This is an optimization exercise on Yosys and OpenROAD, whose aim is small area, a short achievable clock period and few clock cycles, not a production implementation.
RTL that was checked went through simulation tests only; none was proved equivalent to the original.
Some runs may be left out. An edit can pass the tests and still lose a function that they never use.
Function not checked in runs 2 and 3: the RTL went through the layout flow alone.

### flow/config.mk
export PLATFORM = sky130hd
export DESIGN_NAME = chip8_cpu
export DESIGN_NICKNAME = chip8_cpu
export VERILOG_FILES = /design/flow/design.v
export SDC_FILE = /design/flow/constraint.sdc
export NUM_CORES = 4
export LEC_CHECK = 0
export CAP_MARGIN = 20
export CORE_MARGIN = 2
export CORE_UTILIZATION = 40
export SLEW_MARGIN = 20
### flow/constraint.sdc
create_clock -name core_clock -period 12.0 [get_ports {clk}]
set_input_delay 2.4000 -clock core_clock [delete_from_list [all_inputs] [get_ports {clk}]]
set_output_delay 2.4000 -clock core_clock [all_outputs]
set_load 0.01 [all_outputs]
### flow/design.v
    `timescale 1ns / 1ps
    module chip8_cpu (
        input wire clk,
        input wire reset,
        input wire [7:0] mem_data_in,
        input wire [15:0] key_pressed,
        output reg mem_read,
        output reg [11:0] mem_addr_out,
        output reg [7:0] mem_data_out,
        output reg mem_write
    );
        reg [11:0]    pc;
        reg [11:0]    I;
        reg [7:0]     V[0:15];
        reg [15:0]    opcode;
        reg [3:0]     state;
        reg [3:0]     pc_data;
        reg [11:0]    stack[0:15];
        reg [7:0]     opcode_fh;
        reg [7:0]     opcode_sh;
        reg [7:0]     delay_timer,sound_timer; 
        reg [20:0]    one_hz;
        reg [3:0]     i;
        reg [15:0]    lfsr;       
        reg [1:0]     bcd_step;   
        wire [7:0]    vx = V[opcode[11:8]];
        wire [7:0]    vy = V[opcode[7:4]];
        wire [8:0]    add_xy = {1'b0, vx} + {1'b0, vy};
        wire [7:0]    bcd_h = vx / 8'd100;
        wire [7:0]    bcd_t = (vx / 8'd10) % 8'd10;
        wire [7:0]    bcd_o = vx % 8'd10;
        reg  [3:0]    key_idx;
        integer       k;
        always @(*) begin
            key_idx = 4'd0;
            for (k = 15; k >= 0; k = k - 1)
                if (key_pressed[k]) key_idx = k[3:0];
        end
        localparam FETCH1 = 0;
        localparam FETCH1_WAIT = 1;
        localparam FETCH2 = 2;
        localparam FETCH2_WAIT = 3;
        localparam LASTFETCH = 4;
        localparam EXECUTE = 5;
        localparam LASTFETCH_WAIT = 6;
        localparam STORE = 7;
        localparam RETRIEVE = 8;
        localparam RETRIEVE_WAIT = 9;
        localparam RETRIEVE_WAIT2 = 10;
        localparam BCD = 11;
        localparam KEYWAIT = 12;
        always @(posedge clk or posedge reset) begin
            if(reset) begin
                pc <= 12'h200;
                state <= FETCH1;
                opcode <= 0;
                I <= 12'd0;
                opcode_fh <= 0;
                opcode_sh <= 0;
                mem_read <= 0;
                mem_write <= 0;
                delay_timer <= 0;
                pc_data <= 0;
                one_hz <= 0;
                sound_timer <= 0;
                lfsr <= 16'hACE1;
                bcd_step <= 0;
            end else begin
                if (one_hz == 833333) begin  
                    one_hz <= 0;
                    if (delay_timer > 0)
                        delay_timer <= delay_timer - 1;
                    if (sound_timer > 0)
                        sound_timer <= sound_timer - 1;
                end else begin
                    one_hz <= one_hz + 1;
                end
                mem_read <= 0;
                mem_write <= 0;
            case(state)
                FETCH1: begin
                    mem_addr_out <= pc;
                    mem_read <= 1;
                    state <= FETCH1_WAIT;
                end
                FETCH1_WAIT: begin
                    state <= FETCH2;
                end
                FETCH2: begin
                    opcode_fh <= mem_data_in;
                    mem_addr_out <= pc + 1;
                    mem_read <= 1;
                    state <= FETCH2_WAIT;
                end
                FETCH2_WAIT: begin
                    state <= LASTFETCH;
                end
                LASTFETCH: begin
                    opcode_sh <= mem_data_in;
                    state <= LASTFETCH_WAIT;
                end 
                LASTFETCH_WAIT: begin
                    opcode <= {opcode_fh, opcode_sh};
                    state <= EXECUTE;
                end
                EXECUTE: begin
                    pc <= pc + 2;
                    state <= FETCH1;
                    case(opcode[15:12])                     
                        4'h6: begin
                            V[opcode[11:8]] <= opcode[7:0];
                        end
                        4'h7: begin
                            V[opcode[11:8]] <= V[opcode[11:8]] + opcode[7:0];
                        end
                        4'h1: begin
                            pc <= opcode[11:0];
                        end 
                        4'h2: begin
                            stack[pc_data] <= pc + 2;
                            pc <= opcode[11:0];
                            pc_data <= pc_data + 1;
                        end
                        4'h9: begin
                            if (vx != vy)
                                pc <= pc + 4;
                        end
                        4'h5: begin
                            if (vx == vy)
                                pc <= pc + 4;
                        end
                        4'h3: begin
                            if (vx == opcode[7:0])
                                pc <= pc + 4;
                        end
                        4'h4: begin
                            if (vx != opcode[7:0])
                                pc <= pc + 4;
                        end
                        4'h8: begin
                            case(opcode[3:0])
                                4'h0: V[opcode[11:8]] <= vy;
                                4'h1: V[opcode[11:8]] <= vx | vy;
                                4'h2: V[opcode[11:8]] <= vx & vy;
                                4'h3: V[opcode[11:8]] <= vx ^ vy;
                                4'h4: begin
                                    V[opcode[11:8]] <= add_xy[7:0];
                                    V[15] <= {7'd0, add_xy[8]};
                                end
                                4'h5: begin
                                    V[opcode[11:8]] <= vx - vy;
                                    V[15] <= {7'd0, vx >= vy};
                                end
                                4'h6: begin
                                    V[opcode[11:8]] <= vx >> 1;
                                    V[15] <= {7'd0, vx[0]};
                                end 
                                4'h7: begin
                                    V[opcode[11:8]] <= vy - vx;
                                    V[15] <= {7'd0, vy >= vx};
                                end
                                4'hE: begin
                                    V[opcode[11:8]] <= vx << 1;
                                    V[15] <= {7'd0, vx[7]};
                                end
                                default: ;
                            endcase
                        end
                        4'hA: begin 
                            I <= opcode[11:0];
                        end
                        4'hB: begin
                            pc <= opcode[11:0] + {4'd0, V[0]};
                        end
                        4'hC: begin
                            V[opcode[11:8]] <= opcode[7:0] & lfsr[7:0];
                            lfsr <= {lfsr[14:0], lfsr[15] ^ lfsr[13] ^ lfsr[12] ^ lfsr[10]};
                        end
                        4'hE: begin
                            case(opcode[7:0])
                                8'h9E: begin
                                    if (key_pressed[vx[3:0]])
                                        pc <= pc + 4;
                                end
                                8'hA1: begin
                                    if (key_pressed[vx[3:0]] != 1)
                                        pc <= pc + 4;
                                end
                                default: ;
                            endcase        
                        end    
                        4'hF: begin
                            case(opcode[7:0])
                                8'h07: begin
                                    V[opcode[11:8]] <= delay_timer;
                                end
                                8'h0A: begin
                                    pc <= pc;
                                    state <= KEYWAIT;
                                end
                                8'h15: begin
                                    delay_timer <= V[opcode[11:8]];
                                end
                                8'h18: begin
                                    sound_timer <= V[opcode[11:8]];
                                end
                                8'h1E: begin
                                    I <= I + V[opcode[11:8]];
                                end
                                8'h29: begin
                                    I <= {8'd0, vx[3:0]} * 12'd5;
                                end
                                8'h33: begin
                                    pc <= pc;
                                    bcd_step <= 0;
                                    state <= BCD;
                                end
                                8'h55: begin
                                    pc <= pc;
                                    i <= 0;
                                    state <= STORE;
                                end
                                8'h65: begin
                                    pc <= pc;
                                    i <= 0;
                                    state <= RETRIEVE;
                                end 
                                default: ;
                            endcase
                        end
                        4'hD: begin    
                        end
                        4'h0: begin
                            if (opcode[11:0] == 12'h0EE) begin
                                pc <= stack[pc_data - 1];
                                pc_data <= pc_data - 1;
                            end
                        end
                        default: ;
                    endcase 
                end
                STORE: begin 
                    mem_addr_out <= I + i;
                    mem_data_out <= V[i];
                    mem_write <= 1;
                    if (i == opcode[11:8]) begin
                        pc <= pc + 2;
                        state <= FETCH1;
                    end else begin
                        i <= i+1;
                        state <= STORE;
                    end
                end
                RETRIEVE: begin
                    mem_addr_out <= I + i;
                    mem_read <= 1;
                    state <= RETRIEVE_WAIT;
                end
                RETRIEVE_WAIT: begin
                    state <= RETRIEVE_WAIT2;
                end
                RETRIEVE_WAIT2: begin
                  V[i] <= mem_data_in;
                  if (i == opcode[11:8]) begin
                      pc <= pc + 2;
                      state <= FETCH1;
                  end else begin
                      i <= i + 1;
                      state <= RETRIEVE;
                  end
                end
                BCD: begin
                    mem_addr_out <= I + bcd_step;
                    mem_data_out <= (bcd_step == 0) ? bcd_h : (bcd_step == 1) ? bcd_t : bcd_o;
                    mem_write <= 1;
                    if (bcd_step == 2) begin
                        pc <= pc + 2;
                        state <= FETCH1;
                    end else begin
                        bcd_step <= bcd_step + 1;
                    end
                end
                KEYWAIT: begin
                    if (key_pressed != 16'd0) begin
                        V[opcode[11:8]] <= {4'd0, key_idx};
                        pc <= pc + 2;
                        state <= FETCH1;
                    end
                end
                default: state <= FETCH1;
            endcase
          end
        end
    endmodule
### flow/run.sh
#!/bin/bash
# synth_recipe.tcl (not shown) runs the flow's synth.tcl, then flattens the netlist and writes it again
# the make line also repeats each setting of config.mk as NAME=value (left out here)
make -C /OpenROAD-flow-scripts/flow DESIGN_CONFIG=/design/flow/config.mk WORK_HOME=/design/flow/orfs CLKGATE_MAP_FILE= SYNTH_SCRIPT=/design/flow/synth_recipe.tcl finish
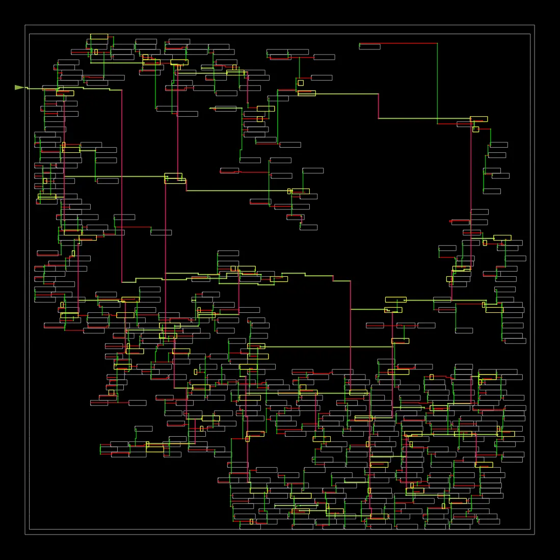
Run 1: the clock network
clock sinks: 457

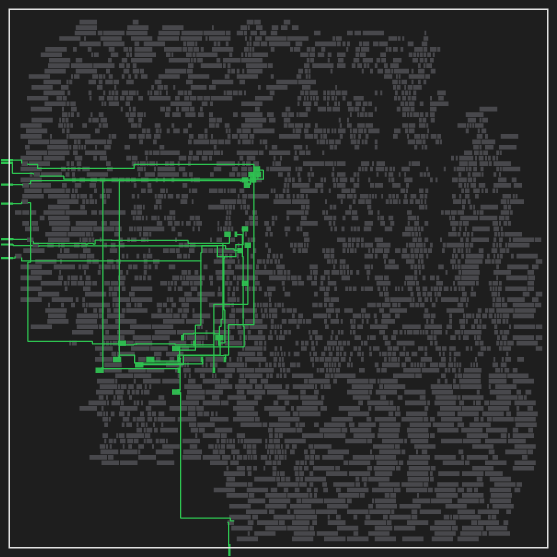
Run 1: I/O nets highlighted
Scale: 2 px per um.
Green stands for mem_data_in, bits 8, direction input, edge 7 left, 1 bottom, end cells 28, buffers 8, wire 1890 um.
port bufs: 47
I/O pins: 48

==> metrics.md, run 1 <==
| Metric | Value |
|---|---|
| Outcome | no timing/DRC/antenna violations |
| Skew-Pair Late Insertion Delay | 640 ps |
| RSZ-0062 raised after global routing | no |
| Global route overflow | 0 |
| Register bit total from synthesis | 457 |
| Synth Instances | 2767 |
| Die Y | 269 um |
| Starting DRT DRC Count | 3853 |
| Worst reg2reg path depth | 23 |
| Distinct cells, synth | 106 |
| CP Capture Type | flop |
| Vias in the first global route | 22995 |
| Post-synth EDFFs | 344 |
| Layout cells sized above 1 | 11.3% |
| Initial Util | 40.6% |
| Worst hold path type | flop to flop |
| Setup WS post-layout | 3440 ps |
| Slew Viols, Final | 0 |
| Max-Cap Viols | 0 |
| Critical Path End | mem_data_out[3]$_DFFE_PP_ |
| Post-CTS Setup Bufs | 0 |
| Total GRT Usage | 30.1% |
| Largest net degree at the start of global routing | 76 |
| Initial antenna violation count | 10 |
| Most common cell after layout, fill and taps aside | edfxtp_1 |
| Clk buf depth | 3 |
| Drt total wl | 110000 um |
| Worst Path Required | 12390 ps |
| Reg2Reg Setup Slack | 3440 ps |
| Avg Synthesized Cell Area | 10.1 sq um |
| CP Launch Type | flop |
| Post-route minimum period | 8560 ps |
| Slew headroom | 15.9% |
| DR pass1 iterations | 7 |
| Placed Area | 29600 sq um |
| Final non-filler cell area | 31300 sq um |
| Pre-CTS setup slack | 3760 ps |
| Layout Skew | 32.1 ps |
| Top_reg_cell synth | edfxtp_1 |
| First-pass GRT wire length | 159000 um |
| Hold Vio Cnt, Final | 0 |
| Vias per Instance | 6.54 |
| Max frequency | 117 MHz |
| Via Count | 24522 |
| Die width | 269 um |
| Nets@finish | 2904 |
| Post-DRT Antenna Nets | 0 |
| Tcrit/Tclk final | 71.4% |
| Total die area | 72100 sq um |
| Routability Congestion | 1.04 |
| Slew at the pin closest to its max-slew limit | 1260 ps |
| CP arrival | 8960 ps |
| Worst-path clk slew | 60 ps |
| Core ar. | 68900 sq um |
| Clock tree from TritonCTS | built |
| Drt wl/cell | 29.4 um |
| R2r endpoint | mem_data_out[3]$_DFFE_PP_ |
| Post-Synthesis Cell Area | 28000 sq um |
| H-Tree Depth | 2 |
| DRC errors left | 0 |
| Multi-input gate area | 13800 sq um |
| Yosys warnings | 3 |
| CTS Buf Count | 51 |
| Setup_tns | 0 ps |
| Most frequent cells in the layout | edfxtp_1 (344), nand2_1 (253), nor2_1 (204) |
| PostCTS Resize Cnt | 0 |
| Register area share after synthesis | 47.0% |
| Hold-fix buffers at CTS | 0 |
| Critical path class | flop to flop |
| Max FO, Critical Path | 48 |
| FF-to-FF Start | opcode[8]$_DFFE_PP0P_ |
| Final-layout fill cell count | 6481 |
| Critical path startpoint | opcode[8]$_DFFE_PP0P_ |
| Async set-or-reset flop fraction in the synthesized netlist | 24.7% |
| Mapped Nets | 2898 |
| CTS Root Buffer Type | clkbuf_16 |
| Number of cell rows | 96 |
| Detail Placement HPWL | 78000 um |
| Synthesis-to-layout area growth | 11.9% |
| Final setup vio count | 0 |
Testbench counts for the RTL of run 1, summed over its fixed seeds: cycles 579,722.
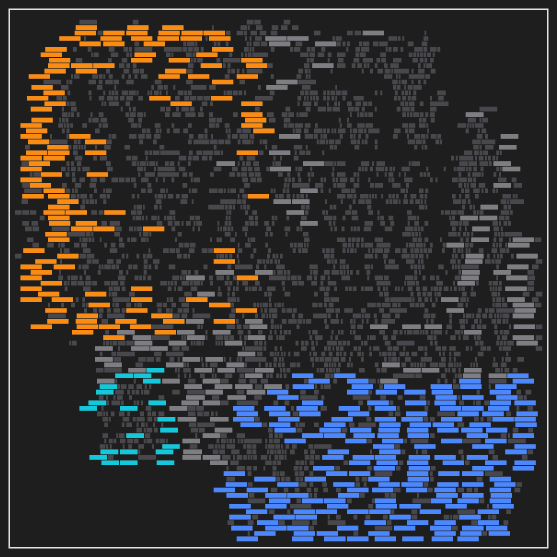
Run 1: sequential cells grouped by signal name
Scale: 2 px per um. Other sequential cells in the stronger gray, the rest of the logic in the fainter gray.
Blue stands for stack, placed flops 192. Orange stands for V, placed flops 128. Cyan stands for one_hz, placed flops 21, where lower left.
Another 116 sequential cells are not colored.
Finished Core Util: 45.4%
Reg area: 13200 sq um

-- run 1: how the worst min path moves through the flow --
stage | start | to | slack [ps] | depth (start not counted)
2_1_floorplan | opcode_fh[3]$_DFFE_PP0P_ | opcode_fh[3]$_DFFE_PP0P_ | 440 | 2
3_3_place_gp | opcode_fh[4]$_DFFE_PP0P_ | opcode_fh[4]$_DFFE_PP0P_ | 450 | 2
3_5_place_dp | opcode_fh[4]$_DFFE_PP0P_ | opcode_fh[4]$_DFFE_PP0P_ | 460 | 2
4_1_cts | opcode_fh[4]$_DFFE_PP0P_ | opcode_fh[4]$_DFFE_PP0P_ | 470 | 2
5_1_grt | lfsr[8]$_DFFE_PP0P_ | lfsr[9]$_DFFE_PP0P_ | 500 | 1
6_report | opcode_fh[6]$_DFFE_PP0P_ | opcode_fh[6]$_DFFE_PP0P_ | 470 | 2
-- run 1: synthesized netlist by cell type, types with 17 or more instances --
library cell / count / area [sq um]
nand4_1: 34 / 213
nand3_1: 85 / 425
nand2b_1: 29 / 181
xnor2_1: 65 / 569
nor4_1: 17 / 106
xor2_1: 31 / 272
a21oi_1: 176 / 881
and2_1: 32 / 200
o21bai_1: 19 / 143
o22ai_1: 24 / 150
dfrtp_1: 104 / 2600
a22o_1: 40 / 350
a22oi_1: 93 / 698
ha_1: 97 / 1210
buf_2: 18 / 90.1
edfxtp_1: 344 / 10300
a31oi_1: 40 / 250
nand2_1: 253 / 950
inv_1: 82 / 308
o21ai_0: 173 / 866
o211ai_1: 27 / 203
nor2_1: 214 / 803
clkbuf_1: 139 / 522
mux2i_1: 48 / 480
a32oi_1: 22 / 193
a211oi_1: 20 / 150
nor3_1: 47 / 235
and3_1: 25 / 156
mux2_2: 57 / 642
nor2b_1: 43 / 269
a221oi_1: 63 / 552
-- run 1: critical path, cell delays in order (launching register included) --
cell	delay, ps
dfrtp_2	1050
clkinv_1	620
o221a_2	410
a2111oi_2	510
a21oi_2	130
inv_1	500
ha_1	420
inv_1	200
a211oi_2	440
nor3_1	120
mux2_2	410
o41ai_1	390
a211o_1	210
inv_2	80
ha_1	220
or2_2	320
o32ai_1	260
a21oi_1	190
o31a_1	390
o21ai_1	370
xnor2_1	210
ha_1	240
or3b_1	390
a32o_1	250
-- run 1: routing by layer --
metal	vias to the layer above	share of wire [%]	track usage, %
li1	10587	-	-
met2	1648	41	43.1
met4	10	4.3	11.3
met5	-	0.063	0
met1	12002	42	43.2
met3	275	12	8.21
-- run 1: state kept, by name, indices dropped and copies added (netlist names) --
register and flops:
mem_data_out 8, opcode_sh 8, pc_data 4, i 4, pc 12, delay_timer 8
mem_write 1, lfsr 16, bcd_step 2, I 12, mem_addr_out 12, stack 192
state 4, opcode 16, V 128, opcode_fh 8, one_hz 21, mem_read 1
-- run 1: layout make-up --
| cell class | count | share of cell area, % |
|---|---|---|
| timing repair buffer | 138 | 3.67 |
| tap | 931 | 3.72 |
| inverter | 89 | 1.08 |
| sequential | 457 | 42.1 |
| multi-input combinational | 2036 | 44.1 |
| clock inverter | 31 | 1.08 |
| clock buffer | 62 | 4.28 |
| antenna | 3 | 0.0240 |
-- run 1: per-stage QoR --
| stage | hold slack, ps | instances |
|---|---|---|
| after floorplan | 440 | 2767 |
| after global placement | 454 | 3649 |
| after detailed placement | 459 | 3651 |
| after CTS | 474 | 3744 |
| after global routing | 498 | 3744 |
| final | 471 | 3747 |
-- run 1: logic make-up (layout without fill, tap and decap cells) --
family	count (synthesis)	count (layout)	share of synthesized area, %
AO/OA/AOI/OAI	871	871	21.7
XOR/XNOR	96	96	3.00
adder cells (fa/ha/maj)	105	105	4.91
buffers and inverters	274	320	4.00
multiplexers	115	115	4.72
flip-flops	457	457	47.0
other	0	3	0
AND/OR/NAND/NOR	849	849	14.7
==> run 2: a larger rewrite; changed files in full <==
removed: flow/run.sh
==> flow/design.v <==
`timescale 1ns / 1ps
module chip8_cpu (
    input wire clk,
    input wire reset,
    input wire [7:0] mem_data_in,
    input wire [15:0] key_pressed,
    output wire mem_read,
    output reg [11:0] mem_addr_out,
    output reg [7:0] mem_data_out,
    output reg mem_write
);
    reg        q_hi, q_lo, q_ld;
    reg        t_hi, t_lo, t_ld;
    reg        m_st, m_ld, m_bcd, m_key, m_res;
    reg [3:0]  i;            
    reg [3:0]  mx;           
    reg [11:0] pcs;          
    reg [7:0]  ir_hi, ir_lo;
    reg        ev;           
    reg [11:0] I;
    reg [7:0]  V[0:15];
    reg [11:0] stack[0:15];
    reg [3:0]  sp;
    reg [7:0]  delay_timer, sound_timer;
    reg [20:0] one_hz;       
    reg [15:0] lfsr;
    wire       dcy = t_lo;               
    wire [7:0] din = mem_data_in;
    wire       stream = !(m_st || m_ld || m_bcd || m_key || m_res);
    assign mem_read = !mem_write;        
    wire [7:0] vx = V[ir_hi[3:0]];
    wire [7:0] vy = V[m_st ? i : din[7:4]];
    reg  [7:0] opx, opy;
    always @(posedge clk) begin
        opx <= vx;
        opy <= vy;
    end
    reg  [3:0] key_idx;
    integer    k;
    always @(*) begin
        key_idx = 4'd0;
        for (k = 15; k >= 0; k = k - 1)
            if (key_pressed[k]) key_idx = k[3:0];
    end
    wire any_key = |key_pressed;
    wire [1:0] bcd_h = (vx >= 8'd200) ? 2'd2 : (vx >= 8'd100) ? 2'd1 : 2'd0;
    reg [19:0] dd;
    integer    b;
    always @(*) begin
        dd = {12'd0, opx};
        for (b = 0; b < 8; b = b + 1) begin
            if (dd[11:8]  >= 4'd5) dd[11:8]  = dd[11:8]  + 4'd3;
            if (dd[15:12] >= 4'd5) dd[15:12] = dd[15:12] + 4'd3;
            dd = dd << 1;
        end
    end
    wire [3:0] bcd_t = dd[15:12];
    wire [3:0] bcd_o = dd[11:8];
    wire [3:0]  dop   = ir_hi[7:4];
    wire        d_jmp = (dop == 4'h1) || (dop == 4'h2);
    wire        d_ret = (ir_hi == 8'h00) && (din == 8'hEE);
    wire        eq_nn = (vx == din);
    wire        key_x = key_pressed[vx[3:0]];
    reg         d_skip;
    always @(*) begin
        case (dop)
            4'h3: d_skip = eq_nn;
            4'h4: d_skip = !eq_nn;
            4'hE: d_skip = ((din == 8'h9E) && key_x) || ((din == 8'hA1) && !key_x);
            default: d_skip = 1'b0;
        endcase
    end
    wire d_f     = (dop == 4'hF);
    wire d_st    = d_f && (din == 8'h55);
    wire d_ld    = d_f && (din == 8'h65);
    wire d_bcd   = d_f && (din == 8'h33);
    wire d_key   = d_f && (din == 8'h0A);
    wire d_mem   = d_st || d_ld || d_bcd || d_key;
    wire d_redir = d_jmp || d_ret || d_skip;
    wire x_zero  = (ir_hi[3:0] == 4'd0);
    reg [11:0] target;
    always @(*) begin
        if (d_jmp)      target = {ir_hi[3:0], din};
        else if (d_ret) target = stack[sp - 4'd1];
        else            target = mem_addr_out + 12'd2;     
    end
    wire       d8     = (dop == 4'h8);
    reg        c_sub_xy, c_sub_yx, c_nn, c_flag;
    always @(posedge clk) begin
        c_sub_xy <= d8 && (din[3:0] == 4'h5);
        c_sub_yx <= d8 && (din[3:0] == 4'h7);
        c_nn     <= (dop == 4'h7);
        c_flag   <= dcy && d8 && (din[3:0] == 4'h4 || din[3:0] == 4'h5 || din[3:0] == 4'h6 ||
                                  din[3:0] == 4'h7 || din[3:0] == 4'hE);
    end
    wire [3:0] eop = ir_hi[7:4];
    wire [3:0] en  = ir_lo[3:0];
    wire [7:0] nn  = ir_lo;
    wire [7:0] a_op = c_sub_yx ? ~opx : opx;
    wire [7:0] b_op = c_nn ? nn : c_sub_xy ? ~opy : opy;
    wire [8:0] sum  = {1'b0, a_op} + {1'b0, b_op} + {8'd0, c_sub_xy | c_sub_yx};
    wire       e_bnn  = ev && (eop == 4'hB);
    wire       e_skip = ev && (((eop == 4'h5) && (opx == opy)) || ((eop == 4'h9) && (opx != opy)));
    reg        e_we, e_wf;
    reg [7:0]  e_wd;
    reg        e_f;
    always @(*) begin
        e_we = 1'b0; e_wf = c_flag; e_wd = 8'd0; e_f = 1'b0;
        if (ev) begin
            case (eop)
                4'h6: begin e_we = 1'b1; e_wd = nn; end
                4'h7: begin e_we = 1'b1; e_wd = sum[7:0]; end
                4'h8: case (en)
                    4'h0: begin e_we = 1'b1; e_wd = opy; end
                    4'h1: begin e_we = 1'b1; e_wd = opx | opy; end
                    4'h2: begin e_we = 1'b1; e_wd = opx & opy; end
                    4'h3: begin e_we = 1'b1; e_wd = opx ^ opy; end
                    4'h4, 4'h5, 4'h7: begin e_we = 1'b1; e_wd = sum[7:0]; e_f = sum[8]; end
                    4'h6: begin e_we = 1'b1; e_wd = {1'b0, opx[7:1]}; e_f = opx[0]; end
                    4'hE: begin e_we = 1'b1; e_wd = {opx[6:0], 1'b0}; e_f = opx[7]; end
                    default: ;
                endcase
                4'hC: begin e_we = 1'b1; e_wd = nn & lfsr[7:0]; end
                4'hF: if (nn == 8'h07) begin e_we = 1'b1; e_wd = delay_timer; end
                default: ;
            endcase
        end
    end
    reg        w_en;
    reg [3:0]  w_idx;
    reg [7:0]  w_dat;
    always @(*) begin
        if (t_ld) begin
            w_en = 1'b1; w_idx = i - 4'd2; w_dat = din;
        end else if (m_key) begin
            w_en = any_key; w_idx = mx; w_dat = {4'd0, key_idx};
        end else begin
            w_en = e_we; w_idx = ir_hi[3:0]; w_dat = e_wd;
        end
    end
    integer r;
    always @(posedge clk) begin
        for (r = 0; r < 16; r = r + 1)
            if (r == 15 && e_wf)
                V[r] <= {7'd0, e_f};
            else if (w_en && w_idx == r[3:0])
                V[r] <= w_dat;
        if (dcy && dop == 4'h2)
            stack[sp] <= mem_addr_out;
    end
    always @(posedge clk) begin
        if (t_hi) ir_hi <= din;
        if (dcy) begin
            ir_lo <= din;
            mx <= ir_hi[3:0];
            pcs <= mem_addr_out + 12'd1;
            mem_data_out <= din[6] ? V[0] : {6'd0, bcd_h};    
        end else if (m_st) begin
            mem_data_out <= vy;
        end else if (m_bcd) begin
            mem_data_out <= {4'd0, i[0] ? bcd_t : bcd_o};
        end
        if (dcy)
            i <= 4'd1;
        else if (m_st || m_ld || m_bcd || m_res)
            i <= i + 4'd1;
    end
    always @(posedge clk or posedge reset) begin
        if (reset) begin
            mem_addr_out <= 12'h200;
            mem_write <= 1'b0;
            q_hi <= 1'b1; q_lo <= 1'b0; q_ld <= 1'b0;
            t_hi <= 1'b0; t_lo <= 1'b0; t_ld <= 1'b0;
            m_st <= 1'b0; m_ld <= 1'b0; m_bcd <= 1'b0; m_key <= 1'b0; m_res <= 1'b0;
            ev <= 1'b0;
            I <= 12'd0;
            sp <= 4'd0;
            delay_timer <= 8'd0;
            sound_timer <= 8'd0;
            one_hz <= 21'h1FFFFF;
            lfsr <= 16'hACE1;
        end else begin
            if (one_hz == 21'h0E2A3E) begin
                one_hz <= 21'h1FFFFF;
                if (delay_timer != 8'd0) delay_timer <= delay_timer - 8'd1;
                if (sound_timer != 8'd0) sound_timer <= sound_timer - 8'd1;
            end else begin
                one_hz <= {one_hz[19:0], one_hz[20] ^ one_hz[18]};
            end
            ev <= dcy;
            t_hi <= q_hi && !(dcy && d_redir);
            t_lo <= q_lo && !e_skip && !e_bnn;
            t_ld <= q_ld;
            mem_write <= 1'b0;
            q_ld <= 1'b0;
            if (stream) begin
                mem_addr_out <= mem_addr_out + 12'd1;
                q_hi <= q_lo;
                q_lo <= q_hi;
                if (dcy) begin
                    if (d_redir) begin
                        mem_addr_out <= target;
                        q_hi <= 1'b1;
                        q_lo <= 1'b0;
                    end else if (d_mem) begin
                        mem_addr_out <= I;
                        q_hi <= 1'b0;
                        q_lo <= 1'b0;
                        q_ld <= d_ld;
                        mem_write <= d_st || d_bcd;
                        m_st <= d_st && !x_zero;
                        m_ld <= d_ld && !x_zero;
                        m_bcd <= d_bcd;
                        m_key <= d_key;
                        m_res <= (d_st || d_ld) && x_zero;
                    end
                    if (dop == 4'h2) sp <= sp + 4'd1;
                    if (d_ret) sp <= sp - 4'd1;
                end
                if (e_bnn) begin
                    mem_addr_out <= {ir_hi[3:0], ir_lo} + {4'd0, V[0]};
                    q_hi <= 1'b1;
                    q_lo <= 1'b0;
                end
            end else begin
                if (m_st || m_ld || m_bcd)
                    mem_addr_out <= mem_addr_out + 12'd1;
                if (m_st || m_bcd)
                    mem_write <= 1'b1;
                if (m_ld)
                    q_ld <= 1'b1;
                if ((m_st || m_ld) && i == mx) begin
                    m_st <= 1'b0;
                    m_ld <= 1'b0;
                    m_res <= 1'b1;
                end
                if (m_bcd && i[1]) begin
                    m_bcd <= 1'b0;
                    m_res <= 1'b1;
                end
                if (m_res || (m_key && any_key)) begin
                    mem_addr_out <= pcs;
                    q_lo <= 1'b1;
                    m_res <= 1'b0;
                    m_key <= 1'b0;
                end
            end
            if (ev) begin
                case (eop)
                    4'hA: I <= {ir_hi[3:0], ir_lo};
                    4'hC: lfsr <= {lfsr[14:0], lfsr[15] ^ lfsr[13] ^ lfsr[12] ^ lfsr[10]};
                    4'hF: case (nn)
                        8'h15: delay_timer <= opx;
                        8'h18: sound_timer <= opx;
                        8'h1E: I <= I + {4'd0, opx};
                        8'h29: I <= {6'd0, opx[3:0], 2'd0} + {8'd0, opx[3:0]};
                        default: ;
                    endcase
                    default: ;
                endcase
            end
        end
    end
endmodule
==> flow/flow/run.sh <==
#!/bin/bash
set -euo pipefail
export SETUP_SLACK_MARGIN=8.5
bash standard.sh > standard_make.log 2>&1
==> flow/standard.sh <==
#!/bin/bash
# synth_recipe.tcl (not shown) runs the flow's synth.tcl, then flattens the netlist and writes it again
# the make line also repeats each setting of config.mk as NAME=value (left out here)
make -C /OpenROAD-flow-scripts/flow DESIGN_CONFIG=/design/flow/config.mk WORK_HOME=/design/flow/orfs CLKGATE_MAP_FILE= SYNTH_SCRIPT=/design/flow/synth_recipe.tcl "${@:-finish}"
==> flow/config.mk <==
export PLATFORM = sky130hd
export DESIGN_NAME = chip8_cpu
export DESIGN_NICKNAME = chip8_cpu
export VERILOG_FILES = /design/flow/design.v
export SDC_FILE = /design/flow/constraint.sdc
export NUM_CORES = 4
export LEC_CHECK = 0
export CAP_MARGIN = 20
export CORE_MARGIN = 2
export CORE_UTILIZATION = 60
export SLEW_MARGIN = 20
==> metrics.md, run 2 <==
| Metric | Value |
|---|---|
| Drt total wl | 85100 um (-23%) |
| Post-DRT Antenna Nets | 0 (unchanged) |
| H-Tree Depth | 2 (unchanged) |
| CP Launch Type | flop |
| Routability Congestion | 0.962 (-7.8%) |
| Layout cells sized above 1 | 31.0% (+20 points) |
| Most frequent cells in the layout | edfxtp_1 (353), buf_4 (148), nand2_1 (136) |
| CP Capture Type | flop |
| Post-Synthesis Cell Area | 24800 sq um (-12%) |
| Initial antenna violation count | 1 (-9) |
| Synthesis-to-layout area growth | 25.8% |
| Ranking of synthesized cells by area | edfxtp_1 (43%), dfrtp_1 (5.6%), mux4_2 (5.0%) |
| Hold-fix buffers at CTS | 0 (unchanged) |
| Register area share after synthesis | 54.1% (+7.1 points) |
| RSZ-0062 raised after global routing | yes |
| Max frequency | 226 MHz (+93%) |
| Die width | 207 um (-23%) |
| Largest register FFs | 192 (unchanged) |
| Outcome | no timing/DRC/antenna violations |
| Synth Instances | 2095 (-24%) |
| Core ar. | 40800 sq um (-41%) |
| Die Y | 207 um (-23%) |
| Slew Viols, Final | 0 (unchanged) |
| Vias in the first global route | 18635 (-19%) |
| Total GRT Usage | 38.1% (+8.0 points) |
| Drt wl/cell | 29.5 um (+0.19%) |
| Worst Path Required | 12420 ps (+30 ps) |
| Final setup vio count | 0 (unchanged) |
| Clk buf depth | 3 (unchanged) |
| Slew at the pin closest to its max-slew limit | 1240 ps (-12.5 ps) |
| Mapped Nets | 2188 (-24%) |
| DR pass1 iterations | 6 (-1) |
| Largest net degree at the start of global routing | 60 (-21%) |
| Number of cell rows | 74 (-23%) |
| Synth top area share | 42.8% (+5.9 points) |
| Synth top cells by count | edfxtp_1 (353), nor2_1 (166), nand2_1 (148), a21oi_1 (103), o21ai_0 (98) |
| Total die area | 42900 sq um (-40%) |
| Clock tree from TritonCTS | built |
| Starting DRT DRC Count | 3243 (-16%) |
| Nets@finish | 2405 (-17%) |
| Non-filler cells, final | 2884 (-23%) |
| Worst hold path type | flop to flop |
| Async set-or-reset flop fraction in the synthesized netlist | 18.3% (-6.4 points) |
| Slew headroom | 17.0% (+1.1 points) |
| I/O pins | 48 (unchanged) |
| Distinct cells, synth | 98 (-7.5%) |
| Yosys warnings | 2 (-1) |
| Post-synth EDFFs | 353 (+2.6%) |
| Register bit total from synthesis | 470 (+2.8%) |
| Top_reg_cell synth | edfxtp_1 |
| Initial Util | 60.7% (+20 points) |
| Antenna Cells | 0 (-3) |
| Avg Synthesized Cell Area | 11.8 sq um (+17%) |
| Vias per Instance | 6.93 (+5.9%) |
| Post-synth top area cell | edfxtp_1 |
| Placed Area | 26400 sq um (-11%) |
| Biggest regs | stack: 192 flops, V: 128 flops, one_hz: 21 flops |
| Final non-filler cell area | 31200 sq um (-0.50%) |
| Detail Placement HPWL | 52100 um (-33%) |
| Hold Vio Cnt, Final | 0 (unchanged) |
| DRC errors left | 0 (unchanged) |
| Critical path class | flop to flop |
| Final-layout fill cell count | 2504 (-61%) |
| CP arrival | 4860 ps (-4100 ps) |
| Post-route minimum period | 4430 ps (-4130 ps) |
| Worst-path clk slew | 70 ps (about the same) |
| Via Count | 19979 (-19%) |
| Max-Cap Viols | 0 (unchanged) |
| First-pass GRT wire length | 122000 um (-23%) |
| Setup_tns | 0 ps (unchanged) |
| Global route overflow | 0 (unchanged) |
| Finished Core Util | 76.3% (+31 points) |
| Placed cell count | 2591 (-29%) |
| Port bufs | 47 (unchanged) |
| CTS Root Buffer Type | clkbuf_16 |
| Most common cell after layout, fill and taps aside | edfxtp_1 |
| Most frequent cell after synthesis | edfxtp_1 |
| Tcrit/Tclk final | 36.9% (-34 points) |
| Biggest register | stack |
| Max FO, Critical Path | 4 (-92%) |
[run 2: critical path, stage by stage, from the launching register on]
cell and delay, ps:
dfxtp_4 390, inv_4 50, ha_4 160, o21ai_4 130, xnor2_2 120, ha_1 180, nand2b_1 160, a32oi_2 270
xnor2_2 180, inv_2 130, buf_6 150, a21oi_4 180, mux2i_4 280, inv_1 70, nand2_2 80, ha_4 150
a21oi_4 50, xor2_2 210, ha_1 200, nand2b_1 150, a21boi_2 170, xnor2_1 140, nor2_1 70, a311o_1 410
a22oi_1 190
[run 2: path summary, 6_finish.rpt]
check / from / end / slack (ps) / depth (start not counted)
min in group asynchronous: reset / lfsr[14]$_DFFE_PP0P_ / 2310 / 2
worst min-delay path: q_ld$_DFF_PP0_ / t_ld$_DFF_PP0_ / 350 / 0
max in group asynchronous: reset / sp[0]$_DFFE_PP0P_ / 8800 / 3
worst min register to register: q_ld$_DFF_PP0_ / t_ld$_DFF_PP0_ / 350 / 0
worst max-delay path: opx[6]$_DFF_P_ / mem_data_out[1]$_DFFE_PP_ / 7570 / 24
worst max register to register: opx[6]$_DFF_P_ / mem_data_out[1]$_DFFE_PP_ / 7570 / 24
[run 2: final cells by class]
cell class | count | area [sq um] | area share [%]
Timing Repair inverter | 1 | 5.00 | 0.0161
Clock buffer | 65 | 1360 | 4.36
Inverter | 79 | 335 | 1.08
Sequential cell | 470 | 13400 | 43.1
Clock inverter | 27 | 203 | 0.650
Multi-Input combinational cell | 1420 | 12000 | 38.5
Tap cell | 532 | 666 | 2.14
Timing Repair Buffer | 290 | 3160 | 10.1
[run 2: logic make-up (layout without fill, tap and decap cells)]
family                     count (synthesis)  after routing  synth area share, %
buffers and inverters                    208            462                 3.57
muxes                                    150            151                 9.05
DFF                                      470            470                 54.1
adders and majority gates                 67             67                 3.54
xor gates and xnor gates                  97             97                 3.43
AOI/OAI and AO/OA                        530            531                 14.9
and+or+nand+nor                          573            574                 11.4
[run 2: routing by layer]
metal / routed length [um] / part of all wire, % / GRT usage, %
met4: 4960 / 5.8 / 16.7
met5: 8 / 0.0094 / 0
met2: 38500 / 45 / 58.9
met1: 32100 / 38 / 53.1
met3: 9500 / 11 / 7.38
[run 2: metrics by stage]
stage	setup slack, ps	hold slack, ps
6_report	7570	353
5_1_grt	7380	357
4_1_cts	7650	352
3_5_place_dp	6220	347
3_3_place_gp	6270	335
2_1_floorplan	7610	331
[run 2: timing repair]
item | 4_1_cts | 5_1_grt
resized for setup | 448 | 114
setup endpoints to repair | 361 | 340
cloned | 9 | 9
pin swaps | 77 | 81
buffers inserted | 127 | 55
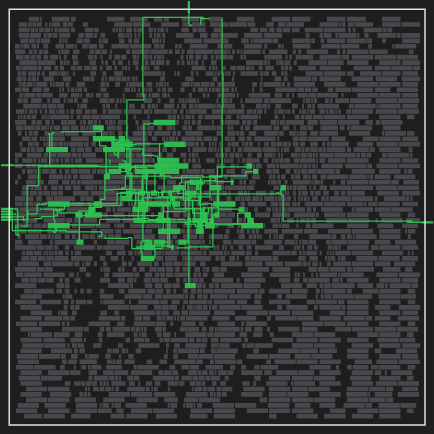
Run 2: I/O nets highlighted
Scale: 2 px per um.
Green stands for mem_data_in, bits 8, direction input, edge 6 left, 1 right, 1 top, end cells 80, buffers 23, wire 2350 um.

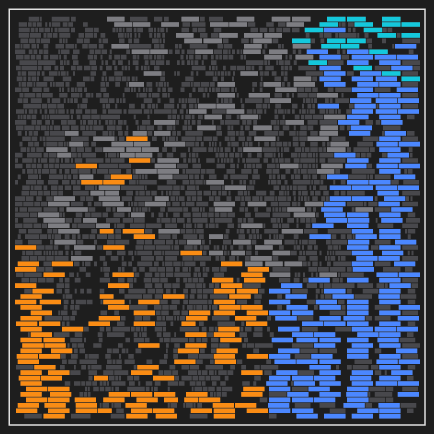
Run 2: sequential cells grouped by signal name
Scale: 2 px per um. Other sequential cells in the stronger gray, the rest of the logic in the fainter gray.
Reg area: 13400 sq um

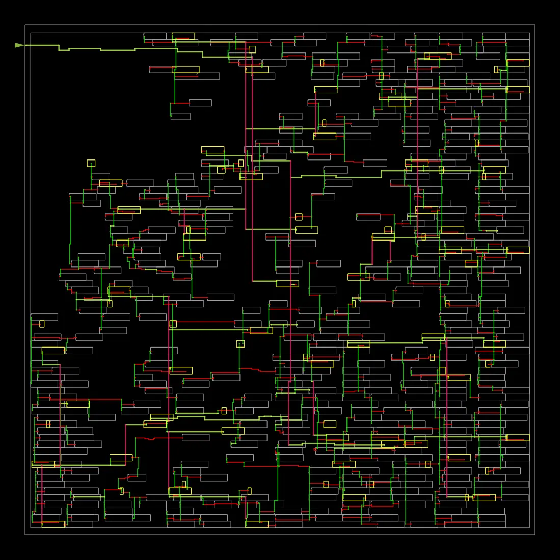
Run 2: the clock network
Layout Skew: 33.8 ps
clock sinks: 470
CTS Buf Count: 50
FFs & Latches: 470
Skew-Pair Late Insertion Delay: 610 ps

--- run 3 (diff from run 2) ---
==> flow/flow/run.sh (replaced) <==
#!/bin/bash
set -euo pipefail
export SETUP_SLACK_MARGIN=7
bash standard.sh > standard_make.log 2>&1
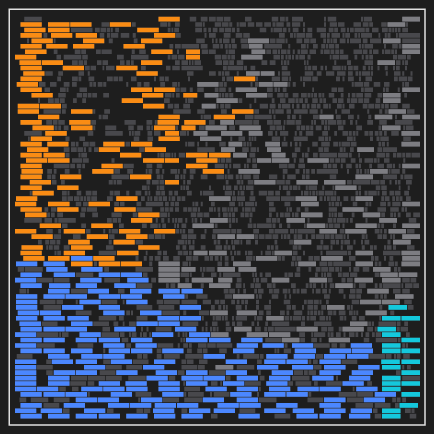
Run 3: sequential cells grouped by signal name
Scale: 2 px per um. Other sequential cells in the stronger gray, the rest of the logic in the fainter gray.
Cyan stands for one_hz, placed flops 21, where lower right. Orange stands for V, placed flops 128. Blue stands for stack, placed flops 192.
Another 129 sequential cells are not colored.
fraction of area in registers: 48.4%
Finished Core Util: 67.9%
Reg area: 13400 sq um

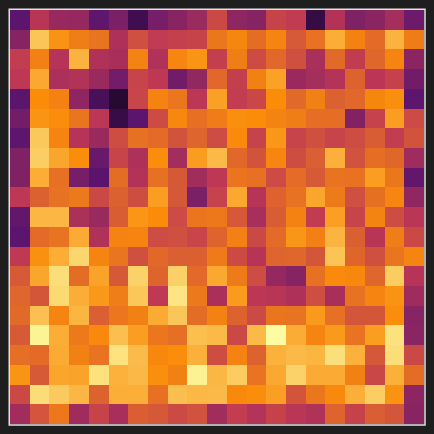
Run 3: placement density heat map
Scale: 2 px per um. 21 x 21 tiles, from black (low) to pale yellow (high), 0 to 100% covered.
The mean over all tiles is 63%. 26% of the tiles are over 75% full. The fullest tile reaches 100%.
Core ar.: 40800 sq um
Initial Util: 60.7%

==> metrics.md, run 3 <==
| Metric | Value |
|---|---|
| Avg Synthesized Cell Area | 11.8 sq um (unchanged) |
| Port bufs | 47 (unchanged) |
| Vias in the first global route | 17938 (-3.7%) |
| DR pass1 iterations | 6 (unchanged) |
| Total GRT Usage | 35.0% (-3.1 points) |
| Worst hold path type | flop to flop |
| Outcome | no timing/DRC/antenna violations |
| Via Count | 18642 (-6.7%) |
| Initial antenna violation count | 0 (-1) |
| Max FO, Critical Path | 12 (+8) |
| Ranking of synthesized cells by area | edfxtp_1 (43%), dfrtp_1 (5.6%), mux4_2 (5.0%) |
| Yosys warnings | 2 (unchanged) |
| Async set-or-reset flop fraction in the synthesized netlist | 18.3% (unchanged) |
| Clock sinks | 470 (unchanged) |
| Vias per Instance | 6.89 (-0.48%) |
| Final setup vio count | 0 (unchanged) |
| Distinct cells, synth | 98 (unchanged) |
| DRC errors left | 0 (unchanged) |
| Largest register FFs | 192 (unchanged) |
| CP top delay family | compound AO/OA/AOI/OAI gates |
| Most frequent CP cell | nor2_1 |
| Drt wl/cell | 28.2 um (-4.4%) |
| Multi-input gate area | 10700 sq um (-11%) |
| Total die area | 42900 sq um (unchanged) |
| Worst-path clk slew | 60 ps (about the same) |
| Layout Skew | 27.2 ps (-6.64 ps) |
| Slew Viols, Final | 0 (unchanged) |
| Synth Instances | 2095 (unchanged) |
| Post-synth EDFFs | 353 (unchanged) |
| CTS Root Buffer Type | clkbuf_16 |
| Final-layout fill cell count | 2940 (+17%) |
| RSZ-0062 raised after global routing | yes |
| Drt total wl | 76200 um (-10%) |
| Register area share after synthesis | 54.1% (unchanged) |
| Die width | 207 um (unchanged) |
| Biggest register | stack |
| Clk buf depth | 3 (unchanged) |
| Crit-path slowest cell | a31oi_1 |
| Pre-CTS setup slack | 6250 ps (+37.1 ps) |
| Hold-fix buffers at CTS | 0 (unchanged) |
| Synth top area share | 42.8% (unchanged) |
| Routability Congestion | 0.949 (-1.4%) |
| Slew at the pin closest to its max-slew limit | 1170 ps (-75.9 ps) |
| CTS Buf Count | 49 (-2.0%) |
| Nets@finish | 2224 (-7.5%) |
| Most frequent cells in the layout | edfxtp_1 (353), nand2_1 (148), nor2_1 (145) |
| Register bit total from synthesis | 470 (unchanged) |
| Top_reg_cell synth | edfxtp_1 |
| Largest net degree at the start of global routing | 68 (+13%) |
| Starting DRT DRC Count | 2326 (-28%) |
| Critical path class | input pin to flop |
| Die Y | 207 um (unchanged) |
| Placed cell count | 2602 (+0.42%) |
| Synthesis-to-layout area growth | 11.9% |
| H-Tree Depth | 2 (unchanged) |
| Post-route minimum period | 4950 ps (+522 ps) |
| Most common cell after layout, fill and taps aside | edfxtp_1 |
| First-pass GRT wire length | 114000 um (-6.7%) |
| Non-filler cells, final | 2704 (-6.2%) |
| Worst Path Required | 12310 ps (-110 ps) |
| Detail Placement HPWL | 51800 um (-0.62%) |
| Post-DRT Antenna Nets | 0 (unchanged) |
| Max-Cap Viols | 0 (unchanged) |
| Mapped Nets | 2188 (unchanged) |
| Most frequent cell after synthesis | edfxtp_1 |
| Post-Synthesis Cell Area | 24800 sq um (unchanged) |
| Slew headroom | 21.5% (+4.5 points) |
| Skew-Pair Late Insertion Delay | 620 ps (about the same) |
| Crit-path max cell delay | 480 ps (+70 ps) |
| Biggest regs | stack: 192 flops, V: 128 flops, one_hz: 21 flops |
| Max frequency | 202 MHz (-11%) |
| Antenna Cells | 0 (unchanged) |
| Synth top cells by count | edfxtp_1 (353), nor2_1 (166), nand2_1 (148), a21oi_1 (103), o21ai_0 (98) |
| Bufs and invs on worst path | 1 (-3) |
| Global route overflow | 0 (unchanged) |
| Hold Vio Cnt, Final | 0 (unchanged) |
| I/O pins | 48 (unchanged) |
| Hold Slack | 353 ps (+0.441 ps) |
| CP Capture Type | flop |
| CP Launch Type | input pin |
| Clock tree from TritonCTS | built |
| Number of cell rows | 74 (unchanged) |
| CP cell instances | dlygate4sd2_1, nand2b_1, nor2_1, a31oi_1, nor2_1, a22o_1, a221oi_1, nand4_1, o22a_1, a21oi_1, a22oi_1 |
| Tcrit/Tclk final | 41.3% (+4.3 points) |
| CP arrival | 5260 ps (+400 ps) |
| Layout cells sized above 1 | 15.4% (-16 points) |
| Setup WS post-layout | 7050 ps (-522 ps) |
| Setup_tns | 0 ps (unchanged) |
| Post-synth top area cell | edfxtp_1 |
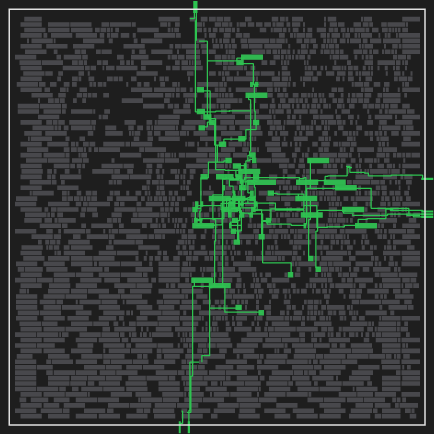
Run 3: I/O nets highlighted
Scale: 2 px per um.
Green stands for mem_data_in, bits 8, direction input, edge 4 right, 2 top, 2 bottom, end cells 79, buffers 9, wire 1740 um.

[run 3: logic make-up after synthesis]
family	count (synthesis)	share of synthesized area [%]
buffers and inverters	208	3.57
AO/OA/AOI/OAI	530	14.9
flip-flops	470	54.1
adder cells (fa/ha/maj)	67	3.54
multiplexers	150	9.05
XOR/XNOR	97	3.43
AND/OR/NAND/NOR	573	11.4
[run 3: final timing paths]
| check | startpoint | end | slack [ps] | cells past startpoint |
|---|---|---|---|---|
| max | mem_data_in[5] | mem_data_out[1]$_DFFE_PP_ | 7050 | 11 |
| min | q_ld$_DFF_PP0_ | t_ld$_DFF_PP0_ | 350 | 0 |
| max reg2reg | ir_hi[0]$_DFFE_PP_ | mem_addr_out[4]$_DFFE_PP0P_ | 7110 | 14 |
| min reg2reg | q_ld$_DFF_PP0_ | t_ld$_DFF_PP0_ | 350 | 0 |
| max in group asynchronous | reset | t_lo$_DFF_PP0_ | 8620 | 3 |
| min in group asynchronous | reset | mem_addr_out[1]$_DFFE_PP0P_ | 2100 | 2 |
[run 3: timing repair]
| action | 4_1_cts | 5_1_grt |
|---|---|---|
| resized for setup | 14 | 37 |
| setup buffers | 5 | 5 |
| pin swaps | 2 | 5 |
| setup endpoints to repair | 36 | 117 |
[run 3: per-stage QoR]
stage	utilization [%]	area, sq um
floorplan	-	24800
global placement	63.1	25800
detailed placement	63.2	25800
CTS	67.5	27600
global route	67.9	27700
finish	67.9	27700
[run 3: area by class of cell]
class	count	area share, %
clock inverter	29	1.31
inverter	79	1.09
sequential	470	48.4
tap	532	2.40
clock buffer	63	4.65
multi-input combinational	1417	38.5
timing repair buffer	114	3.66
[run 3: per-layer routing]
metal	vias to the layer above	global-route usage, %	wire [um]
li1	8065	-	-
met3	224	7.23	8000
met4	0	14.8	3370
met1	9242	49.9	30700
met2	1111	52.6	34200
met5	-	0	0
## Run 4: files that changed since run 3, shown whole
removed: flow/flow/run.sh
removed: flow/standard.sh
==> flow/design.v <==
`timescale 1ns / 1ps
module chip8_cpu (
    input wire clk,
    input wire reset,
    input wire [7:0] mem_data_in,
    input wire [15:0] key_pressed,
    output reg mem_read,
    output reg [11:0] mem_addr_out,
    output reg [7:0] mem_data_out,
    output reg mem_write
);
    localparam K_NONE = 2'd0;
    localparam K_HI   = 2'd1;
    localparam K_LO   = 2'd2;
    localparam K_LD   = 2'd3;
    localparam M_STREAM = 3'd0;
    localparam M_STORE  = 3'd1;
    localparam M_LOAD   = 3'd2;
    localparam M_BCD    = 3'd3;
    localparam M_KEY    = 3'd4;
    localparam M_RESUME = 3'd5;
    reg [1:0]  qk;           
    reg [1:0]  tk;           
    reg [2:0]  mode;
    reg [3:0]  i;            
    reg [3:0]  mx;           
    reg [11:0] pcs;          
    reg [7:0]  ir_hi, ir_lo;
    reg        ev;           
    reg [11:0] I;
    reg [7:0]  V[0:15];
    reg [11:0] stack[0:15];
    reg [3:0]  sp;
    reg [7:0]  delay_timer, sound_timer;
    reg [20:0] one_hz;
    reg [15:0] lfsr;
    wire       dcy = (tk == K_LO);             
    wire [7:0] din = mem_data_in;
    wire [3:0] xa = (mode == M_STREAM) ? ir_hi[3:0] : (mode == M_STORE) ? i : mx;
    wire [3:0] yb = dcy ? din[7:4] : ir_lo[7:4];
    wire [7:0] vx = V[xa];
    wire [7:0] vy = V[yb];
    reg  [3:0] key_idx;
    integer    k;
    always @(*) begin
        key_idx = 4'd0;
        for (k = 15; k >= 0; k = k - 1)
            if (key_pressed[k]) key_idx = k[3:0];
    end
    wire any_key = |key_pressed;
    reg [19:0] dd;
    integer    b;
    always @(*) begin
        dd = {12'd0, vx};
        for (b = 0; b < 8; b = b + 1) begin
            if (dd[11:8]  >= 4'd5) dd[11:8]  = dd[11:8]  + 4'd3;
            if (dd[15:12] >= 4'd5) dd[15:12] = dd[15:12] + 4'd3;
            dd = dd << 1;
        end
    end
    wire [3:0] bcd_h = dd[19:16];
    wire [3:0] bcd_t = dd[15:12];
    wire [3:0] bcd_o = dd[11:8];
    wire [3:0]  dop   = ir_hi[7:4];
    wire [11:0] nnn   = {ir_hi[3:0], din};
    wire        d_jmp = (dop == 4'h1) || (dop == 4'h2);
    wire        d_bnn = (dop == 4'hB);
    wire        d_ret = (ir_hi == 8'h00) && (din == 8'hEE);
    wire        eq_nn = (vx == din);
    wire        eq_xy = (vx == vy);
    wire        key_x = key_pressed[vx[3:0]];
    reg         d_skip;
    always @(*) begin
        case (dop)
            4'h3: d_skip = eq_nn;
            4'h4: d_skip = !eq_nn;
            4'h5: d_skip = eq_xy;
            4'h9: d_skip = !eq_xy;
            4'hE: d_skip = ((din == 8'h9E) && key_x) || ((din == 8'hA1) && !key_x);
            default: d_skip = 1'b0;
        endcase
    end
    wire d_f    = (dop == 4'hF);
    wire d_st   = d_f && (din == 8'h55);
    wire d_ld   = d_f && (din == 8'h65);
    wire d_bcd  = d_f && (din == 8'h33);
    wire d_key  = d_f && (din == 8'h0A);
    wire d_redir = d_jmp || d_bnn || d_ret || d_skip;
    reg [11:0] target;
    always @(*) begin
        if (d_jmp)      target = nnn;
        else if (d_bnn) target = nnn + {4'd0, V[0]};
        else if (d_ret) target = stack[sp - 4'd1];
        else            target = mem_addr_out + 12'd2;
    end
    wire [3:0] eop = ir_hi[7:4];
    wire [3:0] en  = ir_lo[3:0];
    wire [7:0] nn  = ir_lo;
    wire       sub_xy = (eop == 4'h8) && (en == 4'h5);
    wire       sub_yx = (eop == 4'h8) && (en == 4'h7);
    wire [7:0] a_op = sub_yx ? ~vx : vx;
    wire [7:0] b_op = (eop == 4'h7) ? nn : sub_xy ? ~vy : vy;
    wire [8:0] sum  = {1'b0, a_op} + {1'b0, b_op} + {8'd0, sub_xy | sub_yx};
    reg        e_we, e_wf;
    reg [7:0]  e_wd;
    reg        e_f;
    always @(*) begin
        e_we = 1'b0; e_wf = 1'b0; e_wd = 8'd0; e_f = 1'b0;
        if (ev) begin
            case (eop)
                4'h6: begin e_we = 1'b1; e_wd = nn; end
                4'h7: begin e_we = 1'b1; e_wd = sum[7:0]; end
                4'h8: case (en)
                    4'h0: begin e_we = 1'b1; e_wd = vy; end
                    4'h1: begin e_we = 1'b1; e_wd = vx | vy; end
                    4'h2: begin e_we = 1'b1; e_wd = vx & vy; end
                    4'h3: begin e_we = 1'b1; e_wd = vx ^ vy; end
                    4'h4, 4'h5, 4'h7: begin e_we = 1'b1; e_wd = sum[7:0]; e_wf = 1'b1; e_f = sum[8]; end
                    4'h6: begin e_we = 1'b1; e_wd = {1'b0, vx[7:1]}; e_wf = 1'b1; e_f = vx[0]; end
                    4'hE: begin e_we = 1'b1; e_wd = {vx[6:0], 1'b0}; e_wf = 1'b1; e_f = vx[7]; end
                    default: ;
                endcase
                4'hC: begin e_we = 1'b1; e_wd = nn & lfsr[7:0]; end
                4'hF: if (nn == 8'h07) begin e_we = 1'b1; e_wd = delay_timer; end
                default: ;
            endcase
        end
    end
    reg        w_en;
    reg [3:0]  w_idx;
    reg [7:0]  w_dat;
    always @(*) begin
        w_en = 1'b0; w_idx = ir_hi[3:0]; w_dat = e_wd;
        if (tk == K_LD) begin
            w_en = 1'b1; w_idx = i - 4'd2; w_dat = din;
        end else if (mode == M_KEY) begin
            w_en = any_key; w_idx = mx; w_dat = {4'd0, key_idx};
        end else if (dcy && d_key) begin
            w_en = any_key; w_dat = {4'd0, key_idx};
        end else begin
            w_en = e_we;
        end
    end
    integer r;
    always @(posedge clk) begin
        for (r = 0; r < 16; r = r + 1)
            if (r == 15 && e_wf)
                V[r] <= {7'd0, e_f};
            else if (w_en && w_idx == r[3:0])
                V[r] <= w_dat;
        if (dcy && dop == 4'h2)
            stack[sp] <= mem_addr_out;
    end
    always @(posedge clk or posedge reset) begin
        if (reset) begin
            mem_addr_out <= 12'h200;
            mem_read <= 1'b1;
            mem_write <= 1'b0;
            qk <= K_HI;
            tk <= K_NONE;
            mode <= M_STREAM;
            ev <= 1'b0;
            I <= 12'd0;
            sp <= 4'd0;
            delay_timer <= 8'd0;
            sound_timer <= 8'd0;
            one_hz <= 21'd0;
            lfsr <= 16'hACE1;
        end else begin
            if (one_hz == 21'd833333) begin
                one_hz <= 21'd0;
                if (delay_timer != 8'd0) delay_timer <= delay_timer - 8'd1;
                if (sound_timer != 8'd0) sound_timer <= sound_timer - 8'd1;
            end else begin
                one_hz <= one_hz + 21'd1;
            end
            tk <= qk;
            ev <= dcy;
            mem_write <= 1'b0;
            case (mode)
                M_STREAM: begin
                    mem_read <= 1'b1;
                    mem_addr_out <= mem_addr_out + 12'd1;
                    qk <= (qk == K_HI) ? K_LO : K_HI;
                    if (dcy) begin
                        if (d_redir) begin
                            mem_addr_out <= target;
                            qk <= K_HI;
                            tk <= K_NONE;
                        end else if (d_st || d_ld || d_bcd || (d_key && !any_key)) begin
                            mx <= ir_hi[3:0];
                            pcs <= mem_addr_out + 12'd1;
                            mem_addr_out <= I;
                            i <= 4'd1;
                            if (d_st) begin
                                mem_read <= 1'b0;
                                mem_write <= 1'b1;
                                mem_data_out <= V[0];
                                qk <= K_NONE;
                                mode <= (ir_hi[3:0] == 4'd0) ? M_RESUME : M_STORE;
                            end else if (d_ld) begin
                                qk <= K_LD;
                                mode <= (ir_hi[3:0] == 4'd0) ? M_RESUME : M_LOAD;
                            end else if (d_bcd) begin
                                mem_read <= 1'b0;
                                mem_write <= 1'b1;
                                mem_data_out <= {4'd0, bcd_h};
                                qk <= K_NONE;
                                mode <= M_BCD;
                            end else begin
                                mem_read <= 1'b0;
                                qk <= K_NONE;
                                mode <= M_KEY;
                            end
                        end
                        if (dop == 4'h2) sp <= sp + 4'd1;
                        if (d_ret) sp <= sp - 4'd1;
                    end
                end
                M_STORE: begin
                    mem_read <= 1'b0;
                    mem_write <= 1'b1;
                    mem_addr_out <= mem_addr_out + 12'd1;
                    mem_data_out <= vx;
                    qk <= K_NONE;
                    i <= i + 4'd1;
                    if (i == mx) mode <= M_RESUME;
                end
                M_LOAD: begin
                    mem_read <= 1'b1;
                    mem_addr_out <= mem_addr_out + 12'd1;
                    qk <= K_LD;
                    i <= i + 4'd1;
                    if (i == mx) mode <= M_RESUME;
                end
                M_BCD: begin
                    mem_read <= 1'b0;
                    mem_write <= 1'b1;
                    mem_addr_out <= mem_addr_out + 12'd1;
                    mem_data_out <= {4'd0, (i == 4'd1) ? bcd_t : bcd_o};
                    qk <= K_NONE;
                    i <= i + 4'd1;
                    if (i == 4'd2) mode <= M_RESUME;
                end
                M_KEY: begin
                    mem_read <= 1'b0;
                    qk <= K_NONE;
                    if (any_key) begin
                        mem_read <= 1'b1;
                        mem_addr_out <= pcs;
                        qk <= K_LO;
                        mode <= M_STREAM;
                    end
                end
                default: begin  
                    mem_read <= 1'b1;
                    mem_addr_out <= pcs;
                    qk <= K_LO;
                    i <= i + 4'd1;
                    mode <= M_STREAM;
                end
            endcase
            if (ev) begin
                case (eop)
                    4'hA: I <= {ir_hi[3:0], ir_lo};
                    4'hC: lfsr <= {lfsr[14:0], lfsr[15] ^ lfsr[13] ^ lfsr[12] ^ lfsr[10]};
                    4'hF: case (nn)
                        8'h15: delay_timer <= vx;
                        8'h18: sound_timer <= vx;
                        8'h1E: I <= I + {4'd0, vx};
                        8'h29: I <= {6'd0, vx[3:0], 2'd0} + {8'd0, vx[3:0]};
                        default: ;
                    endcase
                    default: ;
                endcase
            end
        end
    end
    always @(posedge clk) begin
        if (tk == K_HI) ir_hi <= din;
        if (dcy) ir_lo <= din;
    end
endmodule
==> flow/run.sh <==
#!/bin/bash
# synth_recipe.tcl (not shown) runs the flow's synth.tcl, then flattens the netlist and writes it again
# the make line also repeats each setting of config.mk as NAME=value (left out here)
make -C /OpenROAD-flow-scripts/flow DESIGN_CONFIG=/design/flow/config.mk WORK_HOME=/design/flow/orfs CLKGATE_MAP_FILE= SYNTH_SCRIPT=/design/flow/synth_recipe.tcl finish
==> flow/config.mk <==
export PLATFORM = sky130hd
export DESIGN_NAME = chip8_cpu
export DESIGN_NICKNAME = chip8_cpu
export VERILOG_FILES = /design/flow/design.v
export SDC_FILE = /design/flow/constraint.sdc
export NUM_CORES = 4
export LEC_CHECK = 0
export CAP_MARGIN = 20
export CORE_MARGIN = 2
export CORE_UTILIZATION = 40
export SLEW_MARGIN = 20
==> metrics.md, run 4 <==
| Metric | Value |
|---|---|
| Max-Cap Viols | 0 (unchanged) |
| Synth Area in Compound Gates | 14.4% (-0.43 points) |
| Biggest regs | stack: 192 flops, V: 128 flops, one_hz: 21 flops |
| Clk buf depth | 3 (unchanged) |
| XOR/XNOR share of the synthesized area | 3.80% (+0.37 points) |
| Hold Path Depth | 1 (+1) |
| Largest net degree at the start of global routing | 68 (unchanged) |
| Reg2Reg Setup Slack | 3470 ps (-3640 ps) |
| Yosys warnings | 2 (unchanged) |
| Drt wl/cell | 26.3 um (-6.6%) |
| Most frequent CP cell | ha_1 |
| Hold path start | one_hz[20]$_DFF_PP0_ |
| Antenna Cells | 0 (unchanged) |
| Top_reg_cell synth | edfxtp_1 |
| Distinct cells, synth | 98 (unchanged) |
| Layout cells sized above 1 | 14.0% (-1.4 points) |
| Post-DRT Antenna Nets | 0 (unchanged) |
| Crit-path max cell delay | 980 ps (+500 ps) |
| Slew at the pin closest to its max-slew limit | 1020 ps (-150 ps) |
| Max FO, Critical Path | 36 (+24) |
| Biggest register | stack |
| Post-CTS Setup Bufs | 0 (-5) |
| Max frequency | 117 MHz (-42%) |
| Critical path class | flop to flop |
| CP Capture Type | flop |
| Initial antenna violation count | 3 (+3) |
| Post-synth top area cell | edfxtp_1 |
| Drt total wl | 80000 um (+4.9%) |
| Avg Synthesized Cell Area | 11.5 sq um (-3.0%) |
| I/O pins | 48 (unchanged) |
| Largest register FFs | 192 (unchanged) |
| Mux contribution to synthesized area | 9.12% (+0.066 points) |
| Post-Synthesis Cell Area | 24600 sq um (-0.84%) |
| Via Count | 18672 (+0.16%) |
| Area share of fa/ha/maj cells after synthesis | 3.82% (+0.28 points) |
| Worst Hold Path EP | one_hz[20]$_DFF_PP0_ |
| Total GRT Usage | 25.0% (-10 points) |
| Setup_tns | 0 ps (unchanged) |
| H-Tree Depth | 2 (unchanged) |
| Hold-fix buffers at CTS | 0 (unchanged) |
| Post-synth EDFFs | 357 (+1.1%) |
| Most frequent cell after synthesis | edfxtp_1 |
| Worst reg2reg path depth | 33 (+19) |
| Mapped Nets | 2239 (+2.3%) |
| Worst hold path type | flop to flop |
| Global route overflow | 0 (unchanged) |
| FF-to-FF Start | mode[1]$_DFFE_PP0P_ |
| R2r endpoint | mem_data_out[2]$_DFFE_PP_ |
| Tcrit/Tclk final | 71.1% (+30 points) |
| Total die area | 63400 sq um (+48%) |
| CTS Root Buffer Type | clkbuf_16 |
| Clock sinks | 447 (-4.9%) |
| RSZ-0062 raised after global routing | no |
| Ranking of synthesized cells by area | edfxtp_1 (44%), dfrtp_1 (7.3%), mux4_2 (5.0%) |
| Non-filler cells, final | 3038 (+12%) |
| Slew Viols, Final | 0 (unchanged) |
| Hold Slack | 475 ps (+122 ps) |
| Post-route minimum period | 8530 ps (+3580 ps) |
| PostCTS Resize Cnt | 0 (-14) |
| Slew headroom | 31.8% (+10 points) |
| Port bufs | 47 (unchanged) |
| Async set-or-reset flop fraction in the synthesized netlist | 18.6% (+0.27 points) |
| Hold Vio Cnt, Final | 0 (unchanged) |
| Clock tree from TritonCTS | built |
| Die Y | 252 um (+22%) |
| Routability Congestion | 0.984 (+3.7%) |
| Vias in the first global route | 18039 (+0.56%) |
| Largest family of logic cells by synthesized area | compound AO/OA/AOI/OAI gates |
| Synth top area share | 43.6% (+0.85 points) |
| Vias per Instance | 6.15 (-11%) |
| Worst Path Required | 12420 ps (+110 ps) |
| Nets@finish | 2314 (+4.0%) |
| Register bit total from synthesis | 447 (-4.9%) |
| Most frequent cells in the layout | edfxtp_1 (357), nor2_1 (214), nand2_1 (177) |
| Crit-path slowest cell | dfrtp_1 |
| Detail Placement HPWL | 56500 um (+9.0%) |
| First-pass GRT wire length | 118000 um (+3.6%) |
| DRC errors left | 0 (unchanged) |
| Most common cell after layout, fill and taps aside | edfxtp_1 |
| Final setup vio count | 0 (unchanged) |
| Synthesis-to-layout area growth | 13.7% |
| CP arrival | 8950 ps (+3690 ps) |
| Worst-path clk slew | 70 ps (about the same) |
| Synth Instances | 2141 (+2.2%) |
| Starting DRT DRC Count | 1957 (-16%) |
| Synth top cells by count | edfxtp_1 (357), nor2_1 (216), nand2_1 (177), a21oi_1 (107), o21ai_0 (107) |
| Number of cell rows | 90 (+22%) |
| Register area share after synthesis | 52.7% (-1.4 points) |
| Post-Synth Simple-Gate Area | 13.2% (+1.8 points) |
| Outcome | no timing/DRC/antenna violations |
| Die width | 252 um (+22%) |
| Placed cell count | 2947 (+13%) |
| DR pass1 iterations | 7 (+1) |
| CP Launch Type | flop |
Testbench counts for the RTL of run 4, summed over its fixed seeds: cycles 201,128.
[run 4: cell families (layout without fill, tap and decap cells)]
group | count (synthesis) | count (layout)
simple gates | 685 | 685
compound gates | 515 | 515
flops | 447 | 447
buf+inv | 168 | 283
mux | 149 | 149
xor+xnor | 105 | 105
fa+ha+maj | 72 | 72
[run 4: worst max-delay path by stage]
stage / cells past startpoint / start / end
after floorplan: 23 / mem_data_in[6] / V[0][5]$_DFFE_PP_
after global placement: 24 / mem_data_in[4] / V[15][1]$_SDFFE_PP0P_
after detailed placement: 23 / mem_data_in[4] / V[15][2]$_SDFFE_PP0P_
after CTS: 33 / mode[1]$_DFFE_PP0P_ / mem_data_out[2]$_DFFE_PP_
after global routing: 34 / mode[0]$_DFFE_PP0P_ / mem_data_out[2]$_DFFE_PP_
final: 33 / mode[1]$_DFFE_PP0P_ / mem_data_out[2]$_DFFE_PP_
[run 4: metal layers]
layer / GRT usage, % / vias up / share of wire, %
li1: - / 8319 / -
met1: 35.9 / 9306 / 44
met2: 37.4 / 854 / 44
met3: 4.38 / 187 / 7.8
met4: 10.6 / 6 / 4.5
met5: 0 / - / 0.043
[run 4: stage by stage]
step	worst slack [ps]	area, sq um	util, %
after floorplan	5010	24600	-
after global placement	3330	26200	43.3
after detailed placement	3310	26300	43.3
after CTS	3630	27900	46.0
after global routing	3120	27900	46.1
final	3470	27900	46.1
[run 4: layout make-up]
cell class / instances / area [sq um]
clock buffer: 57 / 1290
clock inverter: 34 / 349
fill: 5518 / 32700
inverter: 64 / 241
multi-input combinational: 1526 / 11000
sequential: 447 / 13000
tap: 782 / 978
timing repair buffer: 128 / 1080
[run 4: worst max-delay path, delay by kind of cell (launching register included)]
kind / cells / cell delay (ps)
flops: 1 / 980
compound gates: 14 / 3140
fa+ha+maj: 6 / 1300
simple gates: 6 / 1570
buf+inv: 7 / 1330
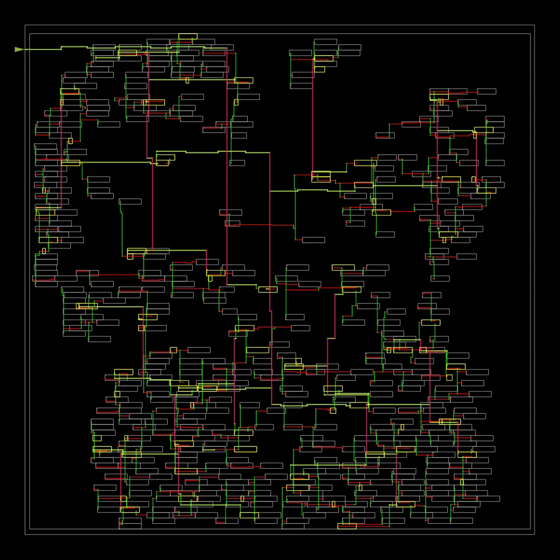
Run 4: the clock network
Layout Skew: 38.8 ps
clock buffer count: 57
Skew-Pair Late Insertion Delay: 620 ps
CTS Buf Count: 49

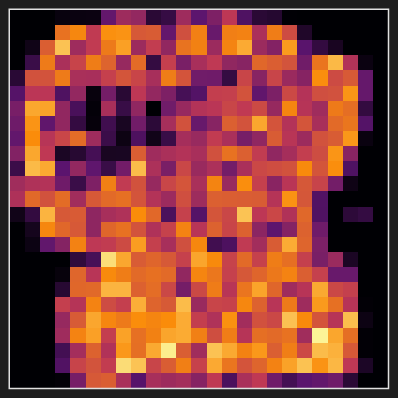
Run 4: placement density heat map
Scale: 1.5 px per um. 25 x 25 tiles, from black (low) to pale yellow (high), 0 to 100% covered.
Initial Util: 40.5%
Finished Core Util: 46.1%
Core ar.: 60600 sq um

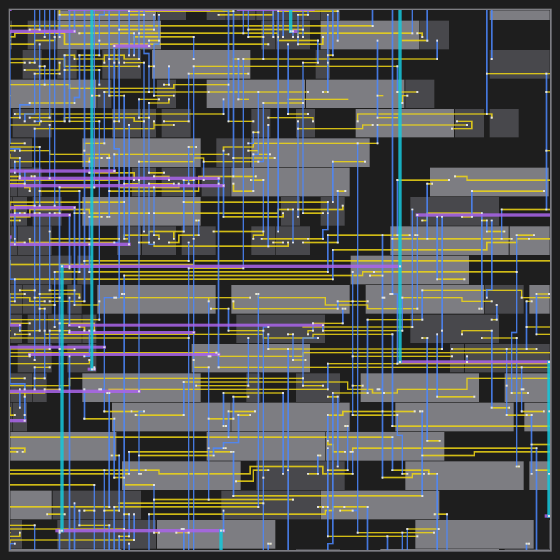
Run 4: a small window of the routed layout
Window x 164 to 214, y 38 to 88 um. Cells in gray, sequential cells in the stronger gray; small squares are vias.
Purple stands for M3. Blue stands for M2. Cyan stands for M4. Yellow stands for M1.
94 logic cells have their middle in the window. Netlist names of flops here include stack (20), mem_addr_out (6), pcs (5). Sequential cells in the window: 31. Most frequent: edfxtp_1 (25), nand2_1 (8), buf_4 (6).

## Run 5: files that changed since run 4, shown whole
==> flow/design.v <==
`timescale 1ns / 1ps
module chip8_cpu (
    input wire clk,
    input wire reset,
    input wire [7:0] mem_data_in,
    input wire [15:0] key_pressed,
    output reg mem_read,
    output reg [11:0] mem_addr_out,
    output reg [7:0] mem_data_out,
    output reg mem_write
);
    localparam K_NONE = 2'd0;
    localparam K_HI   = 2'd1;
    localparam K_LO   = 2'd2;
    localparam K_LD   = 2'd3;
    localparam M_STREAM = 3'd0;
    localparam M_STORE  = 3'd1;
    localparam M_LOAD   = 3'd2;
    localparam M_BCD    = 3'd3;
    localparam M_KEY    = 3'd4;
    localparam M_RESUME = 3'd5;
    reg [1:0]  qk;           
    reg [1:0]  tk;           
    reg [2:0]  mode;
    reg [3:0]  i;            
    reg [3:0]  mx;           
    reg [11:0] pcs;          
    reg [7:0]  ir_hi, ir_lo;
    reg        ev;           
    reg [11:0] I;
    reg [7:0]  V[0:15];
    reg [11:0] stack[0:15];
    reg [3:0]  sp;
    reg [7:0]  delay_timer, sound_timer;
    reg [20:0] one_hz;
    reg [15:0] lfsr;
    wire       dcy = (tk == K_LO);             
    wire [7:0] din = mem_data_in;
    wire [3:0] xa = (mode == M_STREAM) ? ir_hi[3:0] : (mode == M_STORE) ? i : mx;
    wire [3:0] yb = ir_lo[7:4];
    wire [7:0] vx = V[xa];
    wire [7:0] vy = V[yb];
    reg  [3:0] key_idx;
    integer    k;
    always @(*) begin
        key_idx = 4'd0;
        for (k = 15; k >= 0; k = k - 1)
            if (key_pressed[k]) key_idx = k[3:0];
    end
    wire any_key = |key_pressed;
    function [9:0] bcd8;
        input [7:0] v;
        begin
            case (v)
                8'd0: bcd8 = {2'd0, 4'd0, 4'd0};
                8'd1: bcd8 = {2'd0, 4'd0, 4'd1};
                8'd2: bcd8 = {2'd0, 4'd0, 4'd2};
                8'd3: bcd8 = {2'd0, 4'd0, 4'd3};
                8'd4: bcd8 = {2'd0, 4'd0, 4'd4};
                8'd5: bcd8 = {2'd0, 4'd0, 4'd5};
                8'd6: bcd8 = {2'd0, 4'd0, 4'd6};
                8'd7: bcd8 = {2'd0, 4'd0, 4'd7};
                8'd8: bcd8 = {2'd0, 4'd0, 4'd8};
                8'd9: bcd8 = {2'd0, 4'd0, 4'd9};
                8'd10: bcd8 = {2'd0, 4'd1, 4'd0};
                8'd11: bcd8 = {2'd0, 4'd1, 4'd1};
                8'd12: bcd8 = {2'd0, 4'd1, 4'd2};
                8'd13: bcd8 = {2'd0, 4'd1, 4'd3};
                8'd14: bcd8 = {2'd0, 4'd1, 4'd4};
                8'd15: bcd8 = {2'd0, 4'd1, 4'd5};
                8'd16: bcd8 = {2'd0, 4'd1, 4'd6};
                8'd17: bcd8 = {2'd0, 4'd1, 4'd7};
                8'd18: bcd8 = {2'd0, 4'd1, 4'd8};
                8'd19: bcd8 = {2'd0, 4'd1, 4'd9};
                8'd20: bcd8 = {2'd0, 4'd2, 4'd0};
                8'd21: bcd8 = {2'd0, 4'd2, 4'd1};
                8'd22: bcd8 = {2'd0, 4'd2, 4'd2};
                8'd23: bcd8 = {2'd0, 4'd2, 4'd3};
                8'd24: bcd8 = {2'd0, 4'd2, 4'd4};
                8'd25: bcd8 = {2'd0, 4'd2, 4'd5};
                8'd26: bcd8 = {2'd0, 4'd2, 4'd6};
                8'd27: bcd8 = {2'd0, 4'd2, 4'd7};
                8'd28: bcd8 = {2'd0, 4'd2, 4'd8};
                8'd29: bcd8 = {2'd0, 4'd2, 4'd9};
                8'd30: bcd8 = {2'd0, 4'd3, 4'd0};
                8'd31: bcd8 = {2'd0, 4'd3, 4'd1};
                8'd32: bcd8 = {2'd0, 4'd3, 4'd2};
                8'd33: bcd8 = {2'd0, 4'd3, 4'd3};
                8'd34: bcd8 = {2'd0, 4'd3, 4'd4};
                8'd35: bcd8 = {2'd0, 4'd3, 4'd5};
                8'd36: bcd8 = {2'd0, 4'd3, 4'd6};
                8'd37: bcd8 = {2'd0, 4'd3, 4'd7};
                8'd38: bcd8 = {2'd0, 4'd3, 4'd8};
                8'd39: bcd8 = {2'd0, 4'd3, 4'd9};
                8'd40: bcd8 = {2'd0, 4'd4, 4'd0};
                8'd41: bcd8 = {2'd0, 4'd4, 4'd1};
                8'd42: bcd8 = {2'd0, 4'd4, 4'd2};
                8'd43: bcd8 = {2'd0, 4'd4, 4'd3};
                8'd44: bcd8 = {2'd0, 4'd4, 4'd4};
                8'd45: bcd8 = {2'd0, 4'd4, 4'd5};
                8'd46: bcd8 = {2'd0, 4'd4, 4'd6};
                8'd47: bcd8 = {2'd0, 4'd4, 4'd7};
                8'd48: bcd8 = {2'd0, 4'd4, 4'd8};
                8'd49: bcd8 = {2'd0, 4'd4, 4'd9};
                8'd50: bcd8 = {2'd0, 4'd5, 4'd0};
                8'd51: bcd8 = {2'd0, 4'd5, 4'd1};
                8'd52: bcd8 = {2'd0, 4'd5, 4'd2};
                8'd53: bcd8 = {2'd0, 4'd5, 4'd3};
                8'd54: bcd8 = {2'd0, 4'd5, 4'd4};
                8'd55: bcd8 = {2'd0, 4'd5, 4'd5};
                8'd56: bcd8 = {2'd0, 4'd5, 4'd6};
                8'd57: bcd8 = {2'd0, 4'd5, 4'd7};
                8'd58: bcd8 = {2'd0, 4'd5, 4'd8};
                8'd59: bcd8 = {2'd0, 4'd5, 4'd9};
                8'd60: bcd8 = {2'd0, 4'd6, 4'd0};
                8'd61: bcd8 = {2'd0, 4'd6, 4'd1};
                8'd62: bcd8 = {2'd0, 4'd6, 4'd2};
                8'd63: bcd8 = {2'd0, 4'd6, 4'd3};
                8'd64: bcd8 = {2'd0, 4'd6, 4'd4};
                8'd65: bcd8 = {2'd0, 4'd6, 4'd5};
                8'd66: bcd8 = {2'd0, 4'd6, 4'd6};
                8'd67: bcd8 = {2'd0, 4'd6, 4'd7};
                8'd68: bcd8 = {2'd0, 4'd6, 4'd8};
                8'd69: bcd8 = {2'd0, 4'd6, 4'd9};
                8'd70: bcd8 = {2'd0, 4'd7, 4'd0};
                8'd71: bcd8 = {2'd0, 4'd7, 4'd1};
                8'd72: bcd8 = {2'd0, 4'd7, 4'd2};
                8'd73: bcd8 = {2'd0, 4'd7, 4'd3};
                8'd74: bcd8 = {2'd0, 4'd7, 4'd4};
                8'd75: bcd8 = {2'd0, 4'd7, 4'd5};
                8'd76: bcd8 = {2'd0, 4'd7, 4'd6};
                8'd77: bcd8 = {2'd0, 4'd7, 4'd7};
                8'd78: bcd8 = {2'd0, 4'd7, 4'd8};
                8'd79: bcd8 = {2'd0, 4'd7, 4'd9};
                8'd80: bcd8 = {2'd0, 4'd8, 4'd0};
                8'd81: bcd8 = {2'd0, 4'd8, 4'd1};
                8'd82: bcd8 = {2'd0, 4'd8, 4'd2};
                8'd83: bcd8 = {2'd0, 4'd8, 4'd3};
                8'd84: bcd8 = {2'd0, 4'd8, 4'd4};
                8'd85: bcd8 = {2'd0, 4'd8, 4'd5};
                8'd86: bcd8 = {2'd0, 4'd8, 4'd6};
                8'd87: bcd8 = {2'd0, 4'd8, 4'd7};
                8'd88: bcd8 = {2'd0, 4'd8, 4'd8};
                8'd89: bcd8 = {2'd0, 4'd8, 4'd9};
                8'd90: bcd8 = {2'd0, 4'd9, 4'd0};
                8'd91: bcd8 = {2'd0, 4'd9, 4'd1};
                8'd92: bcd8 = {2'd0, 4'd9, 4'd2};
                8'd93: bcd8 = {2'd0, 4'd9, 4'd3};
                8'd94: bcd8 = {2'd0, 4'd9, 4'd4};
                8'd95: bcd8 = {2'd0, 4'd9, 4'd5};
                8'd96: bcd8 = {2'd0, 4'd9, 4'd6};
                8'd97: bcd8 = {2'd0, 4'd9, 4'd7};
                8'd98: bcd8 = {2'd0, 4'd9, 4'd8};
                8'd99: bcd8 = {2'd0, 4'd9, 4'd9};
                8'd100: bcd8 = {2'd1, 4'd0, 4'd0};
                8'd101: bcd8 = {2'd1, 4'd0, 4'd1};
                8'd102: bcd8 = {2'd1, 4'd0, 4'd2};
                8'd103: bcd8 = {2'd1, 4'd0, 4'd3};
                8'd104: bcd8 = {2'd1, 4'd0, 4'd4};
                8'd105: bcd8 = {2'd1, 4'd0, 4'd5};
                8'd106: bcd8 = {2'd1, 4'd0, 4'd6};
                8'd107: bcd8 = {2'd1, 4'd0, 4'd7};
                8'd108: bcd8 = {2'd1, 4'd0, 4'd8};
                8'd109: bcd8 = {2'd1, 4'd0, 4'd9};
                8'd110: bcd8 = {2'd1, 4'd1, 4'd0};
                8'd111: bcd8 = {2'd1, 4'd1, 4'd1};
                8'd112: bcd8 = {2'd1, 4'd1, 4'd2};
                8'd113: bcd8 = {2'd1, 4'd1, 4'd3};
                8'd114: bcd8 = {2'd1, 4'd1, 4'd4};
                8'd115: bcd8 = {2'd1, 4'd1, 4'd5};
                8'd116: bcd8 = {2'd1, 4'd1, 4'd6};
                8'd117: bcd8 = {2'd1, 4'd1, 4'd7};
                8'd118: bcd8 = {2'd1, 4'd1, 4'd8};
                8'd119: bcd8 = {2'd1, 4'd1, 4'd9};
                8'd120: bcd8 = {2'd1, 4'd2, 4'd0};
                8'd121: bcd8 = {2'd1, 4'd2, 4'd1};
                8'd122: bcd8 = {2'd1, 4'd2, 4'd2};
                8'd123: bcd8 = {2'd1, 4'd2, 4'd3};
                8'd124: bcd8 = {2'd1, 4'd2, 4'd4};
                8'd125: bcd8 = {2'd1, 4'd2, 4'd5};
                8'd126: bcd8 = {2'd1, 4'd2, 4'd6};
                8'd127: bcd8 = {2'd1, 4'd2, 4'd7};
                8'd128: bcd8 = {2'd1, 4'd2, 4'd8};
                8'd129: bcd8 = {2'd1, 4'd2, 4'd9};
                8'd130: bcd8 = {2'd1, 4'd3, 4'd0};
                8'd131: bcd8 = {2'd1, 4'd3, 4'd1};
                8'd132: bcd8 = {2'd1, 4'd3, 4'd2};
                8'd133: bcd8 = {2'd1, 4'd3, 4'd3};
                8'd134: bcd8 = {2'd1, 4'd3, 4'd4};
                8'd135: bcd8 = {2'd1, 4'd3, 4'd5};
                8'd136: bcd8 = {2'd1, 4'd3, 4'd6};
                8'd137: bcd8 = {2'd1, 4'd3, 4'd7};
                8'd138: bcd8 = {2'd1, 4'd3, 4'd8};
                8'd139: bcd8 = {2'd1, 4'd3, 4'd9};
                8'd140: bcd8 = {2'd1, 4'd4, 4'd0};
                8'd141: bcd8 = {2'd1, 4'd4, 4'd1};
                8'd142: bcd8 = {2'd1, 4'd4, 4'd2};
                8'd143: bcd8 = {2'd1, 4'd4, 4'd3};
                8'd144: bcd8 = {2'd1, 4'd4, 4'd4};
                8'd145: bcd8 = {2'd1, 4'd4, 4'd5};
                8'd146: bcd8 = {2'd1, 4'd4, 4'd6};
                8'd147: bcd8 = {2'd1, 4'd4, 4'd7};
                8'd148: bcd8 = {2'd1, 4'd4, 4'd8};
                8'd149: bcd8 = {2'd1, 4'd4, 4'd9};
                8'd150: bcd8 = {2'd1, 4'd5, 4'd0};
                8'd151: bcd8 = {2'd1, 4'd5, 4'd1};
                8'd152: bcd8 = {2'd1, 4'd5, 4'd2};
                8'd153: bcd8 = {2'd1, 4'd5, 4'd3};
                8'd154: bcd8 = {2'd1, 4'd5, 4'd4};
                8'd155: bcd8 = {2'd1, 4'd5, 4'd5};
                8'd156: bcd8 = {2'd1, 4'd5, 4'd6};
                8'd157: bcd8 = {2'd1, 4'd5, 4'd7};
                8'd158: bcd8 = {2'd1, 4'd5, 4'd8};
                8'd159: bcd8 = {2'd1, 4'd5, 4'd9};
                8'd160: bcd8 = {2'd1, 4'd6, 4'd0};
                8'd161: bcd8 = {2'd1, 4'd6, 4'd1};
                8'd162: bcd8 = {2'd1, 4'd6, 4'd2};
                8'd163: bcd8 = {2'd1, 4'd6, 4'd3};
                8'd164: bcd8 = {2'd1, 4'd6, 4'd4};
                8'd165: bcd8 = {2'd1, 4'd6, 4'd5};
                8'd166: bcd8 = {2'd1, 4'd6, 4'd6};
                8'd167: bcd8 = {2'd1, 4'd6, 4'd7};
                8'd168: bcd8 = {2'd1, 4'd6, 4'd8};
                8'd169: bcd8 = {2'd1, 4'd6, 4'd9};
                8'd170: bcd8 = {2'd1, 4'd7, 4'd0};
                8'd171: bcd8 = {2'd1, 4'd7, 4'd1};
                8'd172: bcd8 = {2'd1, 4'd7, 4'd2};
                8'd173: bcd8 = {2'd1, 4'd7, 4'd3};
                8'd174: bcd8 = {2'd1, 4'd7, 4'd4};
                8'd175: bcd8 = {2'd1, 4'd7, 4'd5};
                8'd176: bcd8 = {2'd1, 4'd7, 4'd6};
                8'd177: bcd8 = {2'd1, 4'd7, 4'd7};
                8'd178: bcd8 = {2'd1, 4'd7, 4'd8};
                8'd179: bcd8 = {2'd1, 4'd7, 4'd9};
                8'd180: bcd8 = {2'd1, 4'd8, 4'd0};
                8'd181: bcd8 = {2'd1, 4'd8, 4'd1};
                8'd182: bcd8 = {2'd1, 4'd8, 4'd2};
                8'd183: bcd8 = {2'd1, 4'd8, 4'd3};
                8'd184: bcd8 = {2'd1, 4'd8, 4'd4};
                8'd185: bcd8 = {2'd1, 4'd8, 4'd5};
                8'd186: bcd8 = {2'd1, 4'd8, 4'd6};
                8'd187: bcd8 = {2'd1, 4'd8, 4'd7};
                8'd188: bcd8 = {2'd1, 4'd8, 4'd8};
                8'd189: bcd8 = {2'd1, 4'd8, 4'd9};
                8'd190: bcd8 = {2'd1, 4'd9, 4'd0};
                8'd191: bcd8 = {2'd1, 4'd9, 4'd1};
                8'd192: bcd8 = {2'd1, 4'd9, 4'd2};
                8'd193: bcd8 = {2'd1, 4'd9, 4'd3};
                8'd194: bcd8 = {2'd1, 4'd9, 4'd4};
                8'd195: bcd8 = {2'd1, 4'd9, 4'd5};
                8'd196: bcd8 = {2'd1, 4'd9, 4'd6};
                8'd197: bcd8 = {2'd1, 4'd9, 4'd7};
                8'd198: bcd8 = {2'd1, 4'd9, 4'd8};
                8'd199: bcd8 = {2'd1, 4'd9, 4'd9};
                8'd200: bcd8 = {2'd2, 4'd0, 4'd0};
                8'd201: bcd8 = {2'd2, 4'd0, 4'd1};
                8'd202: bcd8 = {2'd2, 4'd0, 4'd2};
                8'd203: bcd8 = {2'd2, 4'd0, 4'd3};
                8'd204: bcd8 = {2'd2, 4'd0, 4'd4};
                8'd205: bcd8 = {2'd2, 4'd0, 4'd5};
                8'd206: bcd8 = {2'd2, 4'd0, 4'd6};
                8'd207: bcd8 = {2'd2, 4'd0, 4'd7};
                8'd208: bcd8 = {2'd2, 4'd0, 4'd8};
                8'd209: bcd8 = {2'd2, 4'd0, 4'd9};
                8'd210: bcd8 = {2'd2, 4'd1, 4'd0};
                8'd211: bcd8 = {2'd2, 4'd1, 4'd1};
                8'd212: bcd8 = {2'd2, 4'd1, 4'd2};
                8'd213: bcd8 = {2'd2, 4'd1, 4'd3};
                8'd214: bcd8 = {2'd2, 4'd1, 4'd4};
                8'd215: bcd8 = {2'd2, 4'd1, 4'd5};
                8'd216: bcd8 = {2'd2, 4'd1, 4'd6};
                8'd217: bcd8 = {2'd2, 4'd1, 4'd7};
                8'd218: bcd8 = {2'd2, 4'd1, 4'd8};
                8'd219: bcd8 = {2'd2, 4'd1, 4'd9};
                8'd220: bcd8 = {2'd2, 4'd2, 4'd0};
                8'd221: bcd8 = {2'd2, 4'd2, 4'd1};
                8'd222: bcd8 = {2'd2, 4'd2, 4'd2};
                8'd223: bcd8 = {2'd2, 4'd2, 4'd3};
                8'd224: bcd8 = {2'd2, 4'd2, 4'd4};
                8'd225: bcd8 = {2'd2, 4'd2, 4'd5};
                8'd226: bcd8 = {2'd2, 4'd2, 4'd6};
                8'd227: bcd8 = {2'd2, 4'd2, 4'd7};
                8'd228: bcd8 = {2'd2, 4'd2, 4'd8};
                8'd229: bcd8 = {2'd2, 4'd2, 4'd9};
                8'd230: bcd8 = {2'd2, 4'd3, 4'd0};
                8'd231: bcd8 = {2'd2, 4'd3, 4'd1};
                8'd232: bcd8 = {2'd2, 4'd3, 4'd2};
                8'd233: bcd8 = {2'd2, 4'd3, 4'd3};
                8'd234: bcd8 = {2'd2, 4'd3, 4'd4};
                8'd235: bcd8 = {2'd2, 4'd3, 4'd5};
                8'd236: bcd8 = {2'd2, 4'd3, 4'd6};
                8'd237: bcd8 = {2'd2, 4'd3, 4'd7};
                8'd238: bcd8 = {2'd2, 4'd3, 4'd8};
                8'd239: bcd8 = {2'd2, 4'd3, 4'd9};
                8'd240: bcd8 = {2'd2, 4'd4, 4'd0};
                8'd241: bcd8 = {2'd2, 4'd4, 4'd1};
                8'd242: bcd8 = {2'd2, 4'd4, 4'd2};
                8'd243: bcd8 = {2'd2, 4'd4, 4'd3};
                8'd244: bcd8 = {2'd2, 4'd4, 4'd4};
                8'd245: bcd8 = {2'd2, 4'd4, 4'd5};
                8'd246: bcd8 = {2'd2, 4'd4, 4'd6};
                8'd247: bcd8 = {2'd2, 4'd4, 4'd7};
                8'd248: bcd8 = {2'd2, 4'd4, 4'd8};
                8'd249: bcd8 = {2'd2, 4'd4, 4'd9};
                8'd250: bcd8 = {2'd2, 4'd5, 4'd0};
                8'd251: bcd8 = {2'd2, 4'd5, 4'd1};
                8'd252: bcd8 = {2'd2, 4'd5, 4'd2};
                8'd253: bcd8 = {2'd2, 4'd5, 4'd3};
                8'd254: bcd8 = {2'd2, 4'd5, 4'd4};
                8'd255: bcd8 = {2'd2, 4'd5, 4'd5};
                default: bcd8 = 10'd0;
            endcase
        end
    endfunction
    wire [9:0] bcd = bcd8(vx);
    wire [3:0] bcd_h = {2'd0, bcd[9:8]};
    wire [3:0] bcd_t = bcd[7:4];
    wire [3:0] bcd_o = bcd[3:0];
    wire [3:0]  dop   = ir_hi[7:4];
    wire [11:0] nnn   = {ir_hi[3:0], din};
    wire        d_jmp = (dop == 4'h1) || (dop == 4'h2);
    wire        d_bnn = (dop == 4'hB);
    wire        d_ret = (ir_hi == 8'h00) && (din == 8'hEE);
    wire        eq_nn = (vx == din);
    wire        key_x = key_pressed[vx[3:0]];
    reg         d_skip;
    always @(*) begin
        case (dop)
            4'h3: d_skip = eq_nn;
            4'h4: d_skip = !eq_nn;
            4'hE: d_skip = ((din == 8'h9E) && key_x) || ((din == 8'hA1) && !key_x);
            default: d_skip = 1'b0;
        endcase
    end
    wire d_f    = (dop == 4'hF);
    wire d_st   = d_f && (din == 8'h55);
    wire d_ld   = d_f && (din == 8'h65);
    wire d_bcd  = d_f && (din == 8'h33);
    wire d_key  = d_f && (din == 8'h0A);
    wire d_redir = d_jmp || d_bnn || d_ret || d_skip;
    reg [11:0] target;
    always @(*) begin
        if (d_jmp)      target = nnn;
        else if (d_bnn) target = nnn + {4'd0, V[0]};
        else if (d_ret) target = stack[sp - 4'd1];
        else            target = mem_addr_out + 12'd2;
    end
    wire [3:0] eop = ir_hi[7:4];
    wire [3:0] en  = ir_lo[3:0];
    wire [7:0] nn  = ir_lo;
    wire       sub_xy = (eop == 4'h8) && (en == 4'h5);
    wire       sub_yx = (eop == 4'h8) && (en == 4'h7);
    wire [7:0] a_op = sub_yx ? ~vx : vx;
    wire [7:0] b_op = (eop == 4'h7) ? nn : sub_xy ? ~vy : vy;
    wire [8:0] sum  = {1'b0, a_op} + {1'b0, b_op} + {8'd0, sub_xy | sub_yx};
    reg        e_we, e_wf;
    reg [7:0]  e_wd;
    reg        e_f;
    always @(*) begin
        e_we = 1'b0; e_wf = 1'b0; e_wd = 8'd0; e_f = 1'b0;
        if (ev) begin
            case (eop)
                4'h6: begin e_we = 1'b1; e_wd = nn; end
                4'h7: begin e_we = 1'b1; e_wd = sum[7:0]; end
                4'h8: case (en)
                    4'h0: begin e_we = 1'b1; e_wd = vy; end
                    4'h1: begin e_we = 1'b1; e_wd = vx | vy; end
                    4'h2: begin e_we = 1'b1; e_wd = vx & vy; end
                    4'h3: begin e_we = 1'b1; e_wd = vx ^ vy; end
                    4'h4, 4'h5, 4'h7: begin e_we = 1'b1; e_wd = sum[7:0]; e_wf = 1'b1; e_f = sum[8]; end
                    4'h6: begin e_we = 1'b1; e_wd = {1'b0, vx[7:1]}; e_wf = 1'b1; e_f = vx[0]; end
                    4'hE: begin e_we = 1'b1; e_wd = {vx[6:0], 1'b0}; e_wf = 1'b1; e_f = vx[7]; end
                    default: ;
                endcase
                4'hC: begin e_we = 1'b1; e_wd = nn & lfsr[7:0]; end
                4'hF: if (nn == 8'h07) begin e_we = 1'b1; e_wd = delay_timer; end
                default: ;
            endcase
        end
    end
    reg        w_en;
    reg [3:0]  w_idx;
    reg [7:0]  w_dat;
    always @(*) begin
        w_en = 1'b0; w_idx = ir_hi[3:0]; w_dat = e_wd;
        if (tk == K_LD) begin
            w_en = 1'b1; w_idx = i - 4'd2; w_dat = din;
        end else if (mode == M_KEY) begin
            w_en = any_key; w_idx = mx; w_dat = {4'd0, key_idx};
        end else if (dcy && d_key) begin
            w_en = any_key; w_dat = {4'd0, key_idx};
        end else begin
            w_en = e_we;
        end
    end
    integer r;
    always @(posedge clk) begin
        for (r = 0; r < 16; r = r + 1)
            if (r == 15 && e_wf)
                V[r] <= {7'd0, e_f};
            else if (w_en && w_idx == r[3:0])
                V[r] <= w_dat;
        if (dcy && dop == 4'h2)
            stack[sp] <= mem_addr_out;
    end
    always @(posedge clk or posedge reset) begin
        if (reset) begin
            mem_addr_out <= 12'h200;
            mem_read <= 1'b1;
            mem_write <= 1'b0;
            qk <= K_HI;
            tk <= K_NONE;
            mode <= M_STREAM;
            ev <= 1'b0;
            I <= 12'd0;
            sp <= 4'd0;
            delay_timer <= 8'd0;
            sound_timer <= 8'd0;
            one_hz <= 21'd0;
            lfsr <= 16'hACE1;
        end else begin
            if (one_hz == 21'd833333) begin
                one_hz <= 21'd0;
                if (delay_timer != 8'd0) delay_timer <= delay_timer - 8'd1;
                if (sound_timer != 8'd0) sound_timer <= sound_timer - 8'd1;
            end else begin
                one_hz <= one_hz + 21'd1;
            end
            tk <= (ev && ((eop == 4'h5 && vx == vy) || (eop == 4'h9 && vx != vy))) ? K_NONE : qk;
            ev <= dcy;
            mem_write <= 1'b0;
            case (mode)
                M_STREAM: begin
                    mem_read <= 1'b1;
                    mem_addr_out <= mem_addr_out + 12'd1;
                    qk <= (qk == K_HI) ? K_LO : K_HI;
                    if (dcy) begin
                        if (d_redir) begin
                            mem_addr_out <= target;
                            qk <= K_HI;
                            tk <= K_NONE;
                        end else if (d_st || d_ld || d_bcd || (d_key && !any_key)) begin
                            mx <= ir_hi[3:0];
                            pcs <= mem_addr_out + 12'd1;
                            mem_addr_out <= I;
                            i <= 4'd1;
                            if (d_st) begin
                                mem_read <= 1'b0;
                                mem_write <= 1'b1;
                                mem_data_out <= V[0];
                                qk <= K_NONE;
                                mode <= (ir_hi[3:0] == 4'd0) ? M_RESUME : M_STORE;
                            end else if (d_ld) begin
                                qk <= K_LD;
                                mode <= (ir_hi[3:0] == 4'd0) ? M_RESUME : M_LOAD;
                            end else if (d_bcd) begin
                                mem_read <= 1'b0;
                                mem_write <= 1'b1;
                                mem_data_out <= {4'd0, bcd_h};
                                qk <= K_NONE;
                                mode <= M_BCD;
                            end else begin
                                mem_read <= 1'b0;
                                qk <= K_NONE;
                                mode <= M_KEY;
                            end
                        end
                        if (dop == 4'h2) sp <= sp + 4'd1;
                        if (d_ret) sp <= sp - 4'd1;
                    end
                end
                M_STORE: begin
                    mem_read <= 1'b0;
                    mem_write <= 1'b1;
                    mem_addr_out <= mem_addr_out + 12'd1;
                    mem_data_out <= vx;
                    qk <= K_NONE;
                    i <= i + 4'd1;
                    if (i == mx) mode <= M_RESUME;
                end
                M_LOAD: begin
                    mem_read <= 1'b1;
                    mem_addr_out <= mem_addr_out + 12'd1;
                    qk <= K_LD;
                    i <= i + 4'd1;
                    if (i == mx) mode <= M_RESUME;
                end
                M_BCD: begin
                    mem_read <= 1'b0;
                    mem_write <= 1'b1;
                    mem_addr_out <= mem_addr_out + 12'd1;
                    mem_data_out <= {4'd0, (i == 4'd1) ? bcd_t : bcd_o};
                    qk <= K_NONE;
                    i <= i + 4'd1;
                    if (i == 4'd2) mode <= M_RESUME;
                end
                M_KEY: begin
                    mem_read <= 1'b0;
                    qk <= K_NONE;
                    if (any_key) begin
                        mem_read <= 1'b1;
                        mem_addr_out <= pcs;
                        qk <= K_LO;
                        mode <= M_STREAM;
                    end
                end
                default: begin  
                    mem_read <= 1'b1;
                    mem_addr_out <= pcs;
                    qk <= K_LO;
                    i <= i + 4'd1;
                    mode <= M_STREAM;
                end
            endcase
            if (ev) begin
                case (eop)
                    4'hA: I <= {ir_hi[3:0], ir_lo};
                    4'hC: lfsr <= {lfsr[14:0], lfsr[15] ^ lfsr[13] ^ lfsr[12] ^ lfsr[10]};
                    4'hF: case (nn)
                        8'h15: delay_timer <= vx;
                        8'h18: sound_timer <= vx;
                        8'h1E: I <= I + {4'd0, vx};
                        8'h29: I <= {6'd0, vx[3:0], 2'd0} + {8'd0, vx[3:0]};
                        default: ;
                    endcase
                    default: ;
                endcase
            end
        end
    end
    always @(posedge clk) begin
        if (tk == K_HI) ir_hi <= din;
        if (dcy) ir_lo <= din;
    end
endmodule
==> flow/config.mk <==
export PLATFORM = sky130hd
export DESIGN_NAME = chip8_cpu
export DESIGN_NICKNAME = chip8_cpu
export VERILOG_FILES = /design/flow/design.v
export SDC_FILE = /design/flow/constraint.sdc
export NUM_CORES = 4
export LEC_CHECK = 0
export CAP_MARGIN = 20
export CORE_MARGIN = 2
export CORE_UTILIZATION = 60
export SETUP_SLACK_MARGIN = 5
export SLEW_MARGIN = 20
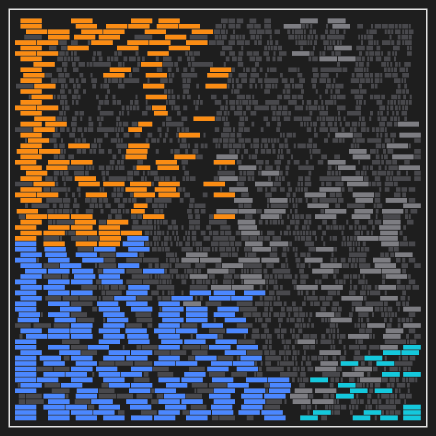
Run 5: sequential cells grouped by signal name
Scale: 2 px per um. Other sequential cells in the stronger gray, the rest of the logic in the fainter gray.
fraction of area in registers: 46.8%
Reg area: 13000 sq um
Finished Core Util: 67.7%

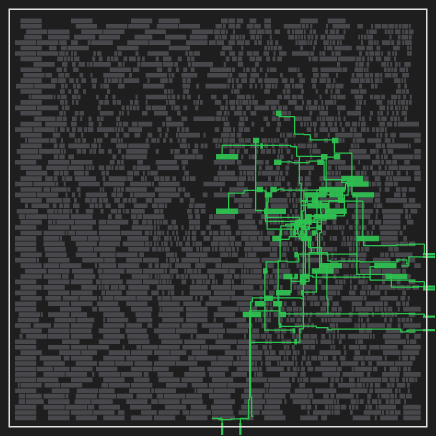
Run 5: I/O nets highlighted
Scale: 2 px per um.
Green stands for mem_data_in, bits 8, direction input, edge 6 right, 2 bottom, end cells 64, buffers 9, wire 1870 um.

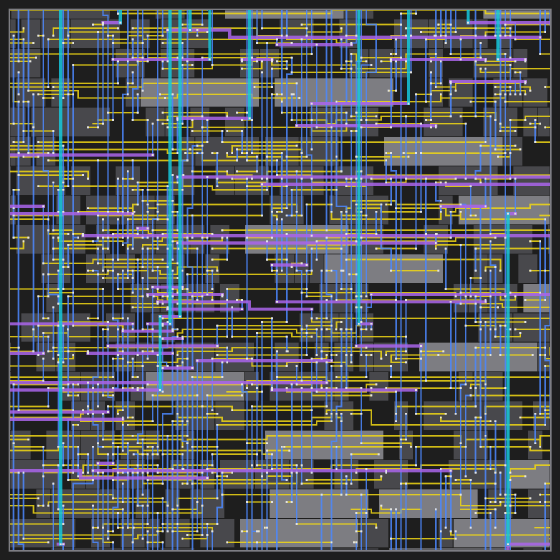
Run 5: a small window of the routed layout
Window x 131 to 181, y 27 to 77 um. Cells in gray, sequential cells in the stronger gray; small squares are vias.
Yellow stands for M1. Blue stands for M2. Purple stands for M3. Cyan stands for M4.
Sequential cells in the window: 13. 190 logic cells have their middle in the window. Most frequent: nor2_1 (36), nand2_1 (19), a21oi_1 (15). Netlist names of flops here include pcs (7), mem_addr_out (5).

==> metrics.md, run 5 <==
| Metric | Value |
|---|---|
| Nets@finish | 2328 (+0.61%) |
| Largest net degree at the start of global routing | 65 (-4.4%) |
| Metal2 WL | 35300 um (+0.84%) |
| Post-DRT Antenna Nets | 0 (unchanged) |
| Top_reg_cell synth | edfxtp_1 |
| Crit-path max cell delay | 640 ps (-340 ps) |
| Yosys warnings | 2 (unchanged) |
| Synthesis-to-layout area growth | 10.9% |
| Pre-CTS setup slack | 5280 ps (+1970 ps) |
| Worst Path Required | 12310 ps (-110 ps) |
| CP top delay family | compound AO/OA/AOI/OAI gates |
| Most frequent CP cell | a21oi_1 |
| Placed Area | 26100 sq um (-0.55%) |
| Die width | 208 um (-17%) |
| Wl on met1 | 31800 um (-9.4%) |
| Post-synth top area cell | edfxtp_1 |
| Layout Skew | 34.4 ps (-4.39 ps) |
| Detail Placement HPWL | 53800 um (-4.8%) |
| Post-synth EDFFs | 357 (unchanged) |
| Post-route minimum period | 6470 ps (-2060 ps) |
| Synth top cells by count | edfxtp_1 (357), nor2_1 (227), nand2_1 (153), a21oi_1 (133), o21ai_0 (112) |
| RSZ-0062 raised after global routing | no |
| Global route overflow | 0 (unchanged) |
| Port bufs | 47 (unchanged) |
| Final-layout fill cell count | 3040 (-45%) |
| Total die area | 43300 sq um (-32%) |
| Max FO, Critical Path | 36 (unchanged) |
| Clock tree from TritonCTS | built |
| Setup_tns | 0 ps (unchanged) |
| Most frequent cells in the layout | edfxtp_1 (357), nor2_1 (221), nand2_1 (153) |
| Biggest regs | stack: 192 flops, V: 128 flops, one_hz: 21 flops |
| Hold Vio Cnt, Final | 0 (unchanged) |
| DR pass1 iterations | 6 (-1) |
| CTS Root Buffer Type | clkbuf_16 |
| Worst-path clk slew | 60 ps (about the same) |
| Synth Instances | 2208 (+3.1%) |
| Clk buf depth | 3 (unchanged) |
| Distinct cells, synth | 88 (-10%) |
| Die Y | 208 um (-17%) |
| Most common cell after layout, fill and taps aside | edfxtp_1 |
| Register area share after synthesis | 51.8% (-0.89 points) |
| Bufs and invs on worst path | 3 (-4) |
| Outcome | no timing/DRC/antenna violations |
| Vias in the first global route | 18811 (+4.3%) |
| Total GRT Usage | 36.3% (+11 points) |
| Tcrit/Tclk final | 53.9% (-17 points) |
| Ranking of synthesized cells by area | edfxtp_1 (43%), dfrtp_1 (7.2%), mux4_2 (5.9%) |
| Max-Cap Viols | 0 (unchanged) |
| Metal3 WL | 8730 um (+41%) |
| Post-Synthesis Cell Area | 25000 sq um (+1.7%) |
| Mapped Nets | 2301 (+2.8%) |
| DRC errors left | 0 (unchanged) |
| Final non-filler cell area | 27700 sq um (-0.73%) |
| First-pass GRT wire length | 119000 um (+0.63%) |
| Initial Util | 61.0% (+21 points) |
| Starting DRT DRC Count | 2923 (+49%) |
| Vias per Instance | 7.02 (+14%) |
| Routability Congestion | 1.02 (+3.7%) |
| Max frequency | 154 MHz (+32%) |
| Via Count | 19707 (+5.5%) |
| Largest register FFs | 192 (unchanged) |
| Final setup vio count | 0 (unchanged) |
| Slew headroom | 23.5% (-8.3 points) |
| CP Launch Type | flop |
| Synth top area share | 42.9% (-0.73 points) |
| I/O pins | 48 (unchanged) |
| Worst hold path type | flop to flop |
| Clock sinks | 447 (unchanged) |
| CP arrival | 6790 ps (-2160 ps) |
| Core ar. | 40900 sq um (-32%) |
| H-Tree Depth | 2 (unchanged) |
| Most frequent cell after synthesis | edfxtp_1 |
| Layout cells sized above 1 | 13.7% (-0.28 points) |
| Async set-or-reset flop fraction in the synthesized netlist | 18.6% (unchanged) |
| Drt total wl | 79400 um (-0.69%) |
| Number of cell rows | 74 (-18%) |
| Biggest register | stack |
| Uppermost routed layer | met4 |
| CP Capture Type | flop |
| Critical path class | flop to flop |
| Drt wl/cell | 28.3 um (+7.5%) |
| Hold Slack | 479 ps (+4.46 ps) |
| Avg Synthesized Cell Area | 11.3 sq um (-1.4%) |
| Slew Viols, Final | 0 (unchanged) |
| Skew-Pair Late Insertion Delay | 620 ps (about the same) |
| Setup WS post-layout | 5530 ps (+2060 ps) |
| Crit-path slowest cell | dfrtp_2 |
| CTS Buf Count | 47 (-4.1%) |
| Slew at the pin closest to its max-slew limit | 1140 ps (+122 ps) |
| Initial antenna violation count | 1 (-2) |
Testbench counts for the RTL of run 5, summed over its fixed seeds: cycles 202,604.
-- run 5: worst register-to-register path, cell delays in order (launching register included) --
cell and delay (ps):
dfrtp_2 640, or2_0 560, o21a_1 220, buf_4 400
nor3_1 200, a221o_1 320, o21ai_1 150, nand4_1 320
and2_1 420, xnor2_1 270, fa_1 230, inv_1 70
fa_1 460, inv_1 80, a21oi_1 60, o21bai_1 200
a21oi_1 100, o21bai_1 210, xnor2_1 120, nor2_1 100
a21oi_1 50, a211oi_1 240, a31oi_1 70, o221ai_1 180
a22o_1 540
-- run 5: final timing paths --
path	cells after the start	from	slack [ps]	to
setup / recovery	24	mode[2]$_DFFE_PP0P_	5530	V[10][6]$_DFFE_PP_
hold reg to reg	1	qk[1]$_DFF_PP0_	480	tk[1]$_DFF_PP0_
max in group asynchronous	3	reset	8390	sp[0]$_DFFE_PP0P_
setup reg to reg	24	mode[2]$_DFFE_PP0P_	5530	V[10][6]$_DFFE_PP_
min in group asynchronous	2	reset	2340	I[6]$_DFFE_PP0P_
hold / removal	1	qk[1]$_DFF_PP0_	480	tk[1]$_DFF_PP0_
-- run 5: per-stage QoR --
stage	std cells	utilization [%]
2_1_floorplan	2208	-
3_3_place_gp	2715	63.6
3_5_place_dp	2718	63.8
4_1_cts	2805	67.7
5_1_grt	2805	67.7
6_report	2806	67.7
-- run 5: layout make-up --
class	count	area (sq um)	share of cell area [%]
Clock buffer	57	1240	4.49
Inverter	67	255	0.921
Timing Repair Buffer	118	1010	3.65
Antenna cell	1	2.50	0.00903
Clock inverter	30	335	1.21
Multi-Input combinational cell	1554	11200	40.6
Sequential cell	447	13000	46.8
Tap cell	532	666	2.40
-- run 5: cell families after synthesis --
| family | Yosys count | synth area share, % |
|---|---|---|
| compound gates | 557 | 15.1 |
| xor+xnor | 99 | 3.47 |
| fa+ha+maj | 68 | 3.55 |
| buf+inv | 207 | 3.62 |
| flops | 447 | 51.8 |
| mux | 152 | 9.66 |
| simple gates | 678 | 12.8 |
-- run 5: repair_timing --
| action | CTS | global route |
|---|---|---|
| resized for setup | 0 | 2 |
| hold buffers | 0 | 0 |
| endpoints found under the hold margin | 0 | 0 |
| setup buffers | 0 | 0 |
| setup endpoints to repair | 0 | 32 |
-- run 5: metal layers --
metal / up-vias / GRT usage [%]
met4: 0 / 15.4
met3: 230 / 7.09
met2: 1299 / 54.6
met5: - / 0
met1: 9662 / 52.0
li1: 8516 / -
--- run 6 (diff from run 5) ---
--- a/flow/config.mk
+++ b/flow/config.mk
@@ -8,5 +8,4 @@
 export CAP_MARGIN = 20
 export CORE_MARGIN = 2
-export CORE_UTILIZATION = 60
-export SETUP_SLACK_MARGIN = 5
+export CORE_UTILIZATION = 40
 export SLEW_MARGIN = 20
==> metrics.md, run 6 <==
| Metric | Value |
|---|---|
| Outcome | no timing/DRC/antenna violations |
| Post-synth EDFFs | 357 (unchanged) |
| Skew-Pair Late Insertion Delay | 620 ps (about the same) |
| Synth top area share | 42.9% (unchanged) |
| Drt total wl | 82700 um (+4.2%) |
| Initial antenna violation count | 6 (+5) |
| Detail Placement HPWL | 57100 um (+6.1%) |
| Hold-fix buffers at CTS | 0 (unchanged) |
| CP Capture Type | flop |
| Crit-path max cell delay | 820 ps (+180 ps) |
| CP top delay family | compound AO/OA/AOI/OAI gates |
| Post-synth top area cell | edfxtp_1 |
| Biggest register | stack |
| Drt wl/cell | 26.5 um (-6.5%) |
| Top_reg_cell synth | edfxtp_1 |
| Post-Synthesis Cell Area | 25000 sq um (unchanged) |
| Largest net degree at the start of global routing | 55 (-15%) |
| CP arrival | 7550 ps (+760 ps) |
| Area share of fa/ha/maj cells after synthesis | 3.55% (unchanged) |
| Die Y | 254 um (+22%) |
| Hold Slack | 476 ps (-2.97 ps) |
| Crit-path slowest cell | dfrtp_1 |
| Distinct cells, synth | 88 (unchanged) |
| Number of cells on the critical path | 22 (-8.3%) |
| FF-to-FF Start | mode[1]$_DFFE_PP0P_ |
| Register area share after synthesis | 51.8% (unchanged) |
| Final setup vio count | 0 (unchanged) |
| Critical path startpoint | mode[1]$_DFFE_PP0P_ |
| Clk buf depth | 3 (unchanged) |
| Largest register FFs | 192 (unchanged) |
| Vias per Instance | 6.22 (-11%) |
| Slew headroom | 24.1% (+0.53 points) |
| Synth Area in Compound Gates | 15.1% (unchanged) |
| Total die area | 64500 sq um (+49%) |
| Post-CTS Setup Bufs | 0 (unchanged) |
| Critical Path End | V[15][1]$_SDFFE_PP0P_ |
| Reg2Reg Setup Slack | 4960 ps (-570 ps) |
| Worst Path Required | 12510 ps (+200 ps) |
| Nets@finish | 2340 (+0.52%) |
| Max FO, Critical Path | 36 (unchanged) |
| Most frequent cells in the layout | edfxtp_1 (357), nor2_1 (226), nand2_1 (153) |
| Biggest regs | stack: 192 flops, V: 128 flops, one_hz: 21 flops |
| Async set-or-reset flop fraction in the synthesized netlist | 18.6% (unchanged) |
| Critical path class | flop to flop |
| Post-DRT Antenna Nets | 0 (unchanged) |
| Post-route minimum period | 7040 ps (+566 ps) |
| CTS Root Buffer Type | clkbuf_16 |
| Mapped Nets | 2301 (unchanged) |
| DR pass1 iterations | 8 (+2) |
| H-Tree Depth | 2 (unchanged) |
| Clock tree from TritonCTS | built |
| XOR/XNOR share of the synthesized area | 3.47% (unchanged) |
| Hold Vio Cnt, Final | 0 (unchanged) |
| Port bufs | 47 (unchanged) |
| Setup_tns | 0 ps (unchanged) |
| Avg Synthesized Cell Area | 11.3 sq um (unchanged) |
| CP Launch Type | flop |
| Die width | 254 um (+22%) |
| RSZ-0062 raised after global routing | no |
| Most frequent cell after synthesis | edfxtp_1 |
| Worst hold path type | flop to flop |
| Yosys warnings | 2 (unchanged) |
| Ranking of synthesized cells by area | edfxtp_1 (43%), dfrtp_1 (7.2%), mux4_2 (5.9%) |
| Post-Synth Simple-Gate Area | 12.8% (unchanged) |
| Vias in the first global route | 18927 (+0.62%) |
| PostCTS Resize Cnt | 0 (unchanged) |
| Routability Congestion | 1.00 (-1.9%) |
| CP cell instances | or2_0, o21a_1, buf_4, nor3_1, a221o_1, o21ai_1, nand4_1, and2_1, xnor2_1, fa_1, inv_1, fa_1, nand2b_1, o31ai_1, a2bb2oi_1, o32ai_1, a221oi_1, o22ai_1, a221oi_1, o211ai_1, o21a_1, a22o_1 |
| Synthesis-to-layout area growth | 13.3% |
| I/O pins | 48 (unchanged) |
| Slew Viols, Final | 0 (unchanged) |
| R2r endpoint | V[15][1]$_SDFFE_PP0P_ |
| Total GRT Usage | 25.6% (-11 points) |
| Clock sinks | 447 (unchanged) |
| Global route overflow | 0 (unchanged) |
| Slew at the pin closest to its max-slew limit | 1140 ps (-5.27 ps) |
| Synth Instances | 2208 (unchanged) |
| Most common cell after layout, fill and taps aside | edfxtp_1 |
| Final-layout fill cell count | 5650 (+86%) |
| DRC errors left | 0 (unchanged) |
| First-pass GRT wire length | 124000 um (+4.0%) |
| Bufs and invs on worst path | 2 (-1) |
| Mux contribution to synthesized area | 9.66% (unchanged) |
| Max frequency | 142 MHz (-8.0%) |
| Starting DRT DRC Count | 2325 (-20%) |
| Layout cells sized above 1 | 13.8% (+0.16 points) |
| Tcrit/Tclk final | 58.7% (+4.7 points) |
| Synth top cells by count | edfxtp_1 (357), nor2_1 (227), nand2_1 (153), a21oi_1 (133), o21ai_0 (112) |
| Antenna Cells | 0 (-1) |
| Worst reg2reg path depth | 22 (-8.3%) |
| Max-Cap Viols | 0 (unchanged) |
| Register bit total from synthesis | 447 |
| Worst-path clk slew | 60 ps (about the same) |
| Via Count | 19459 (-1.3%) |
| Largest family of logic cells by synthesized area | compound AO/OA/AOI/OAI gates |
| Number of cell rows | 91 (+23%) |
[run 6: cell counts after synthesis]
Identical to the previous run, type by type.
[run 6: through the flow]
step	cells	util [%]	setup slack (ps)	area [sq um]
after detailed placement	3031	43.0	5190	26500
final	3127	45.9	4960	28300
after floorplan	2208	-	6510	25000
after global routing	3127	45.9	4610	28300
after global placement	3031	43.0	5310	26500
after CTS	3127	45.9	5140	28300
[run 6: worst min-delay path by stage]
stage               slack, ps                    to                  from  depth (start not counted)
floorplan                 420       mx[0]$_DFFE_PP_    ir_hi[0]$_DFFE_PN_                          0
global placement          470  one_hz[20]$_DFF_PP0_  one_hz[20]$_DFF_PP0_                          1
detailed placement        470  one_hz[20]$_DFF_PP0_  one_hz[20]$_DFF_PP0_                          1
CTS                       480  one_hz[20]$_DFF_PP0_  one_hz[20]$_DFF_PP0_                          1
global route              510  one_hz[20]$_DFF_PP0_  one_hz[20]$_DFF_PP0_                          1
finish                    480  one_hz[20]$_DFF_PP0_  one_hz[20]$_DFF_PP0_                          1
[run 6: area by class of cell]
class	count	area [sq um]	area share [%]
Tap cell	837	1050	3.70
Clock buffer	63	1340	4.74
Clock inverter	33	442	1.56
Timing Repair Buffer	126	1070	3.77
Inverter	67	255	0.902
Multi-Input combinational cell	1554	11200	39.5
Sequential cell	447	13000	45.8
[run 6: routing by layer]
metal	global-route usage [%]	up-vias	routed length, um
li1	-	8525	-
met1	35.2	9697	34600
met2	40.6	1028	37900
met3	4.72	199	6960
met4	9.45	10	3200
met5	0	-	67
[run 6: cell families (layout without fill, tap and decap cells)]
logic type | count (synthesis) | in the layout
fa+ha+maj | 68 | 68
flops | 447 | 447
compound gates | 557 | 557
buf+inv | 207 | 289
mux | 152 | 152
simple gates | 678 | 678
xor+xnor | 99 | 99
[run 6: worst reg2reg max path, cell delays in order, from the launching register on]
cell	delay (ps)
dfrtp_1	820
or2_0	560
o21a_1	220
buf_4	390
nor3_1	200
a221o_1	320
o21ai_1	140
nand4_1	340
and2_1	450
xnor2_1	260
fa_1	250
inv_1	70
fa_1	550
nand2b_1	130
o31ai_1	70
a2bb2oi_1	190
o32ai_1	130
a221oi_1	250
o22ai_1	130
a221oi_1	600
o211ai_1	150
o21a_1	390
a22o_1	310
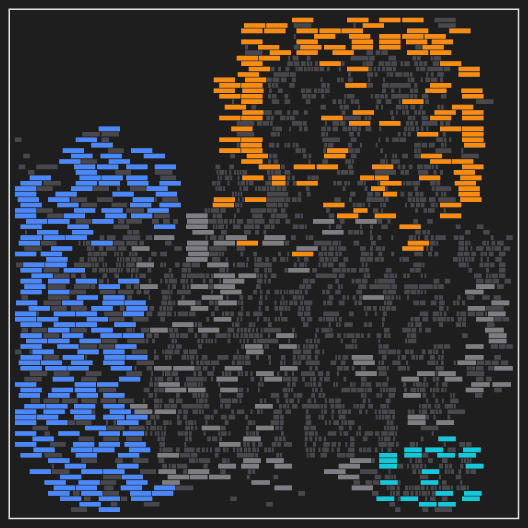
Run 6: sequential cells grouped by signal name
Scale: 2 px per um. Other sequential cells in the stronger gray, the rest of the logic in the fainter gray.
Orange stands for V, placed flops 128. Blue stands for stack, placed flops 192. Cyan stands for one_hz, placed flops 21, where lower right.
Another 106 sequential cells are not colored.
fraction of area in registers: 45.8%
Finished Core Util: 45.9%
Reg area: 13000 sq um

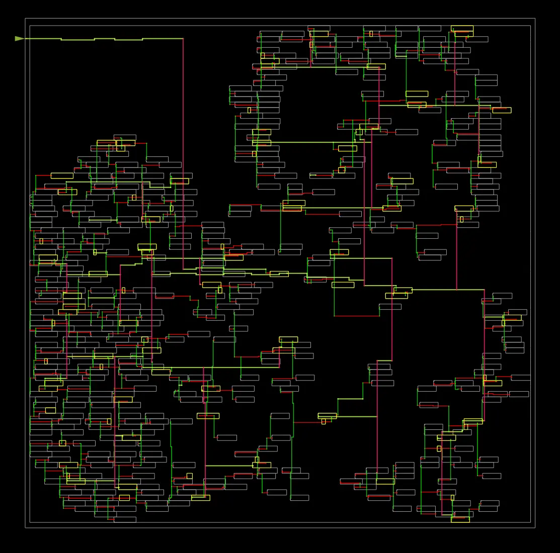
Run 6: the clock network
Layout Skew: 34.4 ps
clock buffer count: 63
CTS Buf Count: 51

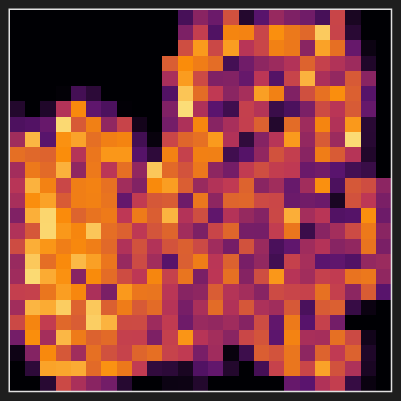
Run 6: placement density heat map
Scale: 1.5 px per um. 25 x 25 tiles, from black (low) to pale yellow (high), 0 to 100% covered.
The emptiest ninth of the die: upper left. 16% of the tiles are nearly empty. The fullest tile reaches 93%. The densest ninth of the die: middle left. The mean over all tiles is 42%.
Core ar.: 61700 sq um
Initial Util: 40.5%


## Gallery

Placement density heat map.
image #1
Scale: 1.5 px per um. 27 x 27 tiles, from black (low) to pale yellow (high), 0 to 100% covered.
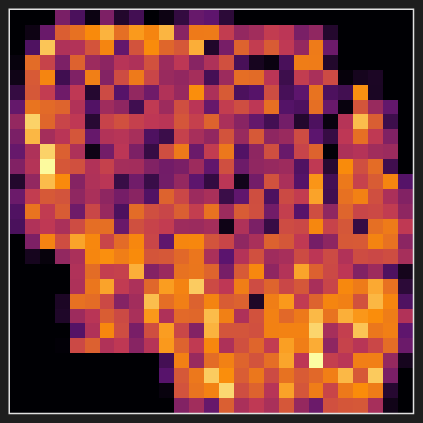
image #2
Scale: 2 px per um. 21 x 21 tiles, from black (low) to pale yellow (high), 0 to 100% covered.
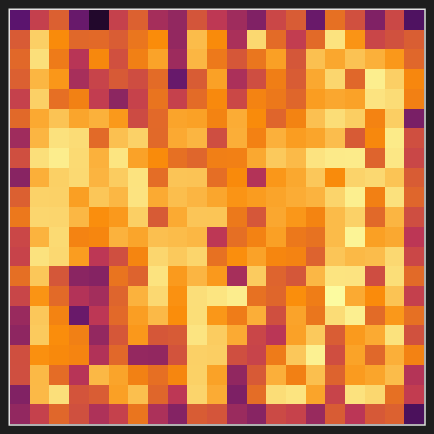
image #3
Scale: 2 px per um. 21 x 21 tiles, from black (low) to pale yellow (high), 0 to 100% covered.
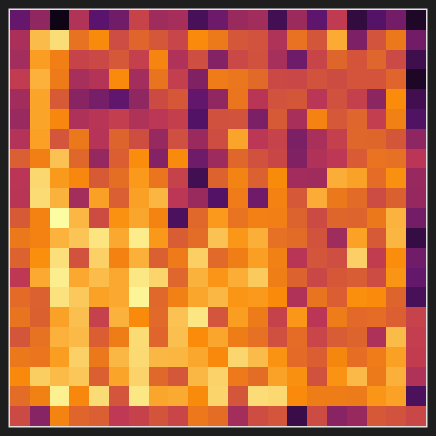
Of these, largest die: image #1
image #1: run 1
image #3: run 5
image #2: run 2

-- afterwards: timing with drivers on the ports --
No port has a modelled driver above. Below, the same layouts with a new extraction and two added sets of constraints.
Step 1: set_driving_cell puts a clkbuf_16 on clk and a buf_2 on each other input, an assumption about the parent block.
Step 2, shift: input delay + t, output delay - t, t = (earliest + latest rising clock arrival at the registers) / 2. This alone moves slack from input paths to output paths.
Three values: ideal, step 1, step 2; two values: the first two.
run	t, ns	slack for setup (ns)	hold WS [ns]	clock arrival spread, ns	worst data-port slew with drivers (ns)
run 1	0.693	3.435 / 3.435 / 3.435	0.471 / 0.471 / 0.471	0.032 / 0.032	0.04
run 2	0.653	7.568 / 7.568 / 7.201	0.353 / 0.353 / 0.353	0.035 / 0.035	0.12
run 3	0.669	7.046 / 7.062 / 6.393	0.353 / 0.353 / 0.353	0.027 / 0.027	0.06
run 4	0.661	3.470 / 3.470 / 3.103	0.475 / 0.475 / 0.475	0.039 / 0.039	0.10
run 5	0.657	5.526 / 5.526 / 5.526	0.479 / 0.479 / 0.479	0.035 / 0.035	0.04
run 6	0.657	4.960 / 4.960 / 4.960	0.476 / 0.476 / 0.476	0.040 / 0.039	0.09
After both steps every run listed still meets setup and hold. For run 3, which loses most, drivers alone change the setup slack by +0.016 ns; drivers and shift together by -0.653 ns.
